Background: an optimization exercise with open tools, aiming at small area and a short achievable clock period. Do not read the settings as production practice. Function was checked by simulation only, so behaviour that the tests miss may differ from the original. Not every run is shown, and edits may drop behaviour that the tests do not exercise. Power is estimated from default activity; no workload was simulated.

==> flow/design.v <==
`timescale 1ns / 1ps
module FETCH #(
    parameter WIDTH = 32
) (
    input clk,
    input reset,
    input halt,
	input restore_pc,
	input [WIDTH - 1: 0] load_pc_A,
	input [WIDTH - 1: 0] load_pc_B,
	output reg [WIDTH - 1: 0] pc_out
);
	reg [WIDTH - 1: 0] pc_prev;
    always @(posedge clk) begin
        if (reset) begin
            pc_out <= 0;
			pc_prev <= pc_prev;
        end else if (halt == 0) begin
			if (restore_pc) begin
				pc_out <= pc_prev;
			end else begin
				pc_out <= load_pc_A + load_pc_B;
				pc_prev <= pc_out;
			end
		end
    end
endmodule
`timescale 1ns / 1ps
module DECODE #(
    parameter WIDTH = 32
) (
    input clk,
    input reset,
	input halt,
    input [WIDTH - 1: 0] instr,
    output reg [WIDTH - 1: 0] imm,
    output reg [2: 0] funct3,
    output reg [7: 0] funct7,
    output reg [4: 0] rs1_sel,
    output reg [4: 0] rs2_sel,
    output reg [4: 0] rd_sel,
    output reg i_type,
    output reg j_type,
    output reg b_type,
    output reg u_type,
    input [WIDTH - 1: 0] i_pc,
    output reg [WIDTH - 1: 0] o_pc,
	output reg sig_mem_rd_en,
	output reg sig_mem_wr_en
);
    parameter op_imm         =  'b0010011;
    parameter f3_addi        =  'h0;   
    parameter f3_xori        =  'h4;   
    parameter f3_ori         =  'h6;   
    parameter f3_andi        =  'h7;   
    parameter f3_slli        =  'h1;
    parameter imm_slli_11_5  =  'h00;   
    parameter f3_srli        =  'h5;
    parameter imm_srli_11_5  =  'h00;   
    parameter f3_srai        =  'h5;
    parameter imm_srai_11_5  =  'h20;   
    parameter f3_slti        =  'h2;   
    parameter f3_sltiu       =  'h3;   
    parameter op_lui         =  'b0110111;
    parameter op_auipc       =  'b0010111;
    parameter op_reg         =  'b0110011;
    parameter f3_add         =  'h0;
    parameter f7_add         =  'h00;   
    parameter f3_sub         =  'h0;
    parameter f7_sub         =  'h20;   
    parameter f3_xor         =  'h4;
    parameter f7_xor         =  'h00;   
    parameter f3_or          =  'h6;
    parameter f7_or          =  'h00;   
    parameter f3_and         =  'h7;
    parameter f7_and         =  'h00;   
    parameter f3_sll         =  'h1;
    parameter f7_sll         =  'h00;   
    parameter f3_srl         =  'h5;
    parameter f7_srl         =  'h00;   
    parameter f3_sra         =  'h5;
    parameter f7_sra         =  'h20;   
    parameter f3_slt         =  'h2;
    parameter f7_slt         =  'h00;   
    parameter f3_sltu        =  'h3;
    parameter f7_sltu        =  'h00;   
    parameter op_jal         =  'b1101111;   
    parameter op_jalr        =  'b1100111;   
    parameter f3_jalr        =  'h0;
    parameter op_branch      =  'b1100011;
    parameter f3_beq         =  'h0;   
    parameter f3_bne         =  'h1;   
    parameter f3_blt         =  'h4;   
    parameter f3_bge         =  'h5;   
    parameter f3_bltu        =  'h6;   
    parameter f3_bgeu        =  'h7;   
    parameter op_load        =  'b0000011;
    parameter f3_lb          =  'h0;   
    parameter f3_lh          =  'h1;   
    parameter f3_lw          =  'h2;   
    parameter f3_lbu         =  'h4;   
    parameter f3_lhu         =  'h5;   
    parameter op_store       =  'b0100011;
    parameter f3_sb          =  'h0;   
    parameter f3_sh          =  'h1;   
    parameter f3_sw          =  'h2;   
    parameter op_env         =  'b1110011;
    parameter f3_ecall       =  'h0;
    parameter imm_ecall      =  'h0;
    parameter f3_ebreak      =  'h0;
    parameter imm_ebreak     =  'h1;
    wire [6: 0] opcode = instr[6: 0];
	reg test;
    always @(posedge clk) begin
		if (reset) begin
			rs1_sel <= 0;
			rs2_sel <= 0;
			imm <= 0;
			rd_sel <= 0;
			funct3 <= 0;
			funct7 <= 0;
			i_type <= 0;
			j_type <= 0;
			b_type <= 0;
			u_type <= 0;
			test <= 0;
			sig_mem_rd_en <= 0;
			sig_mem_wr_en <= 0;
			o_pc <= 0;
        end else if (halt == 0) begin
			sig_mem_rd_en <= opcode == op_load;
			sig_mem_wr_en <= opcode == op_store;
			i_type <= opcode[5] == 0;
			j_type <= opcode == op_jal || opcode == op_jalr;
			b_type <= opcode == op_branch;
			u_type <= opcode == op_auipc || opcode == op_lui;
			o_pc <= i_pc;
			if (opcode == op_load || opcode == op_imm || opcode == op_jalr) begin
				imm[31: 11] <= {21{instr[31]}};
				imm[10: 5] <= instr[30: 25];
				imm[4: 1] <= instr[24: 21];
				imm[0] <= instr[20];
				rs1_sel <= instr[19: 15];
				rs2_sel <= 0;
				funct7  <= 0;
				funct3  <= instr[14: 12];
				rd_sel  <= instr[11: 7];
			end else if (opcode == op_store) begin
				imm[31: 11] <= {21{instr[31]}};
				imm[10: 5] <= instr[30: 25];
				imm[4: 1] <= instr[11: 8];
				imm[0] <= instr[7];
				rs1_sel <= instr[19: 15];
				rs2_sel <= instr[24: 20];
				funct7  <= 0;
				funct3  <= instr[14: 12];
				rd_sel  <= instr[11: 7];
			end else if (opcode == op_branch) begin
				imm[31: 12] <= {20{instr[31]}};
				imm[11] <= instr[7];
				imm[10: 5] <= instr[30: 25];
				imm[4: 1] <= instr[11: 8];
				imm[0] <= 0;
				test <= 1;
				rs1_sel <= instr[19: 15];
				rs2_sel <= instr[24: 20];
				funct3  <= instr[14: 12];
				funct7 <= 0;
				rd_sel  <= 0;
			end else if (opcode == op_jal) begin
				imm[31: 20] <= {12{instr[31]}};
				imm[19: 12] <= instr[19: 12];
				imm[11] <= instr[20];
				imm[10: 5] <= instr[30: 25];
				imm[4: 1] <= instr[24: 21];
				imm[0] <= 0;
				rs1_sel <= 0;
				rs2_sel <= 0;
				funct7 <= 0;
				funct3  <= instr[14: 12];
				rd_sel  <= instr[11: 7];
			end else if (opcode == op_auipc || opcode == op_lui) begin
				imm[31] <= instr[31];
				imm[30: 20] <= instr[30: 20];
				imm[19: 12] <= instr[19: 12];
				imm[11: 0] <= 0;
				rs1_sel <= 0;
				rs2_sel <= 0;
				funct7 <= 0;
				funct3  <= 0;
				rd_sel  <= instr[11: 7];
			end else begin
				rs1_sel <= instr[19: 15];
				rs2_sel <= instr[24: 20];
				funct7 <= instr[31: 25];
				funct3  <= instr[14: 12];
				rd_sel  <= instr[11: 7];
			end
		end
    end
endmodule
`timescale 1ns / 1ps
module EXECUTE #(
    parameter WIDTH = 32
) (
    input clk,
    input reset,
	input halt,
	input i_type,
	input j_type,
	input u_type,
    input [2: 0] funct3,
    input [7: 0] funct7,
    input [WIDTH - 1: 0] imm,
    input [WIDTH - 1: 0] rs1,
    input [WIDTH - 1: 0] rs2,
    output reg [WIDTH - 1: 0] rd,
    input [WIDTH - 1: 0] i_rd_sel,
    output reg [WIDTH - 1: 0] o_rd_sel,
	input [WIDTH - 1: 0] i_pc,
	output reg [WIDTH - 1: 0] o_pc,
	input sig_i_mem_wr_en,
	output reg sig_o_mem_wr_en,
	input sig_i_mem_rd_en,
	output reg sig_o_mem_rd_en,
	output reg [WIDTH - 1: 0] o_mem_wr_data,
	output reg [2: 0] o_mem_rw_size
);
    parameter f3_add         =  'h0;
    parameter f3_sub         =  'h0;
    parameter f3_xor         =  'h4;
    parameter f3_or          =  'h6;
    parameter f3_and         =  'h7;
    parameter f3_sll         =  'h1;
    parameter f3_srl         =  'h5;
    parameter f3_sra         =  'h5;
    parameter f3_slt         =  'h2;
    parameter f3_sltu        =  'h3;
	parameter f7_add         =  'h00;
	parameter f7_sub         =  'h20;
	parameter f7_xor         =  'h00;
	parameter f7_or          =  'h00;
	parameter f7_and         =  'h00;
	parameter f7_sll         =  'h00;
	parameter f7_srl         =  'h00;
	parameter f7_sra         =  'h20;
	parameter f7_slt         =  'h00;
	parameter f7_sltu        =  'h00;
	wire [WIDTH - 1: 0] A = 
		j_type == 1 ?
			i_pc:
		u_type && i_type ?
			o_pc:
		rs1;
	wire [WIDTH - 1: 0] B =
		j_type == 1 ?
			4:
		u_type || i_type || sig_i_mem_wr_en || sig_i_mem_rd_en ?
			imm:
		rs2;
	reg rst_0;
	reg rst_1;
	always @(posedge clk) begin
		rst_0 <= j_type;
		rst_1 <= rst_0;
		if (reset) begin
			o_pc <= 0;
		end else if (halt == 0) begin
			o_pc <= i_pc;
		end
		if (reset || rst_0 || rst_1 || halt) begin
			rd <= 0;
			o_rd_sel <= 0;
			sig_o_mem_wr_en <= 0;
			sig_o_mem_rd_en <= 0;
			o_mem_wr_data <= 0;
			o_mem_rw_size <= 0;
		end else if (halt == 0) begin
			rd	<=
				j_type ?
					B:
				sig_i_mem_wr_en || sig_i_mem_rd_en || (funct3 == f3_add && funct7 == f7_add) ? A + B:
				funct3 == f3_sub 	&& funct7 == f7_sub 	? A - B:
				funct3 == f3_xor 	&& funct7 == f7_xor 	? A ^ B:
				funct3 == f3_or 	&& funct7 == f7_or 		? A | B:
				funct3 == f3_and 	&& funct7 == f7_and 	? A & B:
				funct3 == f3_sll 	&& funct7 == f7_sll 	? A << B[4: 0]:
				funct3 == f3_srl 	&& funct7 == f7_srl 	? A >> B[4: 0]:
				funct3 == f3_sra 	&& funct7 == f7_sra 	? A >> B[4: 0]:
				funct3 == f3_slt 	&& funct7 == f7_slt 	? (A < B ? 1: 0):
				funct3 == f3_sltu 	&& funct7 == f7_sltu 	? (A < B ? 1: 0):
				0;
			o_rd_sel <= i_rd_sel;
			o_pc <= i_pc;
			sig_o_mem_wr_en <= sig_i_mem_wr_en;
			sig_o_mem_rd_en <= sig_i_mem_rd_en;
			o_mem_wr_data <= sig_i_mem_rd_en || sig_i_mem_wr_en ? rs2: 0;
			o_mem_rw_size <= sig_i_mem_rd_en || sig_i_mem_wr_en ? funct3:  0;
		end
	end
endmodule
`timescale 1ns / 1ps
module MEMORY #(
	parameter WIDTH = 8,
	parameter SIZE = 256
) (
	input wr_clk,
	input rd_clk,
	input reset,
	input halt,
	input fe_halt,
    input [4: 0] i_rd_sel,
    output reg [4: 0] o_rd_sel,
	input wr_en,
	input [2: 0] wr_size,
	input [WIDTH - 1: 0] wr_addr,
	input [WIDTH - 1: 0] wr_data,
	input rd_en,
	input [2: 0] rd_size,
	input [WIDTH - 1: 0] rd_addr,
	output reg [WIDTH - 1: 0] rd_data,
	input fe_rd_en,
	input [WIDTH - 1: 0] fe_rd_addr,
	output reg [WIDTH - 1: 0] fe_rd_data,
	output [WIDTH - 1: 0] imem_addr,
	input [WIDTH - 1: 0] imem_rdata,
	output [WIDTH - 1: 0] dmem_addr,
	output dmem_re,
	output dmem_we,
	output [WIDTH - 1: 0] dmem_wdata,
	input [WIDTH - 1: 0] dmem_rdata
);
	assign imem_addr	= fe_rd_addr;
	assign dmem_addr	= wr_addr;
	assign dmem_re		= rd_en;
	assign dmem_we		= wr_en && reset == 0 && halt == 0 && wr_size >= 2;
	assign dmem_wdata	= wr_data;
	always @(posedge rd_clk) begin
		if (reset) begin
			fe_rd_data <= 0;
		end else if (fe_halt == 0) begin
			fe_rd_data <= fe_rd_en ? imem_rdata: 0;
		end
	end
	always @(posedge rd_clk) begin
		if (reset) begin
			o_rd_sel <= 0;
			rd_data <= 0;
		end else begin
			if (halt == 0) begin
				rd_data <= rd_en ? dmem_rdata: 0;
			end
			o_rd_sel <= rd_en ? i_rd_sel: 0;
		end
	end
endmodule
`timescale 1ns / 1ps
module WRITE_BACK #(parameter WIDTH = 32) (
	input clk,
	input reset,
	input halt,
	input [4: 0] rd_ex_sel,
	input [4: 0] rd_mem_sel,
	input [4: 0] rs1_sel,
	input [4: 0] rs2_sel,
	input [WIDTH - 1: 0] rd_ex,
	input [WIDTH - 1: 0] rd_mem,
	output [WIDTH - 1: 0] rs1,
	output [WIDTH - 1: 0] rs2
);
	reg [WIDTH - 1: 0] reg_x[WIDTH - 1: 0];
	assign rs1 = rs1_sel > 0 &&
		rd_ex_sel == rs1_sel ?
			rd_ex:
		rd_mem_sel == rs1_sel ?
			rd_mem:
		reg_x[rs1_sel];
	assign rs2 = rs2_sel > 0 &&
		rd_ex_sel == rs2_sel ?
			rd_ex:
		rd_mem_sel == rs2_sel ?
			rd_mem:
		reg_x[rs2_sel];
	wire [WIDTH - 1: 0] zero	= reg_x[0];
	wire [WIDTH - 1: 0] ra		= reg_x[1];
	wire [WIDTH - 1: 0] sp		= reg_x[2];
	wire [WIDTH - 1: 0] gp		= reg_x[3];
	wire [WIDTH - 1: 0] tp		= reg_x[4];
	wire [WIDTH - 1: 0] fp		= reg_x[8];
	wire [WIDTH - 1: 0] a0		= reg_x[10];
	wire [WIDTH - 1: 0] a1		= reg_x[11];
	wire [WIDTH - 1: 0] a2		= reg_x[12];
	wire [WIDTH - 1: 0] a3		= reg_x[13];
	wire [WIDTH - 1: 0] a4		= reg_x[14];
	wire [WIDTH - 1: 0] a5		= reg_x[15];
	wire [WIDTH - 1: 0] a6		= reg_x[16];
	wire [WIDTH - 1: 0] a7		= reg_x[17];
	wire [WIDTH - 1: 0] s0		= reg_x[8];
	wire [WIDTH - 1: 0] s1		= reg_x[9];
	wire [WIDTH - 1: 0] s2		= reg_x[18];
	wire [WIDTH - 1: 0] s3		= reg_x[19];
	wire [WIDTH - 1: 0] s4		= reg_x[20];
	wire [WIDTH - 1: 0] s5		= reg_x[21];
	wire [WIDTH - 1: 0] s6		= reg_x[22];
	wire [WIDTH - 1: 0] s7		= reg_x[23];
	wire [WIDTH - 1: 0] s8		= reg_x[24];
	wire [WIDTH - 1: 0] s9		= reg_x[25];
	wire [WIDTH - 1: 0] s10		= reg_x[26];
	wire [WIDTH - 1: 0] s11		= reg_x[27];
	wire [WIDTH - 1: 0] t0		= reg_x[5];
	wire [WIDTH - 1: 0] t1		= reg_x[6];
	wire [WIDTH - 1: 0] t2		= reg_x[7];
	wire [WIDTH - 1: 0] t3		= reg_x[28];
	wire [WIDTH - 1: 0] t4		= reg_x[29];
	wire [WIDTH - 1: 0] t5		= reg_x[30];
	wire [WIDTH - 1: 0] t6		= reg_x[31];
	integer i;
	always @(posedge clk) begin
		if (reset) begin
			for (i = 0; i < WIDTH; i = i + 1) begin
				reg_x[i] <= 0;
			end
		end else if (halt == 0) begin
			if (rd_ex_sel > 0) begin
				reg_x[rd_ex_sel] <= rd_ex;
			end
			if (rd_mem_sel > 0 && rd_ex_sel != rd_mem_sel) begin
				reg_x[rd_mem_sel] <= rd_mem;
			end
		end
	end
endmodule
`timescale 1ns / 1ps
module processor #(
    parameter WIDTH = 32
) (
    input clk,
    input reset,
    output [WIDTH - 1: 0] imem_addr,
    input [WIDTH - 1: 0] imem_rdata,
    output [WIDTH - 1: 0] dmem_addr,
    output dmem_re,
    output dmem_we,
    output [WIDTH - 1: 0] dmem_wdata,
    input [WIDTH - 1: 0] dmem_rdata,
    output reg [WIDTH - 1: 0] PORT_OUT_A,
    output reg [WIDTH - 1: 0] PORT_OUT_B,
    output reg [WIDTH - 1: 0] PORT_OUT_C,
    output reg [WIDTH - 1: 0] PORT_OUT_D
);
    localparam LD_PC_DISABLE = 0;
    localparam LD_PC_PLUSEQ = 1;
    localparam LD_PC_REPLACE = 2;
    localparam LD_PC_INCREMENT = 3;
    wire FE_halt;
    wire FE_reset;
    wire [WIDTH - 1: 0] FE_load_pc_A;
    wire [WIDTH - 1: 0] FE_load_pc_B;
    wire [WIDTH - 1: 0] FE_pc;
    wire MEM_fe_rd_en;
    wire [WIDTH - 1: 0] MEM_fe_rd_addr = FE_pc;
    wire [WIDTH - 1: 0] MEM_fe_rd_data;
    wire DE_halt;
    wire [WIDTH - 1: 0] DE_instr = MEM_fe_rd_data;
    wire [WIDTH - 1: 0] DE_imm;
    wire [2: 0] DE_funct3;
    wire [7: 0] DE_funct7;
    wire [4: 0] DE_rs1_sel;
    wire [4: 0] DE_rs2_sel;
    wire [4: 0] DE_rd_sel;
    wire DE_i_type;
    wire DE_j_type;
    wire DE_b_type;
    wire DE_u_type;
    wire DE_sig_mem_rd_en;
    wire DE_sig_mem_wr_en;
    wire [WIDTH - 1: 0] DE_i_pc = FE_pc;
    wire [WIDTH - 1: 0] DE_o_pc;
    wire EX_halt;
    wire EX_i_type = DE_i_type;
    wire EX_j_type;				 
    wire EX_u_type				= DE_u_type;
    wire [2: 0] EX_funct3		= DE_funct3;
    wire [7: 0] EX_funct7		= DE_funct7;
    wire [WIDTH - 1: 0] EX_imm	= DE_imm;
    wire [WIDTH - 1: 0] EX_rs1;
    wire [WIDTH - 1: 0] EX_rs2;
    wire [WIDTH - 1: 0] EX_rd;
    wire [4: 0] EX_i_rd_sel		= DE_rd_sel;
    wire [4: 0] EX_o_rd_sel;
    wire [WIDTH - 1: 0] EX_i_pc	= DE_o_pc;
    wire [WIDTH - 1: 0] EX_o_pc;
    wire EX_sig_i_mem_wr_en		= DE_sig_mem_wr_en;
    wire EX_sig_o_mem_wr_en;
    wire EX_sig_i_mem_rd_en		= DE_sig_mem_rd_en;
    wire EX_sig_o_mem_rd_en;
    wire [WIDTH - 1: 0] EX_o_mem_wr_data;
    wire [2: 0] EX_o_mem_rw_size;
    wire MEM_halt = 0;
	wire MEM_fe_halt				= FE_halt;
    wire [4: 0] MEM_i_rd_sel		= EX_o_rd_sel;
    wire [4: 0] MEM_o_rd_sel;
    wire [2: 0] MEM_rw_size			= EX_o_mem_rw_size;
    wire MEM_wr_en 					= EX_sig_o_mem_wr_en;
    wire [WIDTH - 1: 0] MEM_wr_addr = EX_rd;
    wire [WIDTH - 1: 0] MEM_wr_data	= EX_o_mem_wr_data;
    wire MEM_rd_en					= EX_sig_o_mem_rd_en;
    wire [WIDTH - 1: 0] MEM_rd_addr = EX_rd;
    wire [WIDTH - 1: 0] MEM_rd_data;
    wire WB_halt = 0;
    wire [4: 0] WB_rd_ex_sel;
    wire [WIDTH - 1: 0] WB_rd_ex;
    wire [4: 0] WB_rd_mem_sel;
    wire [WIDTH - 1: 0] WB_rd_mem;
    wire [4: 0] WB_rs1_sel	= DE_rs1_sel;
    wire [WIDTH - 1: 0] WB_rs1;
    assign EX_rs1			= WB_rs1;
    wire [4: 0] WB_rs2_sel	= DE_rs2_sel;
    wire [WIDTH - 1: 0] WB_rs2;
    assign EX_rs2			= WB_rs2;
    wire is_branch_taken =
        DE_b_type ?
            DE_funct3 == 0 ? (EX_rs1 == EX_rs2):
            DE_funct3 == 1 ? (EX_rs1 != EX_rs2):
            DE_funct3 == 4 ? (EX_rs1 < EX_rs2):
            DE_funct3 == 5 ? (EX_rs1 >= EX_rs2):
            DE_funct3 == 6 ? (EX_rs1 < EX_rs2):
            DE_funct3 == 7 ? (EX_rs1 >= EX_rs2):
            0:
        DE_j_type;
    assign EX_j_type = is_branch_taken;
    assign FE_load_pc_B =
        is_branch_taken == 1 ?
            DE_imm:
        EX_i_rd_sel != EX_o_rd_sel && EX_sig_i_mem_rd_en == 0 && EX_sig_o_mem_rd_en == 1 && EX_o_rd_sel > 0 ?
            0:
        4;
    assign FE_load_pc_A =
        DE_j_type == 1 && DE_i_type == 1 ?
            WB_rs1:
        is_branch_taken == 1 && DE_i_type == 0 ?
            EX_o_pc:
        FE_pc;
    assign MEM_fe_rd_en = 1;
    assign WB_rd_ex_sel		= EX_o_rd_sel;
    assign WB_rd_ex			= EX_rd;
	assign WB_rd_mem_sel	= MEM_o_rd_sel;
	assign WB_rd_mem		= MEM_rd_data;
    assign FE_halt	 = (MEM_i_rd_sel == WB_rs1_sel || MEM_i_rd_sel == WB_rs2_sel) && EX_sig_o_mem_rd_en;
    assign DE_halt	 = (MEM_i_rd_sel == WB_rs1_sel || MEM_i_rd_sel == WB_rs2_sel) && EX_sig_o_mem_rd_en;
    assign EX_halt	 = (MEM_i_rd_sel == WB_rs1_sel || MEM_i_rd_sel == WB_rs2_sel) && EX_sig_o_mem_rd_en;
	reg [31: 0] rd_prev;
	reg rd_prev_en;
    always @(posedge clk) begin
        if (reset) begin
            PORT_OUT_A <= 0;
            PORT_OUT_B <= 0;
            PORT_OUT_C <= 0;
            PORT_OUT_D <= 0;
			rd_prev <= 0;
			rd_prev_en <= 0;
        end else begin
			rd_prev_en <= (MEM_i_rd_sel > 0) && (MEM_i_rd_sel == WB_rs1_sel) && MEM_rd_en;
			rd_prev <= MEM_rd_data;
            if (MEM_wr_en) begin
                case (MEM_wr_addr)
                    'h40000000:
                        PORT_OUT_A <= MEM_wr_data;
                    'h40000001:
                        PORT_OUT_B <= MEM_wr_data;
                    'h40000002:
                        PORT_OUT_C <= MEM_wr_data;
                    'h40000003:
                        PORT_OUT_D <= MEM_wr_data;
                endcase
            end
        end
    end
    FETCH #(
        .WIDTH             (WIDTH)
    ) u_FETCH (
        .clk               (clk),
        .reset             (reset),
        .halt              (FE_halt),
        .restore_pc        (1'b0),
        .load_pc_A         (FE_load_pc_A),
        .load_pc_B         (FE_load_pc_B),
        .pc_out            (FE_pc)
    );
    DECODE #(
        .WIDTH            (WIDTH)
    ) u_DECODE (
        .clk              (clk),
        .reset            (reset),
        .halt             (DE_halt),
        .instr            (DE_instr),
        .imm              (DE_imm),
        .funct3           (DE_funct3),
        .funct7           (DE_funct7),
        .rs1_sel          (DE_rs1_sel),
        .rs2_sel          (DE_rs2_sel),
        .rd_sel           (DE_rd_sel),
        .i_type           (DE_i_type),
        .j_type           (DE_j_type),
        .b_type           (DE_b_type),
        .u_type           (DE_u_type),
        .i_pc			  (DE_i_pc),
        .o_pc			  (DE_o_pc),
        .sig_mem_rd_en    (DE_sig_mem_rd_en),
        .sig_mem_wr_en    (DE_sig_mem_wr_en)
    );
    EXECUTE #(
        .WIDTH              (WIDTH)
    ) u_EXECUTE (
        .clk                (clk),
        .reset              (reset),
        .halt               (EX_halt),
        .i_type             (EX_i_type),
        .j_type             (EX_j_type),
        .u_type             (EX_u_type),
        .funct3             (EX_funct3),
        .funct7             (EX_funct7),
        .imm                (EX_imm),
        .rs1                (EX_rs1),
        .rs2                (EX_rs2),
        .rd                 (EX_rd),
        .i_rd_sel           (EX_i_rd_sel),
        .o_rd_sel           (EX_o_rd_sel),
        .i_pc           	(EX_i_pc),
        .o_pc          		(EX_o_pc),
        .sig_i_mem_wr_en    (EX_sig_i_mem_wr_en),
        .sig_o_mem_wr_en    (EX_sig_o_mem_wr_en),
        .sig_i_mem_rd_en    (EX_sig_i_mem_rd_en),
        .sig_o_mem_rd_en    (EX_sig_o_mem_rd_en),
        .o_mem_wr_data      (EX_o_mem_wr_data),
        .o_mem_rw_size      (EX_o_mem_rw_size)
    );
    MEMORY #(
        .WIDTH		(WIDTH),
        .SIZE 		(1024)
    ) u_MEMORY (
        .wr_clk		(clk),
        .rd_clk		(clk),
        .reset		(reset),
        .halt 		(MEM_halt),
        .fe_halt 	(MEM_fe_halt),
        .i_rd_sel   (MEM_i_rd_sel),
        .o_rd_sel   (MEM_o_rd_sel),
        .wr_en  	(MEM_wr_en),
        .wr_addr	(MEM_wr_addr),
        .wr_size	(MEM_rw_size),
        .wr_data	(MEM_wr_data),
        .rd_en  	(MEM_rd_en),
        .rd_addr	(MEM_rd_addr),
        .rd_size	(MEM_rw_size),
        .rd_data	(MEM_rd_data),
        .fe_rd_en  	(MEM_fe_rd_en),
        .fe_rd_addr	(MEM_fe_rd_addr),
        .fe_rd_data	(MEM_fe_rd_data),
        .imem_addr	(imem_addr),
        .imem_rdata	(imem_rdata),
        .dmem_addr	(dmem_addr),
        .dmem_re	(dmem_re),
        .dmem_we	(dmem_we),
        .dmem_wdata	(dmem_wdata),
        .dmem_rdata	(dmem_rdata)
    );
    WRITE_BACK #(
        .WIDTH      (WIDTH)
    ) u_WRITE_BACK (
        .clk        (clk),
        .reset      (reset),
        .halt       (WB_halt),
        .rd_ex_sel     (WB_rd_ex_sel),
        .rd_mem_sel     (WB_rd_mem_sel),
        .rs1_sel    (WB_rs1_sel),
        .rs2_sel    (WB_rs2_sel),
        .rd_ex         (WB_rd_ex),
        .rd_mem         (WB_rd_mem),
        .rs1        (WB_rs1),
        .rs2        (WB_rs2)
    );
endmodule
==> flow/run.sh <==
#!/bin/bash
# synth_recipe.tcl (not shown) runs the flow's synth.tcl, then flattens the netlist and writes it again
# the make line also repeats each setting of config.mk as NAME=value (left out here)
make -C /OpenROAD-flow-scripts/flow DESIGN_CONFIG=/design/flow/config.mk WORK_HOME=/design/flow/orfs CLKGATE_MAP_FILE= SYNTH_SCRIPT=/design/flow/synth_recipe.tcl finish
==> flow/config.mk <==
export PLATFORM = sky130hd
export DESIGN_NAME = processor
export DESIGN_NICKNAME = processor
export VERILOG_FILES = /design/flow/design.v
export SDC_FILE = /design/flow/constraint.sdc
export NUM_CORES = 4
export LEC_CHECK = 0
export CAP_MARGIN = 20
export CORE_MARGIN = 2
export CORE_UTILIZATION = 25
export PLACE_DENSITY = 0.3
export SLEW_MARGIN = 20
==> flow/constraint.sdc <==
create_clock -name core_clock -period 11.0 [get_ports {clk}]
set_input_delay 2.2000 -clock core_clock [delete_from_list [all_inputs] [get_ports {clk}]]
set_output_delay 2.2000 -clock core_clock [all_outputs]
set_load 0.01 [all_outputs]
==> notes.md, run 1 <==
outcome - timing/DRC/antenna clean
Post-Route Setup TNS - 0 ns
sequential power - 6.28 mW
Final Hold Viols - 0
adder-cell share of the synthesized area - 2.357%
Layout non-clock buf frac - 6.580%
Post-Synthesis Cell Area - 0.08694 sq mm
max cap viols - 0
post-synth top area share - 35.37%
most common cell after layout, fill and taps aside - edfxtp_1
met3 WL - 47000 um
metal1 wirelength - 253500 um
Compound-Gate Fraction of Synth Area - 20.14%
hold path start - u_EXECUTE.rst_0
Sw Share - 33.56%
Inverters - 127
Worst-path clk slew - 0.06 ns
number of flops mapped to enable cells by yosys - 1024
post-route minimum period - 10.61 ns
CTS tree - yes
post-route setup slack - 0.3899 ns
Global Route Usage Sum - 31.40%
Int Pwr - 10.98 mW
hold path depth - 0
first-pass GRT wire length - 746200 um
fill count - 35050
detailed-route DRC error count - 0
crit path buf inv count - 3
Synth cell types - 101
CTS buffer count - 194
syn avg cell area - 11.29 sq um
Synth Area in XOR/XNOR - 0.6548%
multi-input gate count - 5221
reg2reg setup slack - 0.39 ns
Final Cell Area - 0.1032 sq mm
DRT iter0 DRCs - 10880
post-CTS setup buffers - 0
Max Clk Rate - 0.09425 GHz
Critical Path Source Type - flip-flop
fraction of area in multi-input gates - 42.72%
core footprint - 0.3462 sq mm
starting density of the core - 25.11%
clock buffer depth - 4
Worst path depth - 34
Power Total - 16.53 mW
grt met3 use - 6.402%
vias per cell - 6.105
Area Overhead vs Synth - 18.75%
Yosys reg bits - 1465
Seq. cell area - 0.03966 sq mm
multi-input logic area - 0.04410 sq mm
asr flop ratio synth - 0%
Logic pwr share - 21.5%
Register-to-Register Path Depth - 34
Slew Limit Fails - 0
WL/cell - 45.68 um
Antenna Cells - 20
synth cell count leaders - 1024 x edfxtp_1, 1008 x a22o_1, 784 x nand2_1
commonest cells after routing, fill and taps aside - 1024 x edfxtp_1, 1008 x a22o_1, 779 x nand2_1
Post-DRT Antenna Nets - 0
gr busiest metal - met2
max_slew headroom - 14.71%
top layer in use - met5
GR met1 Demand/Resource - 44.33%
top-count cell post-synth - edfxtp_1
Die X - 593.7 um
family with the most delay on the worst path - compound AO/OA/AOI/OAI gates
# setup viols final - 0
R2R Path End - u_FETCH.pc_out[31]
Tightest Hold Check Type - flip-flop to flip-flop
initial antenna violation count - 68
cell taking the most area after synthesis - edfxtp_1
sequential area share after synthesis - 45.53%
share of layout cells above drive strength 1 - 20.58%
Largest Register - u_WRITE_BACK.reg_x
CLK BUF - 245
crit path to - u_FETCH.pc_out[31]
critical path capture point type - flip-flop
well tap count - 4578
pin count of the biggest net entering global routing - 173
Hold-fix buffers, CTS - 0
CP dominant cell by count - a21oi_1
Crit path arrival time - 11.41 ns
WS Path Type - flip-flop to flip-flop
CP Max Fanout - 37
root buf cell - clkbuf_16
Placed Cells - 12150
Primary FF master, synth - edfxtp_1
Top-Level Pins - 292
worst hold margin - 0.3851 ns
Worst Path Required - 11.80 ns
vias in the first global route - 72570
RSZ-0062 raised after global routing - false
Switch Pwr - 5.548 mW
post-synthesis mux area share - 17.38%
PwrDens - 160.1 mW/mm^2
CP max-delay cell - a221oi_1
Run 1, metal 2:
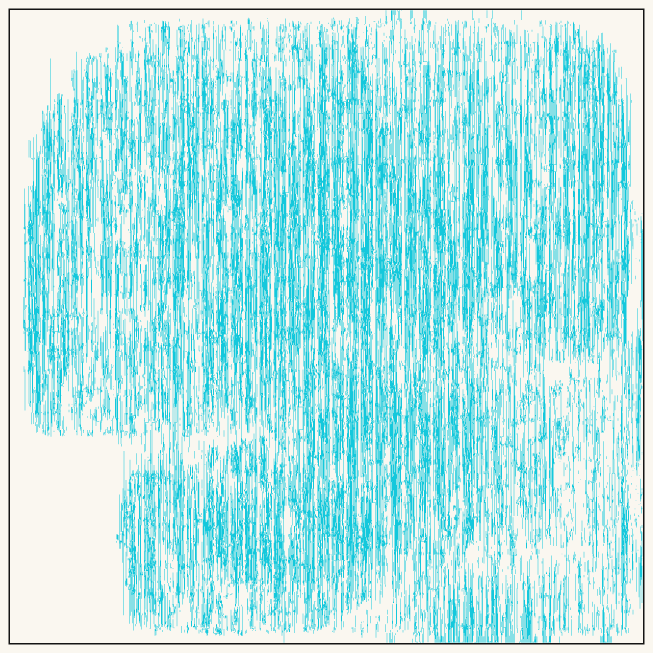
wire length on this layer: 247 mm
longest straight run: 206 um
nets with wire on the layer: 6448
routed vias: 76480
Global Route met2 Usage: 47.09%
final wirelength: 572200 um

Run 1, routed clock nets over the placement:
Bar = 200 um.
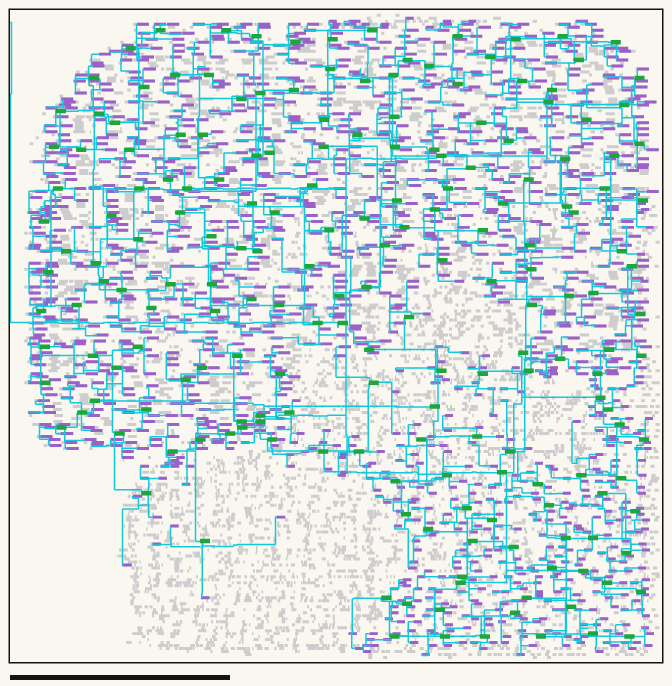
legend:
  green:
    item: cells driving clock nets
    count: 194
  purple:
    item: flip-flops
    count: 1465
  cyan:
    item: clock wires
    length: 27.6 mm
routed clock nets: 195
Clk power: 6.69 mW
Setup Skew: 0.08770 ns
Clock Latency Late Sink: 0.95 ns

Run 1, placed standard cells:
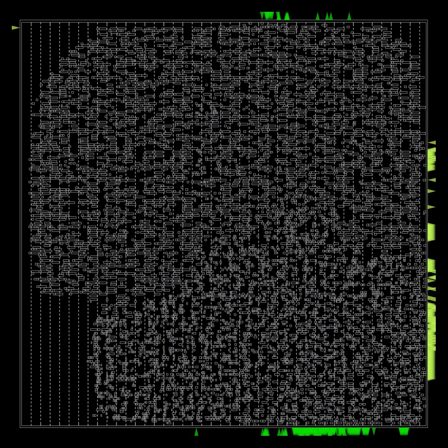
Seq/total area: 38.42%
FF+latch count: 1465
final non-filler cell total: 12530
Util after Layout: 29.82%

--- run 2 (changed files replaced; the others as in run 1) ---
==> flow/design.v <==
`timescale 1ns / 1ps
module processor #(
    parameter WIDTH = 32
) (
    input clk,
    input reset,
    output [WIDTH - 1: 0] imem_addr,
    input [WIDTH - 1: 0] imem_rdata,
    output [WIDTH - 1: 0] dmem_addr,
    output dmem_re,
    output dmem_we,
    output [WIDTH - 1: 0] dmem_wdata,
    input [WIDTH - 1: 0] dmem_rdata,
    output reg [WIDTH - 1: 0] PORT_OUT_A,
    output reg [WIDTH - 1: 0] PORT_OUT_B,
    output reg [WIDTH - 1: 0] PORT_OUT_C,
    output reg [WIDTH - 1: 0] PORT_OUT_D
);
    reg [31: 0] pc;
    reg [31: 0] fi;             
    reg [4: 0]  rs1s, rs2s, rds;
    reg [31: 0] imm;
    reg [31: 0] dpc;
    reg         d_mrd, d_mwr, d_swe;    
    reg         d_mem;                  
    reg         d_useimm;               
    reg         d_auipc;                
    reg         d_jmp;                  
    reg         d_beq, d_bne, d_blt, d_bge;
    reg         d_add, d_sub, d_xor, d_or, d_and, d_sll, d_srl, d_lt;
    reg         d_stlsel;               
    reg [31: 0] epc;
    reg         rst0, rst1;
    reg [31: 0] rd;
    reg [4: 0]  ers;
    reg         emwr, emrd, eswe;
    reg [31: 0] wdata;
    reg [31: 0] z;
    reg [31: 0] rf [1: 31];
    wire [31: 0] rf1 = (rs1s == 0) ? z : rf[rs1s];
    wire [31: 0] rf2 = (rs2s == 0) ? z : rf[rs2s];
    wire [31: 0] op1 = (rs1s != 0 && ers == rs1s) ? rd : rf1;
    wire [31: 0] op2 = (rs2s != 0 && ers == rs2s) ? rd : rf2;
    wire halt = (ers == rs1s || ers == rs2s) && emrd;
    wire eq = op1 == op2;
    wire lt = op1 < op2;
    wire taken = (d_beq & eq) | (d_bne & ~eq) | (d_blt & lt) | (d_bge & ~lt) | d_jmp;
    wire stl = (ers != rds) && d_stlsel && emrd && (ers != 0);
    wire [31: 0] A = d_auipc ? epc : op1;
    wire [31: 0] B = d_useimm ? imm : op2;
    wire [31: 0] sum = A + B;
    wire [31: 0] alu =
        d_add ? sum :
        d_sub ? A - B :
        d_xor ? A ^ B :
        d_or  ? A | B :
        d_and ? A & B :
        d_sll ? A << B[4: 0] :
        d_srl ? A >> B[4: 0] :
        d_lt  ? {31'b0, A < B} :
        32'b0;
    wire [6: 0] opc = fi[6: 0];
    wire o_load  = opc == 7'b0000011;
    wire o_imm   = opc == 7'b0010011;
    wire o_jalr  = opc == 7'b1100111;
    wire o_store = opc == 7'b0100011;
    wire o_br    = opc == 7'b1100011;
    wire o_jal   = opc == 7'b1101111;
    wire o_u     = opc == 7'b0010111 || opc == 7'b0110111;
    wire o_itype = o_load || o_imm || o_jalr;
    wire o_other = !(o_itype || o_store || o_br || o_jal || o_u);
    wire i_t     = !fi[5];
    wire [2: 0] n_f3 = o_u ? 3'd0 : fi[14: 12];
    wire [6: 0] n_f7 = o_other ? fi[31: 25] : 7'd0;
    wire n_f7z = n_f7 == 7'h00;
    wire n_f7s = n_f7 == 7'h20;
    wire n_mem = o_load || o_store;
    always @(posedge clk) begin
        if (reset) begin
            pc <= 0;
            fi <= 0;
        end else if (!halt) begin
            pc <= taken ? epc + imm : stl ? pc : pc + 4;
            fi <= imem_rdata;
        end
    end
    always @(posedge clk) begin
        if (reset) begin
            rs1s <= 0; rs2s <= 0; rds <= 0;
            imm <= 0;
            dpc <= 0;
            d_mrd <= 0; d_mwr <= 0; d_swe <= 0; d_mem <= 0;
            d_useimm <= 0; d_auipc <= 0; d_jmp <= 0;
            d_beq <= 0; d_bne <= 0; d_blt <= 0; d_bge <= 0;
            d_add <= 1; d_sub <= 0; d_xor <= 0; d_or <= 0; d_and <= 0;
            d_sll <= 0; d_srl <= 0; d_lt <= 0;
            d_stlsel <= 1;
        end else if (!halt) begin
            dpc <= pc;
            rs1s <= (o_jal || o_u) ? 5'd0 : fi[19: 15];
            rs2s <= (o_itype || o_jal || o_u) ? 5'd0 : fi[24: 20];
            rds  <= o_br ? 5'd0 : fi[11: 7];
            if (o_itype)
                imm <= {{21{fi[31]}}, fi[30: 20]};
            else if (o_store)
                imm <= {{21{fi[31]}}, fi[30: 25], fi[11: 7]};
            else if (o_br)
                imm <= {{20{fi[31]}}, fi[7], fi[30: 25], fi[11: 8], 1'b0};
            else if (o_jal)
                imm <= {{12{fi[31]}}, fi[19: 12], fi[20], fi[30: 21], 1'b0};
            else if (o_u)
                imm <= {fi[31: 12], 12'b0};
            d_mrd <= o_load;
            d_mwr <= o_store;
            d_mem <= n_mem;
            d_swe <= o_store && n_f3[2: 1] != 0;
            d_useimm <= o_u || i_t || n_mem;
            d_auipc <= o_u && i_t;
            d_jmp <= o_jal || o_jalr;
            d_beq <= o_br && n_f3 == 0;
            d_bne <= o_br && n_f3 == 1;
            d_blt <= o_br && (n_f3 == 4 || n_f3 == 6);
            d_bge <= o_br && (n_f3 == 5 || n_f3 == 7);
            d_add <= n_mem || (n_f3 == 0 && n_f7z);
            d_sub <= !n_mem && n_f3 == 0 && n_f7s;
            d_xor <= !n_mem && n_f3 == 4 && n_f7z;
            d_or  <= !n_mem && n_f3 == 6 && n_f7z;
            d_and <= !n_mem && n_f3 == 7 && n_f7z;
            d_sll <= !n_mem && n_f3 == 1 && n_f7z;
            d_srl <= !n_mem && n_f3 == 5 && (n_f7z || n_f7s);
            d_lt  <= !n_mem && (n_f3 == 2 || n_f3 == 3) && n_f7z;
            d_stlsel <= !o_load;
        end
    end
    always @(posedge clk) begin
        rst0 <= taken;
        rst1 <= rst0;
        if (reset)
            epc <= 0;
        else if (!halt)
            epc <= dpc;
        if (reset || rst0 || rst1 || halt) begin
            rd <= 0;
            ers <= 0;
            emwr <= 0;
            emrd <= 0;
            eswe <= 0;
            wdata <= 0;
        end else begin
            rd <= taken ? 32'd4 : alu;
            ers <= rds;
            emwr <= d_mwr;
            emrd <= d_mrd;
            eswe <= d_swe;
            wdata <= d_mem ? op2 : 32'd0;
        end
    end
    always @(posedge clk) begin
        if (reset)
            z <= 0;
        else
            z <= (emrd && ers == 0) ? dmem_rdata : 32'd0;
    end
    wire [31: 0] wd = reset ? 32'd0 : emrd ? dmem_rdata : rd;
    genvar gi;
    generate
        for (gi = 1; gi < 32; gi = gi + 1) begin : g_rf
            always @(posedge clk)
                if (reset || ers == gi)
                    rf[gi] <= wd;
        end
    endgenerate
    always @(posedge clk) begin
        if (reset) begin
            PORT_OUT_A <= 0;
            PORT_OUT_B <= 0;
            PORT_OUT_C <= 0;
            PORT_OUT_D <= 0;
        end else if (emwr) begin
            case (rd)
                32'h40000000: PORT_OUT_A <= wdata;
                32'h40000001: PORT_OUT_B <= wdata;
                32'h40000002: PORT_OUT_C <= wdata;
                32'h40000003: PORT_OUT_D <= wdata;
                default: ;
            endcase
        end
    end
    assign imem_addr  = pc;
    assign dmem_addr  = rd;
    assign dmem_re    = emrd;
    assign dmem_we    = eswe && !reset;
    assign dmem_wdata = wdata;
endmodule
Run 2, nets reached from selected ports:
Bar = 200 um.
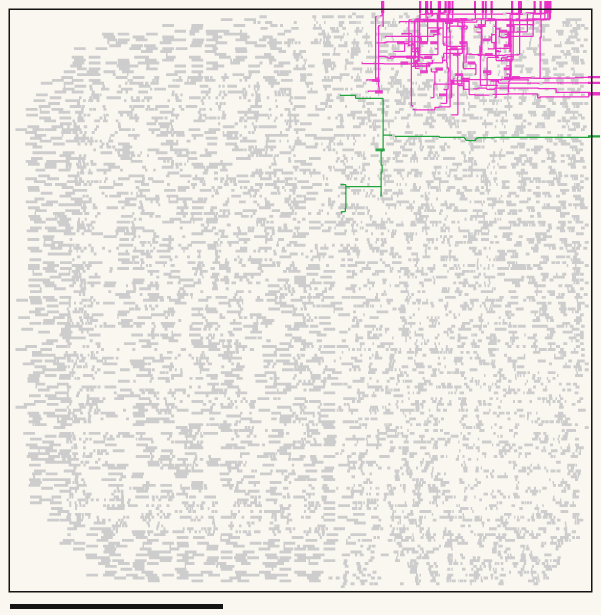
legend:
  green:
    port: dmem_re
    bits: 1
    direction: output
    edge: east
    end_cells: 1
    buffers: 1
    wire: 410 um
  magenta:
    port: imem_addr
    bits: 32
    direction: output
    edge: 28 north, 4 east
    end_cells: 32
    buffers: 32
    wire: 3840 um
number of port buffers: 291
Top-Level Pins: 292

Run 2, routed clock nets over the placement:
Bar = 200 um.
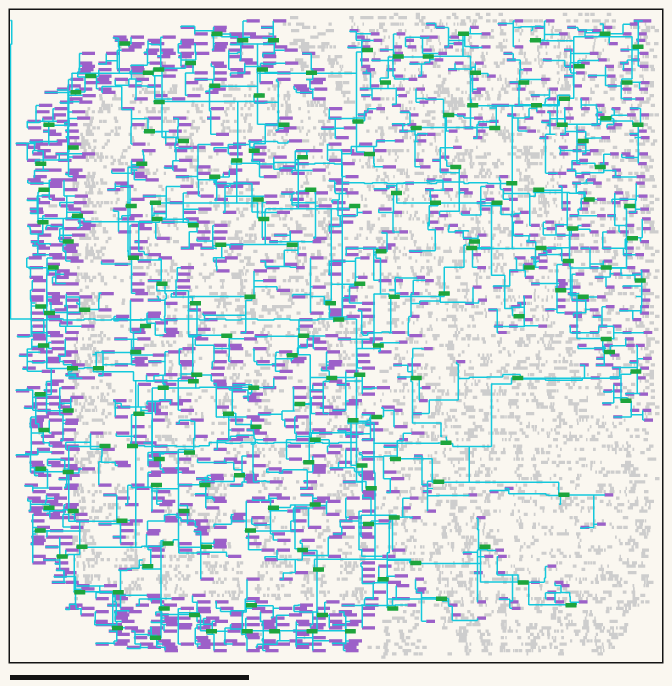
legend:
  cyan:
    item: clock wires
    length: 24.7 mm
  green:
    item: cells driving clock nets
    count: 182
  purple:
    item: flip-flops
    count: 1421
routed clock nets: 183
Clock Latency Late Sink: 0.90 ns
Clk power: 6.20 mW
Setup Skew: 0.05157 ns

==> notes.md, run 2 <==
crit path to - rd[19]
final wirelength - 505900 um
RSZ-0062 raised after global routing - false
Global Route Usage Sum - 32.60%
fraction of area in multi-input gates - 37.40%
outcome - timing/DRC/antenna clean
post-synthesis mux area share - 4.411%
Yosys reg bits - 1421
share of layout cells above drive strength 1 - 12.56%
Critical Path Source Type - flip-flop
well tap count - 3919
Final Cell Area - 0.08924 sq mm
first-pass GRT wire length - 657700 um
FF+latch count - 1421
vias in the first global route - 65450
top-count cell post-synth - edfxtp_1
vias per cell - 5.961
CP max-delay cell - nor3_1
max_slew headroom - 10.81%
post-synth top area share - 40.52%
Die X - 546.3 um
clock buffer depth - 4
top layer in use - met5
pin count of the biggest net entering global routing - 99
Tightest Hold Check Type - flip-flop to flip-flop
initial antenna violation count - 55
R2R Path End - rd[19]
Seq/total area - 43.02%
Sw Share - 31.58%
post-route minimum period - 9.589 ns
post-CTS setup buffers - 0
Post-Route Setup TNS - 0 ns
Inverters - 170
Logic pwr share - 17.2%
Hold-fix buffers, CTS - 0
Int Pwr - 10.38 mW
multi-input gate count - 4953
Register-to-Register Path Depth - 26
grt met3 use - 5.293%
CTS buffer count - 182
CTS tree - yes
Util after Layout - 30.42%
fill count - 30440
detailed-route DRC error count - 0
final non-filler cell total - 11470
Primary FF master, synth - edfxtp_1
critical path capture point type - flip-flop
hold path start - rst0
commonest cells after routing, fill and taps aside - 992 x edfxtp_1, 529 x nand2_1, 487 x nor2_1
syn avg cell area - 10.37 sq um
Largest Register - rf
hold path depth - 0
Antenna Cells - 17
multi-input logic area - 0.03337 sq mm
asr flop ratio synth - 0%
Synth cell types - 112
family with the most delay on the worst path - simple AND/OR/NAND/NOR gates
Compound-Gate Fraction of Synth Area - 18.28%
Worst path depth - 26
number of flops mapped to enable cells by yosys - 992
Final Hold Viols - 0
crit path buf inv count - 3
Layout non-clock buf frac - 6.677%
starting density of the core - 25.07%
--- run 3 (changed files replaced; the others as in run 2) ---
==> flow/design.v <==
`timescale 1ns / 1ps
module processor #(
    parameter WIDTH = 32
) (
    input clk,
    input reset,
    output [WIDTH - 1: 0] imem_addr,
    input [WIDTH - 1: 0] imem_rdata,
    output [WIDTH - 1: 0] dmem_addr,
    output dmem_re,
    output dmem_we,
    output [WIDTH - 1: 0] dmem_wdata,
    input [WIDTH - 1: 0] dmem_rdata,
    output reg [WIDTH - 1: 0] PORT_OUT_A,
    output reg [WIDTH - 1: 0] PORT_OUT_B,
    output reg [WIDTH - 1: 0] PORT_OUT_C,
    output reg [WIDTH - 1: 0] PORT_OUT_D
);
    reg [31: 0] pc;
    reg [31: 0] fi;             
    reg [4: 0]  rs1s, rs2s, rds;
    reg [31: 0] imm;
    reg [31: 0] dpc;
    reg [31: 0] op1, op2;               
    reg [31: 0] opb;                    
    reg         d_mrd, d_mwr, d_swe;    
    reg         d_useimm;               
    reg         d_auipc;                
    reg         d_jmp;                  
    reg         d_beq, d_bne, d_blt, d_bge;
    reg         d_add, d_sub, d_xor, d_or, d_and, d_sll, d_srl, d_lt;
    reg [31: 0] tgt;            
    reg         rst0, rst1;
    reg [31: 0] rd;
    reg [4: 0]  ers;
    reg         emwr, emrd, eswe;
    reg [31: 0] wdata;
    reg [31: 0] rf [1: 31];
    wire halt = (ers == rs1s || ers == rs2s) && emrd;
    wire kill = reset || rst0 || rst1 || halt;
    wire eq = op1 == op2;
    wire lt = op1 < op2;
    wire taken = (d_beq & eq) | (d_bne & ~eq) | (d_blt & lt) | (d_bge & ~lt) | d_jmp;
    wire stl = (ers != rds) && !d_mrd && emrd && (ers != 0);
    wire [31: 0] A = op1;
    wire [31: 0] B = opb;
    wire [31: 0] alu =
        d_auipc ? tgt :
        d_add ? A + B :
        d_sub ? A - B :
        d_xor ? A ^ B :
        d_or  ? A | B :
        d_and ? A & B :
        d_sll ? A << B[4: 0] :
        d_srl ? A >> B[4: 0] :
        d_lt  ? {31'b0, A < B} :
        32'b0;
    wire [31: 0] rd_n = taken ? 32'd4 : alu;
    wire [6: 0] opc = fi[6: 0];
    wire o_load  = opc == 7'b0000011;
    wire o_imm   = opc == 7'b0010011;
    wire o_jalr  = opc == 7'b1100111;
    wire o_store = opc == 7'b0100011;
    wire o_br    = opc == 7'b1100011;
    wire o_jal   = opc == 7'b1101111;
    wire o_u     = opc == 7'b0010111 || opc == 7'b0110111;
    wire o_itype = o_load || o_imm || o_jalr;
    wire o_other = !(o_itype || o_store || o_br || o_jal || o_u);
    wire i_t     = !fi[5];
    wire [2: 0] n_f3 = o_u ? 3'd0 : fi[14: 12];
    wire [6: 0] n_f7 = o_other ? fi[31: 25] : 7'd0;
    wire n_f7z = n_f7 == 7'h00;
    wire n_f7s = n_f7 == 7'h20;
    wire n_mem = o_load || o_store;
    wire useimm_n = o_u || i_t || n_mem;
    wire [4: 0] n_rs1s = (o_jal || o_u) ? 5'd0 : fi[19: 15];
    wire [4: 0] n_rs2s = (o_itype || o_jal || o_u) ? 5'd0 : fi[24: 20];
    wire [4: 0] n_rds  = o_br ? 5'd0 : fi[11: 7];
    wire [31: 0] imm_n =
        o_itype ? {{21{fi[31]}}, fi[30: 20]} :
        o_store ? {{21{fi[31]}}, fi[30: 25], fi[11: 7]} :
        o_br    ? {{20{fi[31]}}, fi[7], fi[30: 25], fi[11: 8], 1'b0} :
        o_jal   ? {{12{fi[31]}}, fi[19: 12], fi[20], fi[30: 21], 1'b0} :
        o_u     ? {fi[31: 12], 12'b0} :
        imm;
    wire [4: 0] ers_n = kill ? 5'd0 : rds;
    wire [4: 0] s1n = halt ? rs1s : n_rs1s;
    wire [4: 0] s2n = halt ? rs2s : n_rs2s;
    wire fwd1 = s1n != 0 && ers_n == s1n;
    wire fwd2 = s2n != 0 && ers_n == s2n;
    wire hit1 = ers == s1n;
    wire hit2 = ers == s2n;
    wire [31: 0] rf1 = halt ? (rs1s == 0 ? 32'd0 : op1) : (n_rs1s == 0 ? 32'd0 : rf[fi[19: 15]]);
    wire [31: 0] rf2 = halt ? (rs2s == 0 ? 32'd0 : op2) : (n_rs2s == 0 ? 32'd0 : rf[fi[24: 20]]);
    wire [31: 0] op1_n =
        fwd1 ? rd_n :
        (hit1 && emrd) ? dmem_rdata :
        (hit1 && s1n != 0) ? rd :
        rf1;
    wire [31: 0] op2_n =
        fwd2 ? rd_n :
        (hit2 && emrd) ? dmem_rdata :
        (hit2 && s2n != 0) ? rd :
        rf2;
    always @(posedge clk) begin
        if (reset) begin
            pc <= 0;
            fi <= 0;
        end else if (!halt) begin
            pc <= taken ? tgt : stl ? pc : pc + 4;
            fi <= imem_rdata;
        end
    end
    always @(posedge clk) begin
        op1 <= op1_n;
        op2 <= op2_n;
        opb <= halt ? (d_useimm ? imm : op2_n) : (useimm_n ? imm_n : op2_n);
    end
    always @(posedge clk) begin
        if (reset) begin
            rs1s <= 0; rs2s <= 0; rds <= 0;
            imm <= 0;
            dpc <= 0;
            tgt <= 0;
            d_mrd <= 0; d_mwr <= 0; d_swe <= 0;
            d_useimm <= 0; d_auipc <= 0; d_jmp <= 0;
            d_beq <= 0; d_bne <= 0; d_blt <= 0; d_bge <= 0;
            d_add <= 1; d_sub <= 0; d_xor <= 0; d_or <= 0; d_and <= 0;
            d_sll <= 0; d_srl <= 0; d_lt <= 0;
        end else if (!halt) begin
            dpc <= pc;
            tgt <= dpc + imm_n;
            rs1s <= n_rs1s;
            rs2s <= n_rs2s;
            rds  <= n_rds;
            imm <= imm_n;
            d_mrd <= o_load;
            d_mwr <= o_store;
            d_swe <= o_store && n_f3[2: 1] != 0;
            d_useimm <= useimm_n;
            d_auipc <= o_u && i_t;
            d_jmp <= o_jal || o_jalr;
            d_beq <= o_br && n_f3 == 0;
            d_bne <= o_br && n_f3 == 1;
            d_blt <= o_br && (n_f3 == 4 || n_f3 == 6);
            d_bge <= o_br && (n_f3 == 5 || n_f3 == 7);
            d_add <= n_mem || (n_f3 == 0 && n_f7z);
            d_sub <= !n_mem && n_f3 == 0 && n_f7s;
            d_xor <= !n_mem && n_f3 == 4 && n_f7z;
            d_or  <= !n_mem && n_f3 == 6 && n_f7z;
            d_and <= !n_mem && n_f3 == 7 && n_f7z;
            d_sll <= !n_mem && n_f3 == 1 && n_f7z;
            d_srl <= !n_mem && n_f3 == 5 && (n_f7z || n_f7s);
            d_lt  <= !n_mem && (n_f3 == 2 || n_f3 == 3) && n_f7z;
        end
    end
    always @(posedge clk) begin
        rst0 <= taken;
        rst1 <= rst0;
        rd <= rd_n;
        wdata <= op2;
        ers <= ers_n;
        if (kill) begin
            emwr <= 0;
            emrd <= 0;
            eswe <= 0;
        end else begin
            emwr <= d_mwr;
            emrd <= d_mrd;
            eswe <= d_swe;
        end
    end
    wire [31: 0] wdr = reset ? 32'd0 : emrd ? dmem_rdata : rd;
    genvar gi;
    generate
        for (gi = 1; gi < 32; gi = gi + 1) begin : g_rf
            always @(posedge clk)
                if (reset || ers == gi)
                    rf[gi] <= wdr;
        end
    endgenerate
    always @(posedge clk) begin
        if (reset) begin
            PORT_OUT_A <= 0;
            PORT_OUT_B <= 0;
            PORT_OUT_C <= 0;
            PORT_OUT_D <= 0;
        end else if (emwr) begin
            case (rd)
                32'h40000000: PORT_OUT_A <= wdata;
                32'h40000001: PORT_OUT_B <= wdata;
                32'h40000002: PORT_OUT_C <= wdata;
                32'h40000003: PORT_OUT_D <= wdata;
                default: ;
            endcase
        end
    end
    assign imem_addr  = pc;
    assign dmem_addr  = rd;
    assign dmem_re    = emrd;
    assign dmem_we    = eswe && !reset;
    assign dmem_wdata = wdata;
endmodule
==> flow/config.mk <==
export PLATFORM = sky130hd
export DESIGN_NAME = processor
export DESIGN_NICKNAME = processor
export VERILOG_FILES = /design/flow/design.v
export SDC_FILE = /design/flow/constraint.sdc
export NUM_CORES = 4
export LEC_CHECK = 0
export CAP_MARGIN = 20
export CORE_MARGIN = 2
export CORE_UTILIZATION = 35
export PLACE_DENSITY = 0.45
export SETUP_SLACK_MARGIN = 5
export SLEW_MARGIN = 20
Run 3, wiring by layer:
Two of the layers only.
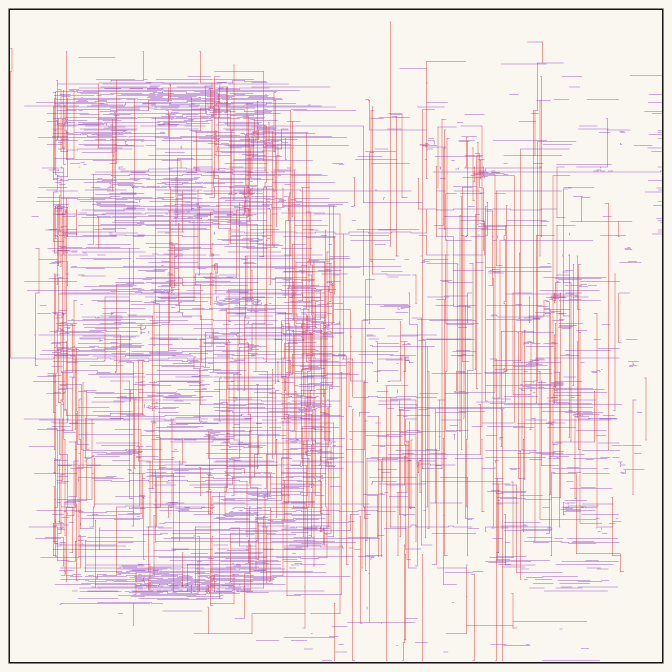
legend:
  red:
    layer: met4
    wire_length: 31.7 mm
  purple:
    layer: met3
    wire_length: 44.6 mm
final wirelength: 413700 um
Global Route Usage Sum: 36.95%
WL/cell: 40.82 um

Run 3, clock wiring as the flow saved it:
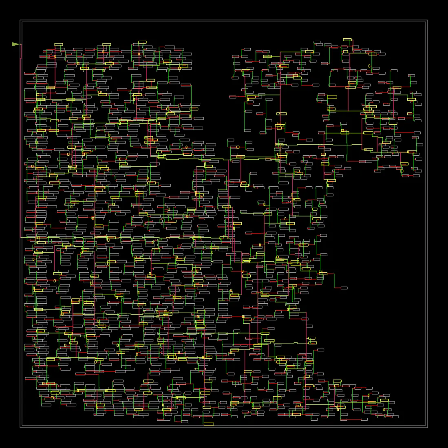
CLK BUF: 217
Setup Skew: 0.06694 ns
Clk power: 5.78 mW
CTS buffer count: 166
clock sinks: 1483

==> notes.md, run 3 <==
outcome - timing/DRC/antenna clean
final non-filler cell total - 10140
Top-Level Pins - 292
R2R Path End - opb[14]
top layer in use - met5
Worst Path Required - 11.69 ns
crit path buf inv count - 3
Util after Layout - 41.21%
post-synthesis mux area share - 4.895%
Int Pwr - 11.15 mW
Clock Latency Late Sink - 0.86 ns
Post-Synthesis Cell Area - 0.07423 sq mm
gr busiest metal - met2
core footprint - 0.2115 sq mm
multi-input gate count - 4762
most common cell after layout, fill and taps aside - edfxtp_1
routed vias - 67940
max_slew headroom - 13.65%
RSZ-0062 raised after global routing - false
Placed Cells - 9813
Worst path depth - 15
Crit path arrival time - 6.35 ns
metal1 wirelength - 153800 um
Critical Path Source Type - flip-flop
Post-DRT Antenna Nets - 0
fraction of area in multi-input gates - 37.13%
Synth cell types - 108
asr flop ratio synth - 0%
Die X - 464.5 um
Logic pwr share - 20.7%
clock buffer depth - 3
top-count cell post-synth - edfxtp_1
Final Hold Viols - 0
number of flops mapped to enable cells by yosys - 1024
hold path start - rst0
syn avg cell area - 10.68 sq um
Yosys reg bits - 1483
Primary FF master, synth - edfxtp_1
# setup viols final - 0
Sw Share - 33.16%
Global Route met2 Usage - 56.92%
grt met3 use - 8.630%
GR met1 Demand/Resource - 46.49%
sequential power - 7.44 mW
Max Clk Rate - 0.1766 GHz
Post-Route Setup TNS - 0 ns
vias in the first global route - 63500
Layout non-clock buf frac - 5.701%
met3 WL - 44630 um
Seq/total area - 45.84%
vias per cell - 6.703
sequential area share after synthesis - 53.81%
starting density of the core - 35.10%
## Run 4: what changed since run 3
==> flow/flow/run.sh (new file) <==
#!/bin/bash
# Own layout flow: the standard flow (standard.sh), with two changes:
#  - synthesis maps the logic with an area-oriented ABC script (flow/area.abc)
#    instead of ORFS's speed script; every other synthesis step, and so every
#    register, is the standard synthesis's;
#  - extra make settings from flow/knobs.txt (one VAR=value per line).
# Each tool's output is in ORFS's own logs under orfs/logs; make's output is
# in flow.log here.
set -euo pipefail
W=$PWD
mkdir -p my
sed "/synth_preamble.tcl/a set abc_args [lreplace \$abc_args 1 1 $W/flow/area.abc]" \
    "$FLOW_HOME/scripts/synth.tcl" > my/synth_orfs.tcl
grep -q "flow/area.abc" my/synth_orfs.tcl
sed "s#\$::env(SCRIPTS_DIR)/synth.tcl#$W/my/synth_orfs.tcl#" synth_recipe.tcl > my/synth.tcl
grep -q "my/synth_orfs.tcl" my/synth.tcl
sed "s#SYNTH_SCRIPT=[^ ]*#SYNTH_SCRIPT=$W/my/synth.tcl#" standard.sh > my/standard.sh
grep -q "my/synth.tcl" my/standard.sh
KNOBS=()
if [[ -f flow/knobs.txt ]]; then
    while read -r k; do [[ -n "$k" ]] && KNOBS+=("$k"); done < flow/knobs.txt
fi
bash my/standard.sh "${KNOBS[@]}" finish > flow.log 2>&1
test -s out/final.def
==> flow/flow/area.abc (new file) <==
&get -n; &st; &dch -f; &nf -a -R 1000; &put
==> flow/flow/knobs.txt (new file) <==
BUFFER_PORTS_ARGS=-buffer_cell sky130_fd_sc_hd__buf_2
MATCH_CELL_FOOTPRINT=0
SETUP_SLACK_MARGIN=6
==> flow/standard.sh (new file) <==
#!/bin/bash
# synth_recipe.tcl (not shown) runs the flow's synth.tcl, then flattens the netlist and writes it again
# the make line also repeats each setting of config.mk as NAME=value (left out here)
make -C /OpenROAD-flow-scripts/flow DESIGN_CONFIG=/design/flow/config.mk WORK_HOME=/design/flow/orfs CLKGATE_MAP_FILE= SYNTH_SCRIPT=/design/flow/synth_recipe.tcl "${@:-finish}"
--- a/flow/config.mk
+++ b/flow/config.mk
@@ -9,5 +9,4 @@
 export CORE_MARGIN = 2
 export CORE_UTILIZATION = 35
 export PLACE_DENSITY = 0.45
-export SETUP_SLACK_MARGIN = 5
 export SLEW_MARGIN = 20
removed: flow/run.sh
Run 4, placed standard cells:
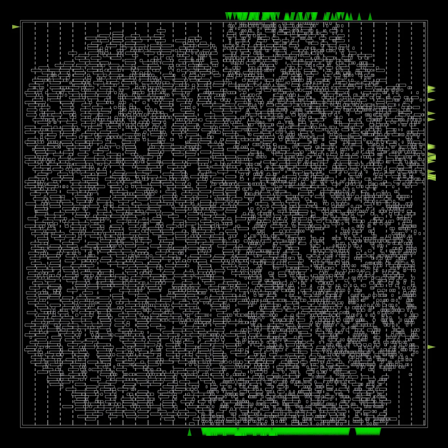
Seq/total area: 48.05%
well tap count: 2640
final non-filler cell total: 9824
row cnt: 163
core footprint: 0.1966 sq mm

Run 4, routed clock nets over the placement:
Bar = 100 um.
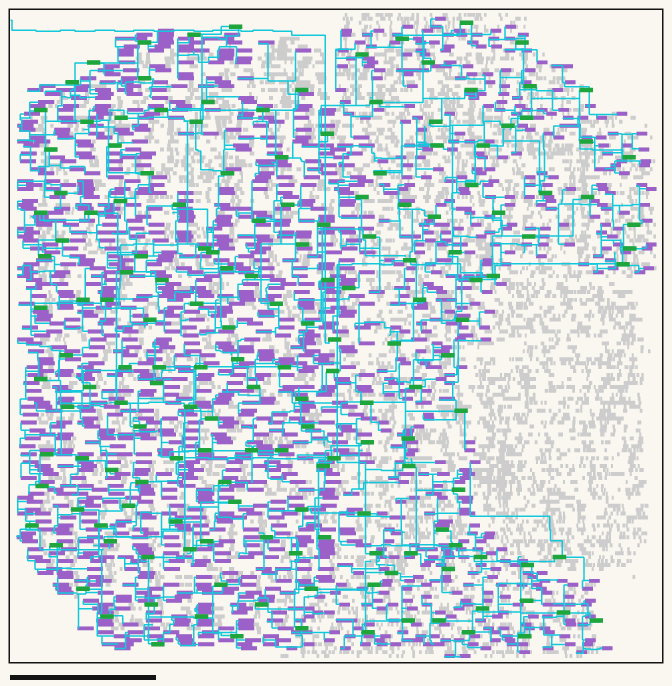
legend:
  cyan:
    item: clock wires
    length: 20.7 mm
  purple:
    item: flip-flops
    count: 1483
  green:
    item: cells driving clock nets
    count: 168
routed clock nets: 169
flops lie: spread over the die
Setup Skew: 0.02548 ns
clock share of power: 33.5%
Clock Latency Late Sink: 0.84 ns
Clk power: 5.51 mW

==> notes.md, run 4 <==
outcome - timing/DRC/antenna clean
WS Path Type - primary input to output pin
family with the most delay on the worst path - buffers and inverters
DRT iter0 DRCs - 9678
Util after Layout - 42.32%
post-route setup slack - 6.045 ns
Primary FF master, synth - edfxtp_1
crit path to - dmem_we
Placed Cells - 9411
CLK BUF - 233
Critical Path Source Type - primary input
Slew Limit Fails - 0
share of layout cells above drive strength 1 - 15.23%
post-synth top area share - 44.55%
sequential power - 7.56 mW
Area Overhead vs Synth - 20.53%
post-route minimum period - 4.955 ns
Top-Level Pins - 292
Crit path arrival time - 2.75 ns
Max Clk Rate - 0.2018 GHz
Compound-Gate Fraction of Synth Area - 22.67%
worst hold margin - 0.4054 ns
multi-input logic area - 0.02988 sq mm
number of port buffers - 291
post-synthesis mux area share - 1.689%
routed vias - 62930
CTS tree - yes
Sw Share - 33.54%
critical path capture point type - output pin
PwrDens - 197.6 mW/mm^2
Global Route met2 Usage - 53.41%
Power Total - 16.44 mW
synth cell count leaders - 1024 x edfxtp_1, 765 x nand2_1, 731 x a21oi_1
GR met1 Demand/Resource - 42.47%
commonest cells after routing, fill and taps aside - 1024 x edfxtp_1, 757 x nand2_1, 706 x a21oi_1
number of flops mapped to enable cells by yosys - 1024
multi-input gate count - 4599
CP Max Fanout - 15
Synth cell types - 59
top layer in use - met5
first-pass GRT wire length - 479500 um
Largest Register - rf
clock buffer depth - 3
CTS buffer count - 168
fill count - 19030
reg2reg setup slack - 6.10 ns
post-CTS setup buffers - 54
adder-cell share of the synthesized area - 3.006%
clock sinks - 1483
most common cell after layout, fill and taps aside - edfxtp_1
starting density of the core - 35.11%
sequential area share after synthesis - 57.86%
Worst Path Required - 8.80 ns
fraction of area in multi-input gates - 35.91%
syn avg cell area - 11.01 sq um
max cap viols - 0
vias in the first global route - 59010
Yosys reg bits - 1483
Global Route Usage Sum - 33.98%
detailed-route DRC error count - 0
gr busiest metal - met2
grt met3 use - 7.023%
crit path buf inv count - 2
hold path depth - 0
Worst path depth - 3
Antenna Cells - 9
Synth Area in XOR/XNOR - 1.612%
metal1 wirelength - 133600 um
Die X - 448.1 um
asr flop ratio synth - 0%
Final Cell Area - 0.08319 sq mm
Register-to-Register Path Depth - 10
Inverters - 190
## Run 5: what changed since run 4
--- a/flow/design.v
+++ b/flow/design.v
@@ -29,6 +29,7 @@
     reg         d_jmp;                  
     reg         d_beq, d_bne, d_blt, d_bge;
     reg         d_add, d_sub, d_xor, d_or, d_and, d_sll, d_srl, d_lt;
+    reg         d_inv;                  
     reg [31: 0] tgt;            
     reg         rst0, rst1;
     reg [31: 0] rd;
@@ -38,23 +39,35 @@
     reg [31: 0] rf [1: 31];
     wire halt = (ers == rs1s || ers == rs2s) && emrd;
     wire kill = reset || rst0 || rst1 || halt;
-    wire eq = op1 == op2;
-    wire lt = op1 < op2;
-    wire taken = (d_beq & eq) | (d_bne & ~eq) | (d_blt & lt) | (d_bge & ~lt) | d_jmp;
-    wire stl = (ers != rds) && !d_mrd && emrd && (ers != 0);
     wire [31: 0] A = op1;
     wire [31: 0] B = opb;
+    wire [33: 0] sum_x = {1'b0, A, 1'b1} + {1'b0, B, d_inv};
+    wire [32: 0] sum = sum_x[33: 1];
+    wire         a_lt_b = !sum[32];
+    wire [31: 0] sh_in;
+    wire [31: 0] sh_out = sh_in >> B[4: 0];
+    wire [31: 0] sh_rev;
+    genvar gr;
+    generate
+        for (gr = 0; gr < 32; gr = gr + 1) begin : g_rev
+            assign sh_in[gr] = d_sll ? A[31 - gr] : A[gr];
+            assign sh_rev[gr] = sh_out[31 - gr];
+        end
+    endgenerate
     wire [31: 0] alu =
         d_auipc ? tgt :
-        d_add ? A + B :
-        d_sub ? A - B :
+        (d_add | d_sub) ? sum[31: 0] :
         d_xor ? A ^ B :
         d_or  ? A | B :
         d_and ? A & B :
-        d_sll ? A << B[4: 0] :
-        d_srl ? A >> B[4: 0] :
-        d_lt  ? {31'b0, A < B} :
+        d_sll ? sh_rev :
+        d_srl ? sh_out :
+        d_lt  ? {31'b0, a_lt_b} :
         32'b0;
+    wire eq = &(op1 ^ opb);
+    wire lt = a_lt_b;
+    wire taken = (d_beq & eq) | (d_bne & ~eq) | (d_blt & lt) | (d_bge & ~lt) | d_jmp;
+    wire stl = (ers != rds) && !d_mrd && emrd && (ers != 0);
     wire [31: 0] rd_n = taken ? 32'd4 : alu;
     wire [6: 0] opc = fi[6: 0];
     wire o_load  = opc == 7'b0000011;
@@ -73,6 +86,9 @@
     wire n_f7s = n_f7 == 7'h20;
     wire n_mem = o_load || o_store;
     wire useimm_n = o_u || i_t || n_mem;
+    wire sub_n = !n_mem && n_f3 == 0 && n_f7s;
+    wire lt_n  = !n_mem && (n_f3 == 2 || n_f3 == 3) && n_f7z;
+    wire inv_n = sub_n || lt_n || o_br;
     wire [4: 0] n_rs1s = (o_jal || o_u) ? 5'd0 : fi[19: 15];
     wire [4: 0] n_rs2s = (o_itype || o_jal || o_u) ? 5'd0 : fi[24: 20];
     wire [4: 0] n_rds  = o_br ? 5'd0 : fi[11: 7];
@@ -114,7 +130,8 @@
     always @(posedge clk) begin
         op1 <= op1_n;
         op2 <= op2_n;
-        opb <= halt ? (d_useimm ? imm : op2_n) : (useimm_n ? imm_n : op2_n);
+        opb <= halt ? (d_useimm ? imm : op2_n) ^ {32{d_inv}}
+                    : (useimm_n ? imm_n : op2_n) ^ {32{inv_n}};
     end
     always @(posedge clk) begin
         if (reset) begin
@@ -126,7 +143,7 @@
             d_useimm <= 0; d_auipc <= 0; d_jmp <= 0;
             d_beq <= 0; d_bne <= 0; d_blt <= 0; d_bge <= 0;
             d_add <= 1; d_sub <= 0; d_xor <= 0; d_or <= 0; d_and <= 0;
-            d_sll <= 0; d_srl <= 0; d_lt <= 0;
+            d_sll <= 0; d_srl <= 0; d_lt <= 0; d_inv <= 0;
         end else if (!halt) begin
             dpc <= pc;
             tgt <= dpc + imm_n;
@@ -145,13 +162,14 @@
             d_blt <= o_br && (n_f3 == 4 || n_f3 == 6);
             d_bge <= o_br && (n_f3 == 5 || n_f3 == 7);
             d_add <= n_mem || (n_f3 == 0 && n_f7z);
-            d_sub <= !n_mem && n_f3 == 0 && n_f7s;
+            d_sub <= sub_n;
             d_xor <= !n_mem && n_f3 == 4 && n_f7z;
             d_or  <= !n_mem && n_f3 == 6 && n_f7z;
             d_and <= !n_mem && n_f3 == 7 && n_f7z;
             d_sll <= !n_mem && n_f3 == 1 && n_f7z;
             d_srl <= !n_mem && n_f3 == 5 && (n_f7z || n_f7s);
-            d_lt  <= !n_mem && (n_f3 == 2 || n_f3 == 3) && n_f7z;
+            d_lt  <= lt_n;
+            d_inv <= inv_n;
         end
     end
     always @(posedge clk) begin
--- a/flow/config.mk
+++ b/flow/config.mk
@@ -7,6 +7,9 @@
 export LEC_CHECK = 0
 export CAP_MARGIN = 20
 export CORE_MARGIN = 2
-export CORE_UTILIZATION = 35
-export PLACE_DENSITY = 0.45
+export CORE_UTILIZATION = 40
+export CTS_BUF_LIST = sky130_fd_sc_hd__clkbuf_8
+export CTS_CLUSTER_DIAMETER = 50
+export CTS_CLUSTER_SIZE = 16
+export PLACE_DENSITY = 0.5
 export SLEW_MARGIN = 20
Run 5, metal 2:
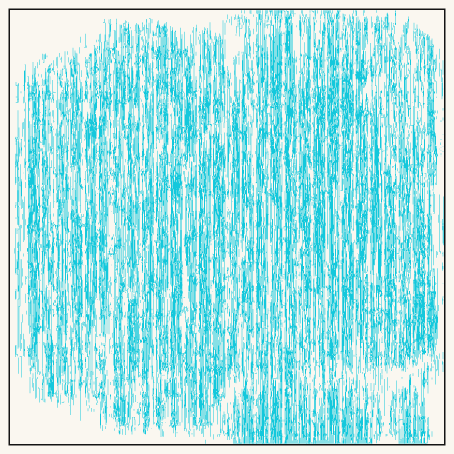
nets with wire on the layer: 5545
wire length on this layer: 140 mm
final wirelength: 310100 um
Global Route met2 Usage: 54.84%

Run 5, nets reached from selected ports:
Bar = 100 um.
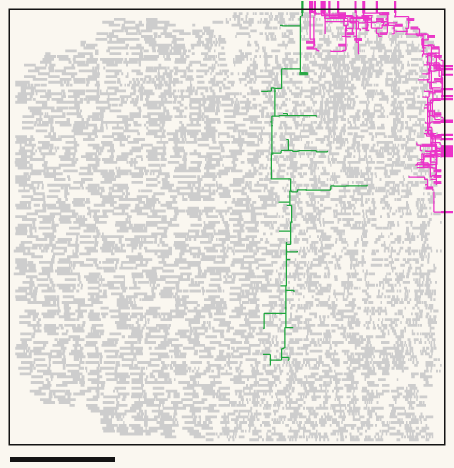
legend:
  magenta:
    port: imem_addr
    bits: 32
    direction: output
    edge: 19 east, 13 north
    end_cells: 32
    buffers: 32
    wire: 2130 um
  green:
    port: dmem_re
    bits: 1
    direction: output
    edge: north
    end_cells: 1
    buffers: 1
    wire: 779 um

==> notes.md, run 5 <==
number of flops mapped to enable cells by yosys - 1024
clock share of power - 29.6%
Worst path depth - 3
Worst Path Required - 8.80 ns
RSZ-0062 raised after global routing - true
Register-to-Register Path Depth - 30
WL/cell - 34.15 um
Final Hold Viols - 0
Crit path arrival time - 2.80 ns
vias per cell - 6.487
CTS buffer count - 158
# setup viols final - 0
Top-Level Pins - 292
Die X - 412.8 um
vias in the first global route - 54620
initial antenna violation count - 24
CP max-delay cell - nor2b_4
top layer in use - met5
Primary FF master, synth - edfxtp_1
max cap viols - 0
post-route setup slack - 6.005 ns
worst hold margin - 0.3891 ns
Area Overhead vs Synth - 18.33%
multi-input logic area - 0.02816 sq mm
Layout non-clock buf frac - 4.972%
Tightest Hold Check Type - flip-flop to flip-flop
syn avg cell area - 11.19 sq um
Placed Cells - 8669
Global Route Usage Sum - 35.24%
first-pass GRT wire length - 427600 um
critical path capture point type - output pin
Power Total - 14.34 mW
Switch Pwr - 4.842 mW
commonest cells after routing, fill and taps aside - 1024 x edfxtp_1, 825 x nand2_1, 603 x a21oi_1
Synth cell types - 55
metal1 wirelength - 121400 um
Setup Skew - 0.05433 ns
Critical Path Source Type - primary input
starting density of the core - 40.12%
post-route minimum period - 4.995 ns
WS Path Type - primary input to output pin
core footprint - 0.1667 sq mm
Antenna Cells - 13
Final Cell Area - 0.07911 sq mm
Slew Limit Fails - 0
Compound-Gate Fraction of Synth Area - 21.65%
post-synth top area share - 45.99%
clock sinks - 1484
top-count cell post-synth - edfxtp_1
multi-input gate count - 4364
Clock Latency Late Sink - 0.97 ns
hold path start - op2[2]
number of port buffers - 291
detailed-route DRC error count - 0
share of layout cells above drive strength 1 - 17.22%
CTS tree - yes
reg2reg setup slack - 6.10 ns
Synth Area in XOR/XNOR - 2.266%
Post-Synthesis Cell Area - 0.06686 sq mm
synth cell count leaders - 1024 x edfxtp_1, 835 x nand2_1, 635 x a21oi_1
CP Max Fanout - 48
outcome - timing/DRC/antenna clean
well tap count - 2204
met3 WL - 30370 um
Sw Share - 33.77%
FF+latch count - 1484
sequential area share after synthesis - 59.77%
row cnt - 150
Post-Route Setup TNS - 0 ns
Largest Register - rf
final non-filler cell total - 9082
fraction of area in multi-input gates - 35.59%
Post-DRT Antenna Nets - 0
most common cell after layout, fill and taps aside - edfxtp_1
Clk power - 4.24 mW
adder-cell share of the synthesized area - 1.856%
Yosys reg bits - 1484
pin count of the biggest net entering global routing - 168
cell taking the most area after synthesis - edfxtp_1
clock buffer depth - 3
Hold-fix buffers, CTS - 0
sequential power - 7.53 mW
CLK BUF - 165
Seq. cell area - 0.04001 sq mm
family with the most delay on the worst path - buffers and inverters
Seq/total area - 50.58%
hold path depth - 0
Worst-path clk slew - 0.11 ns
asr flop ratio synth - 0%
## Run 6: what changed since run 5
==> flow/config.mk (replaced) <==
export PLATFORM = sky130hd
export DESIGN_NAME = processor
export DESIGN_NICKNAME = processor
export VERILOG_FILES = /design/flow/design.v
export SDC_FILE = /design/flow/constraint.sdc
export NUM_CORES = 4
export LEC_CHECK = 0
export CAP_MARGIN = 20
export CORE_MARGIN = 2
export CORE_UTILIZATION = 35
export PLACE_DENSITY = 0.45
export SLEW_MARGIN = 20
Run 6, metal 2:
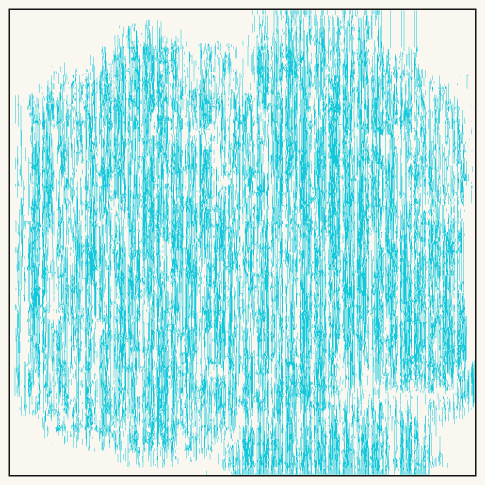
main direction: vertical
wire length on this layer: 146 mm
share of all routed wire: 47%
Global Route met2 Usage: 49.98%
routed vias: 58360
final wirelength: 313300 um

Run 6, clock wiring as the flow saved it:
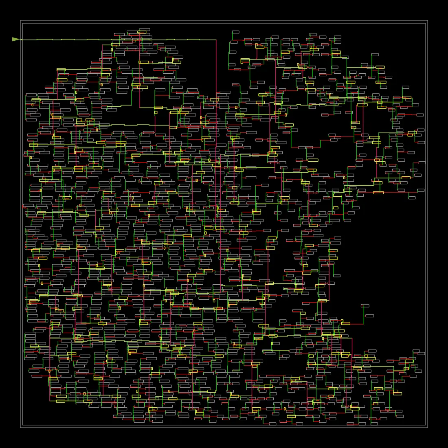
Setup Skew: 0.05074 ns
CLK BUF: 235
Clk power: 5.75 mW
FF+latch count: 1484

==> notes.md, run 6 <==
root buf cell - clkbuf_16
adder-cell share of the synthesized area - 1.856%
syn avg cell area - 11.19 sq um
max_slew headroom - 14.74%
Worst Path Required - 8.80 ns
met3 WL - 26030 um
metal1 wirelength - 123400 um
vias in the first global route - 54470
post-CTS setup buffers - 46
CTS tree - yes
vias per cell - 6.211
commonest cells after routing, fill and taps aside - 1024 x edfxtp_1, 826 x nand2_1, 607 x a21oi_1
synth cell count leaders - 1024 x edfxtp_1, 835 x nand2_1, 635 x a21oi_1
multi-input gate count - 4364
Top-Level Pins - 292
Hold-fix buffers, CTS - 0
most common cell after layout, fill and taps aside - edfxtp_1
WS Path Type - primary input to output pin
Util after Layout - 42.72%
crit path buf inv count - 2
Compound-Gate Fraction of Synth Area - 21.65%
RSZ-0062 raised after global routing - true
clock buffer depth - 3
multi-input logic area - 0.02801 sq mm
Max Clk Rate - 0.2002 GHz
row cnt - 160
Post-Route Setup TNS - 0 ns
Synth cell types - 55
worst hold margin - 0.3686 ns
post-synthesis mux area share - 1.787%
number of port buffers - 291
DRT iter0 DRCs - 8698
well tap count - 2511
Seq/total area - 49.30%
core footprint - 0.1900 sq mm
fraction of area in multi-input gates - 34.52%
CTS buffer count - 169
pin count of the biggest net entering global routing - 133
max cap viols - 0
PwrDens - 195.6 mW/mm^2
Clock Latency Late Sink - 0.84 ns
cell taking the most area after synthesis - edfxtp_1
Post-DRT Antenna Nets - 0
Switch Pwr - 4.957 mW
outcome - timing/DRC/antenna clean
## Run 7: what changed since run 6
--- a/flow/design.v
+++ b/flow/design.v
@@ -197,21 +197,13 @@
                     rf[gi] <= wdr;
         end
     endgenerate
-    always @(posedge clk) begin
-        if (reset) begin
-            PORT_OUT_A <= 0;
-            PORT_OUT_B <= 0;
-            PORT_OUT_C <= 0;
-            PORT_OUT_D <= 0;
-        end else if (emwr) begin
-            case (rd)
-                32'h40000000: PORT_OUT_A <= wdata;
-                32'h40000001: PORT_OUT_B <= wdata;
-                32'h40000002: PORT_OUT_C <= wdata;
-                32'h40000003: PORT_OUT_D <= wdata;
-                default: ;
-            endcase
-        end
+    wire [31: 0] pw = reset ? 32'd0 : wdata;
+    wire pm = emwr && rd[31: 2] == 30'h10000000;
+    always @(posedge clk) begin
+        if (reset || (pm && rd[1: 0] == 2'd0)) PORT_OUT_A <= pw;
+        if (reset || (pm && rd[1: 0] == 2'd1)) PORT_OUT_B <= pw;
+        if (reset || (pm && rd[1: 0] == 2'd2)) PORT_OUT_C <= pw;
+        if (reset || (pm && rd[1: 0] == 2'd3)) PORT_OUT_D <= pw;
     end
     assign imem_addr  = pc;
     assign dmem_addr  = rd;
--- a/flow/config.mk
+++ b/flow/config.mk
@@ -7,6 +7,9 @@
 export LEC_CHECK = 0
 export CAP_MARGIN = 20
 export CORE_MARGIN = 2
-export CORE_UTILIZATION = 35
-export PLACE_DENSITY = 0.45
+export CORE_UTILIZATION = 40
+export CTS_BUF_LIST = sky130_fd_sc_hd__clkbuf_8
+export CTS_CLUSTER_DIAMETER = 50
+export CTS_CLUSTER_SIZE = 16
+export PLACE_DENSITY = 0.5
 export SLEW_MARGIN = 20
Run 7, clock wiring as the flow saved it:
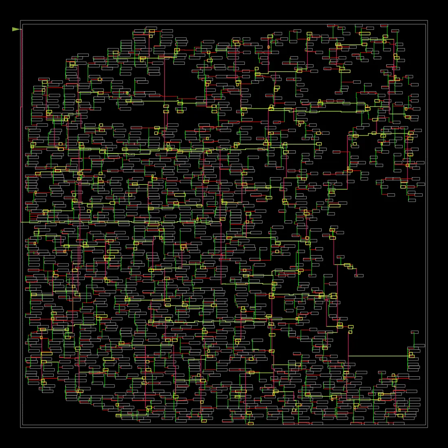
Clock Latency Late Sink: 0.99 ns
Setup Skew: 0.08290 ns
Clk power: 4.04 mW
CTS buffer count: 156

Run 7, wiring by layer:
Two of the layers only.
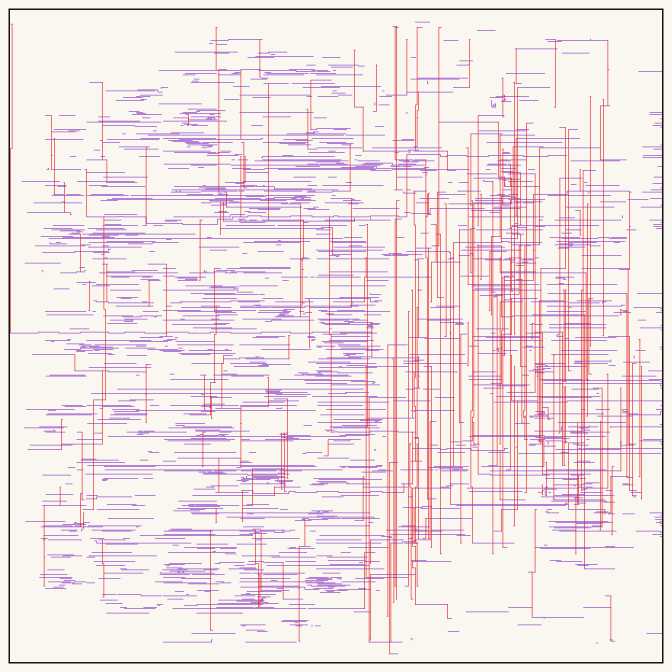
legend:
  red:
    layer: met4
    wire_length: 14500 um
  purple:
    layer: met3
    wire_length: 27.9 mm
final wirelength: 292200 um
routed vias: 56330
Global Route Usage Sum: 33.27%
WL/cell: 33.66 um

==> notes.md, run 7 <==
Tightest Hold Check Type - flip-flop to flip-flop
Seq. cell area - 0.04129 sq mm
Placed Cells - 8272
met3 WL - 27930 um
metal1 wirelength - 117400 um
Max Clk Rate - 0.2012 GHz
family with the most delay on the worst path - buffers and inverters
worst hold margin - 0.3892 ns
CP max-delay cell - buf_16
sequential area share after synthesis - 61.98%
post-CTS setup buffers - 38
max cap viols - 0
post-route minimum period - 4.971 ns
CP Max Fanout - 11
root buf cell - clkbuf_8
number of flops mapped to enable cells by yosys - 1152
Util after Layout - 47.51%
Register-to-Register Path Depth - 21
multi-input logic area - 0.02643 sq mm
first-pass GRT wire length - 404700 um
share of layout cells above drive strength 1 - 17.52%
Top-Level Pins - 292
CP dominant cell by count - buf_16
syn avg cell area - 11.86 sq um
Die X - 411.9 um
hold path depth - 0
Antenna Cells - 15
CLK BUF - 164
# setup viols final - 0
hold path start - op2[8]
R2R Path End - opb[21]
RSZ-0062 raised after global routing - true
Slew Limit Fails - 0
FF+latch count - 1484
Area Overhead vs Synth - 17.93%
post-synth top area share - 51.99%
Post-Synthesis Cell Area - 0.06654 sq mm
Synth Area in XOR/XNOR - 2.172%
Logic pwr share - 18.9%
Switch Pwr - 4.863 mW
Synth cell types - 57
Yosys reg bits - 1484
gr busiest metal - met2
commonest cells after routing, fill and taps aside - 1152 x edfxtp_1, 514 x a21oi_1, 490 x nand2_1
max_slew headroom - 20.72%
final non-filler cell total - 8683
clock buffer depth - 3
Post-DRT Antenna Nets - 0
well tap count - 2189
top-count cell post-synth - edfxtp_1
WS Path Type - primary input to output pin
number of port buffers - 291
CTS tree - yes
reg2reg setup slack - 6.08 ns
fraction of area in multi-input gates - 33.68%
Power Total - 14.46 mW
Final Hold Viols - 0
DRT iter0 DRCs - 9546
Global Route met2 Usage - 51.35%
vias in the first global route - 51630
post-synthesis mux area share - 1.469%
initial antenna violation count - 17
Layout non-clock buf frac - 5.019%
clock sinks - 1484
Sw Share - 33.64%
fill count - 15290
Hold-fix buffers, CTS - 0
top layer in use - met5
core footprint - 0.1652 sq mm
Post-Route Setup TNS - 0 ns
outcome - timing/DRC/antenna clean
Largest Register - rf
crit path to - dmem_we
Worst-path clk slew - 0.09 ns
GR met1 Demand/Resource - 46.00%
Inverters - 143
pin count of the biggest net entering global routing - 108
row cnt - 149
grt met3 use - 5.579%
asr flop ratio synth - 0%
synth cell count leaders - 1152 x edfxtp_1, 542 x a21oi_1, 500 x nand2_1
## Run 8: what changed since run 7
==> flow/flow/knobs.txt (replaced) <==
BUFFER_PORTS_ARGS=-buffer_cell sky130_fd_sc_hd__buf_2
MATCH_CELL_FOOTPRINT=0
SETUP_SLACK_MARGIN=6.3
Run 8, nets reached from selected ports:
Bar = 100 um.
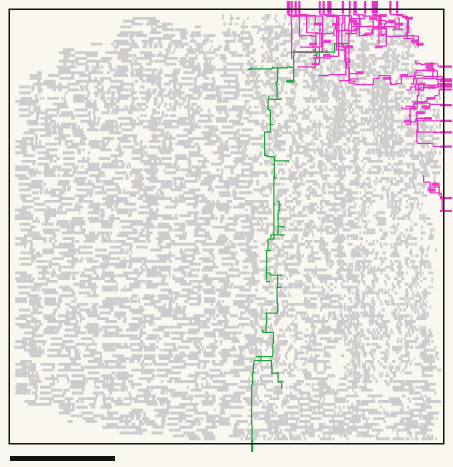
legend:
  magenta:
    port: imem_addr
    bits: 32
    direction: output
    edge: 19 north, 13 east
    end_cells: 32
    buffers: 32
    wire: 2350 um
  green:
    port: dmem_re
    bits: 1
    direction: output
    edge: south
    end_cells: 1
    buffers: 2
    wire: 764 um

Run 8, placed standard cells:
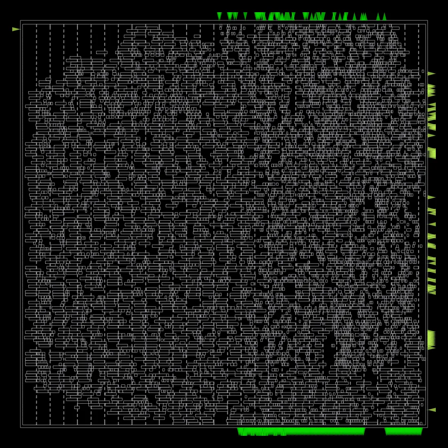
core footprint: 0.1652 sq mm
fill count: 15170
Util after Layout: 48.09%
final non-filler cell total: 8732

==> notes.md, run 8 <==
commonest cells after routing, fill and taps aside - 1152 x edfxtp_1, 492 x a21oi_1, 488 x nand2_1
WL/cell - 34.12 um
clock buffer depth - 3
Top-Level Pins - 292
sequential area share after synthesis - 61.98%
Primary FF master, synth - edfxtp_1
post-synthesis mux area share - 1.469%
Tightest Hold Check Type - flip-flop to flip-flop
CTS buffer count - 158
routed vias - 56960
GR met1 Demand/Resource - 45.54%
Yosys reg bits - 1484
Worst Path Required - 11.84 ns
asr flop ratio synth - 0%
Hold-fix buffers, CTS - 0
root buf cell - clkbuf_8
FF+latch count - 1484
Synth Area in XOR/XNOR - 2.172%
hold path depth - 0
Power Total - 14.64 mW
# setup viols final - 0
starting density of the core - 40.28%
WS Path Type - flip-flop to flip-flop
met3 WL - 28710 um
Worst path depth - 29
top layer in use - met5
clock share of power - 28.1%
Logic pwr share - 19.6%
multi-input gate count - 3991
Largest Register - rf
post-route setup slack - 6.172 ns
PwrDens - 184.2 mW/mm^2
synth cell count leaders - 1152 x edfxtp_1, 542 x a21oi_1, 500 x nand2_1
row cnt - 149
post-synth top area share - 51.99%
Global Route met2 Usage - 52.00%
initial antenna violation count - 17
post-route minimum period - 4.828 ns
gr busiest metal - met2
CP Max Fanout - 5
Clk power - 4.11 mW
hold path start - op2[5]
fraction of area in multi-input gates - 33.84%
Placed Cells - 8271
R2R Path End - tgt[31]
crit path buf inv count - 2
reg2reg setup slack - 6.17 ns
Register-to-Register Path Depth - 29
number of flops mapped to enable cells by yosys - 1152
outcome - timing/DRC/antenna clean
Post-Synthesis Cell Area - 0.06654 sq mm
Seq. cell area - 0.04130 sq mm
well tap count - 2189
CP max-delay cell - or3b_4
Int Pwr - 9.720 mW
most common cell after layout, fill and taps aside - edfxtp_1
max_slew headroom - 21.87%
adder-cell share of the synthesized area - 1.865%
Final Hold Viols - 0
Slew Limit Fails - 0
Compound-Gate Fraction of Synth Area - 21.42%
Final Cell Area - 0.07943 sq mm
number of port buffers - 291
multi-input logic area - 0.02688 sq mm
Global Route Usage Sum - 33.92%
Post-DRT Antenna Nets - 0
Max Clk Rate - 0.2071 GHz
critical path capture point type - flip-flop
syn avg cell area - 11.86 sq um
vias in the first global route - 52910
Setup Skew - 0.08765 ns
Clock Latency Late Sink - 0.98 ns
sequential power - 7.65 mW
Layout non-clock buf frac - 5.488%
Switch Pwr - 4.915 mW
CTS tree - yes
first-pass GRT wire length - 411600 um
max cap viols - 0
## Run 9: what changed since run 8
--- a/flow/design.v
+++ b/flow/design.v
@@ -30,7 +30,7 @@
     reg         d_beq, d_bne, d_blt, d_bge;
     reg         d_add, d_sub, d_xor, d_or, d_and, d_sll, d_srl, d_lt;
     reg         d_inv;                  
-    reg [31: 0] tgt;            
+    reg [31: 0] epc;            
     reg         rst0, rst1;
     reg [31: 0] rd;
     reg [4: 0]  ers;
@@ -39,6 +39,7 @@
     reg [31: 0] rf [1: 31];
     wire halt = (ers == rs1s || ers == rs2s) && emrd;
     wire kill = reset || rst0 || rst1 || halt;
+    wire [31: 0] tgt = epc + imm;
     wire [31: 0] A = op1;
     wire [31: 0] B = opb;
     wire [33: 0] sum_x = {1'b0, A, 1'b1} + {1'b0, B, d_inv};
@@ -138,7 +139,7 @@
             rs1s <= 0; rs2s <= 0; rds <= 0;
             imm <= 0;
             dpc <= 0;
-            tgt <= 0;
+            epc <= 0;
             d_mrd <= 0; d_mwr <= 0; d_swe <= 0;
             d_useimm <= 0; d_auipc <= 0; d_jmp <= 0;
             d_beq <= 0; d_bne <= 0; d_blt <= 0; d_bge <= 0;
@@ -146,7 +147,7 @@
             d_sll <= 0; d_srl <= 0; d_lt <= 0; d_inv <= 0;
         end else if (!halt) begin
             dpc <= pc;
-            tgt <= dpc + imm_n;
+            epc <= dpc;
             rs1s <= n_rs1s;
             rs2s <= n_rs2s;
             rds  <= n_rds;
==> flow/flow/knobs.txt (replaced) <==
BUFFER_PORTS_ARGS=-buffer_cell sky130_fd_sc_hd__buf_2
MATCH_CELL_FOOTPRINT=0
SETUP_SLACK_MARGIN=6.3
CTS_ARGS=-sink_clustering_enable -repair_clock_nets -sink_clustering_size 16 -sink_clustering_max_diameter 50 -buf_list sky130_fd_sc_hd__clkbuf_8 -dont_use_dummy_load
Run 9, metal 2:
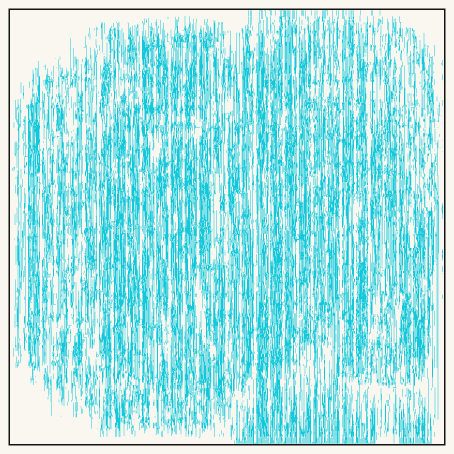
share of all routed wire: 45%
nets with wire on the layer: 5453
Global Route met2 Usage: 54.29%
routed vias: 57280
final wirelength: 307300 um

Run 9, clock wiring as the flow saved it:
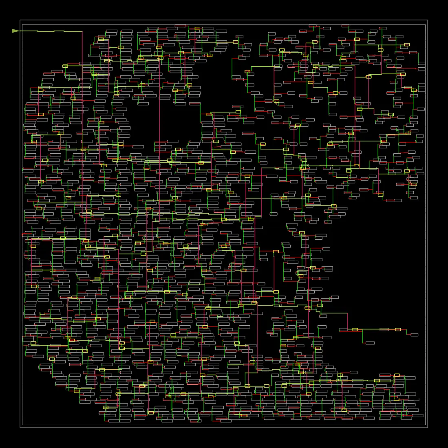
CLK BUF: 158
clock sinks: 1484
Setup Skew: 0.1020 ns
CTS buffer count: 158
Clock Latency Late Sink: 1.01 ns

==> notes.md, run 9 <==
outcome - timing/DRC/antenna clean
Worst Path Required - 8.80 ns
clock share of power - 23.3%
Critical Path Source Type - primary input
Seq/total area - 53.37%
Die X - 412.6 um
Seq. cell area - 0.04131 sq mm
initial antenna violation count - 29
Synth cell types - 54
well tap count - 2189
Global Route Usage Sum - 34.88%
CTS tree - yes
Compound-Gate Fraction of Synth Area - 20.96%
detailed-route DRC error count - 0
crit path to - dmem_we
hold path depth - 0
Hold-fix buffers, CTS - 0
Logic pwr share - 20.3%
Sw Share - 32.92%
multi-input gate count - 4036
Yosys reg bits - 1484
top layer in use - met5
starting density of the core - 40.38%
Slew Limit Fails - 0
Final Cell Area - 0.07741 sq mm
max_slew headroom - 17.97%
Inverters - 119
commonest cells after routing, fill and taps aside - 1152 x edfxtp_1, 610 x nand2_1, 502 x a21oi_1
CP dominant cell by count - buf_16
reg2reg setup slack - 6.24 ns
synth cell count leaders - 1152 x edfxtp_1, 620 x nand2_1, 531 x a21oi_1
Placed Cells - 8294
Tightest Hold Check Type - flip-flop to flip-flop
hold path start - op2[3]
Post-Synthesis Cell Area - 0.06677 sq mm
DRT iter0 DRCs - 9132
worst hold margin - 0.3673 ns
post-CTS setup buffers - 32
Primary FF master, synth - edfxtp_1
crit path buf inv count - 3
vias per cell - 6.686
CP max-delay cell - nor2b_4
RSZ-0062 raised after global routing - true
Int Pwr - 9.093 mW
post-synth top area share - 51.81%
GR met1 Demand/Resource - 44.58%
Area Overhead vs Synth - 15.93%
Post-Route Setup TNS - 0 ns
Antenna Cells - 15

## Gallery

Metal 2.
Plate I
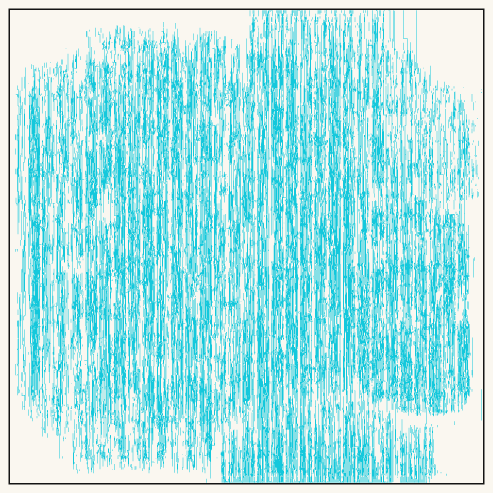
Plate II
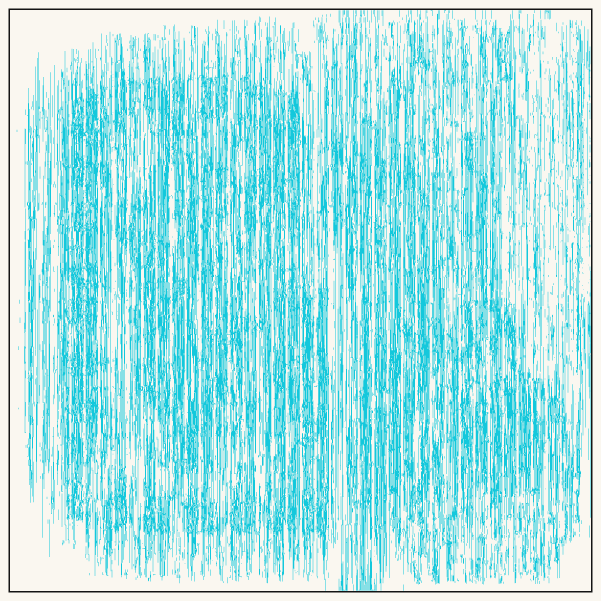
Plate III
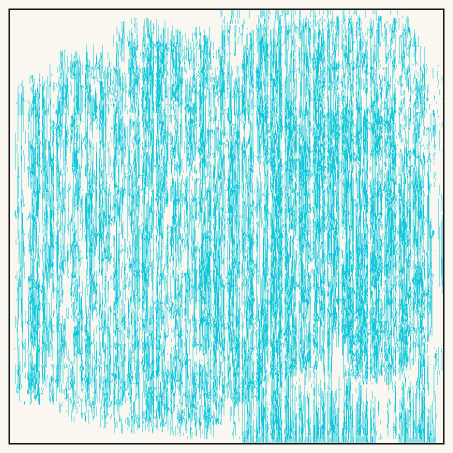
Plate II: run 2
Plate I: run 4
Plate III: run 8

Key to Plate II:
share of all routed wire: 46%
nets with wire on the layer: 6247
main direction: vertical
longest straight run: 403 um
wire length on this layer: 235 mm


==> notes/layouts.md <==
Pictures saved along the way, in no particular order.

Placed standard cells.
picture 1
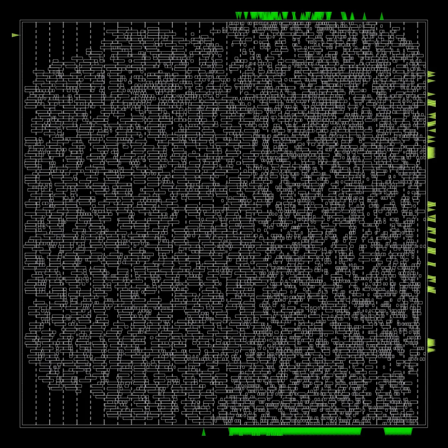
picture 2
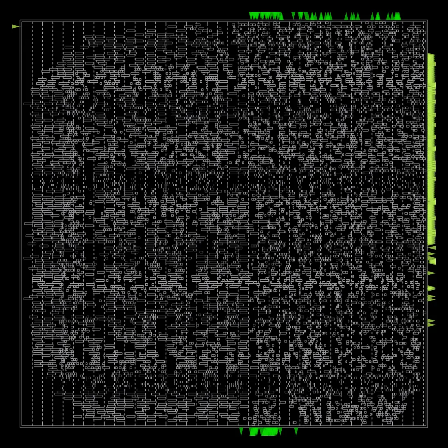
- picture 2 = run 2
- picture 1 = run 5

==> static timing again, ports no longer ideal <==
How much do the figures lean on ideal ports? The routed layouts below were timed once more, with nothing changed but the port constraints.
Step 1, drivers: a clkbuf_16 drives clk and a buf_2 each remaining input, both assumed.
Step 2 moves the port delays by t, midway between the first and last clock arrival at a register: inputs arrive t later, outputs are due t later. That takes back most of the time a late clock gives input paths.
Three values: ideal ports, drivers, drivers and shift; two values: the first two.
run	t (ns)	slack for setup (ns)	worst setup path at the end
run 1	1.010	0.390 / 0.390 / 0.390	register to register
run 2	0.970	1.411 / 1.411 / 1.411	register to register
run 3	0.918	5.339 / 5.315 / 5.315	input to output
run 4	0.919	6.045 / 5.998 / 5.349	input to register
run 5	1.029	6.005 / 5.956 / 5.266	input to register
run 6	0.902	6.006 / 5.960 / 5.297	input to register
run 7	1.027	6.029 / 5.792 / 5.415	input to register
run 8	1.024	6.172 / 6.071 / 5.446	input to register
run 9	1.029	5.997 / 5.718 / 5.110	input to register
After both steps every run listed still meets setup and hold. The setup slack of run 9, which loses most, moves by -0.279 ns with the drivers and by -0.887 ns with both steps.
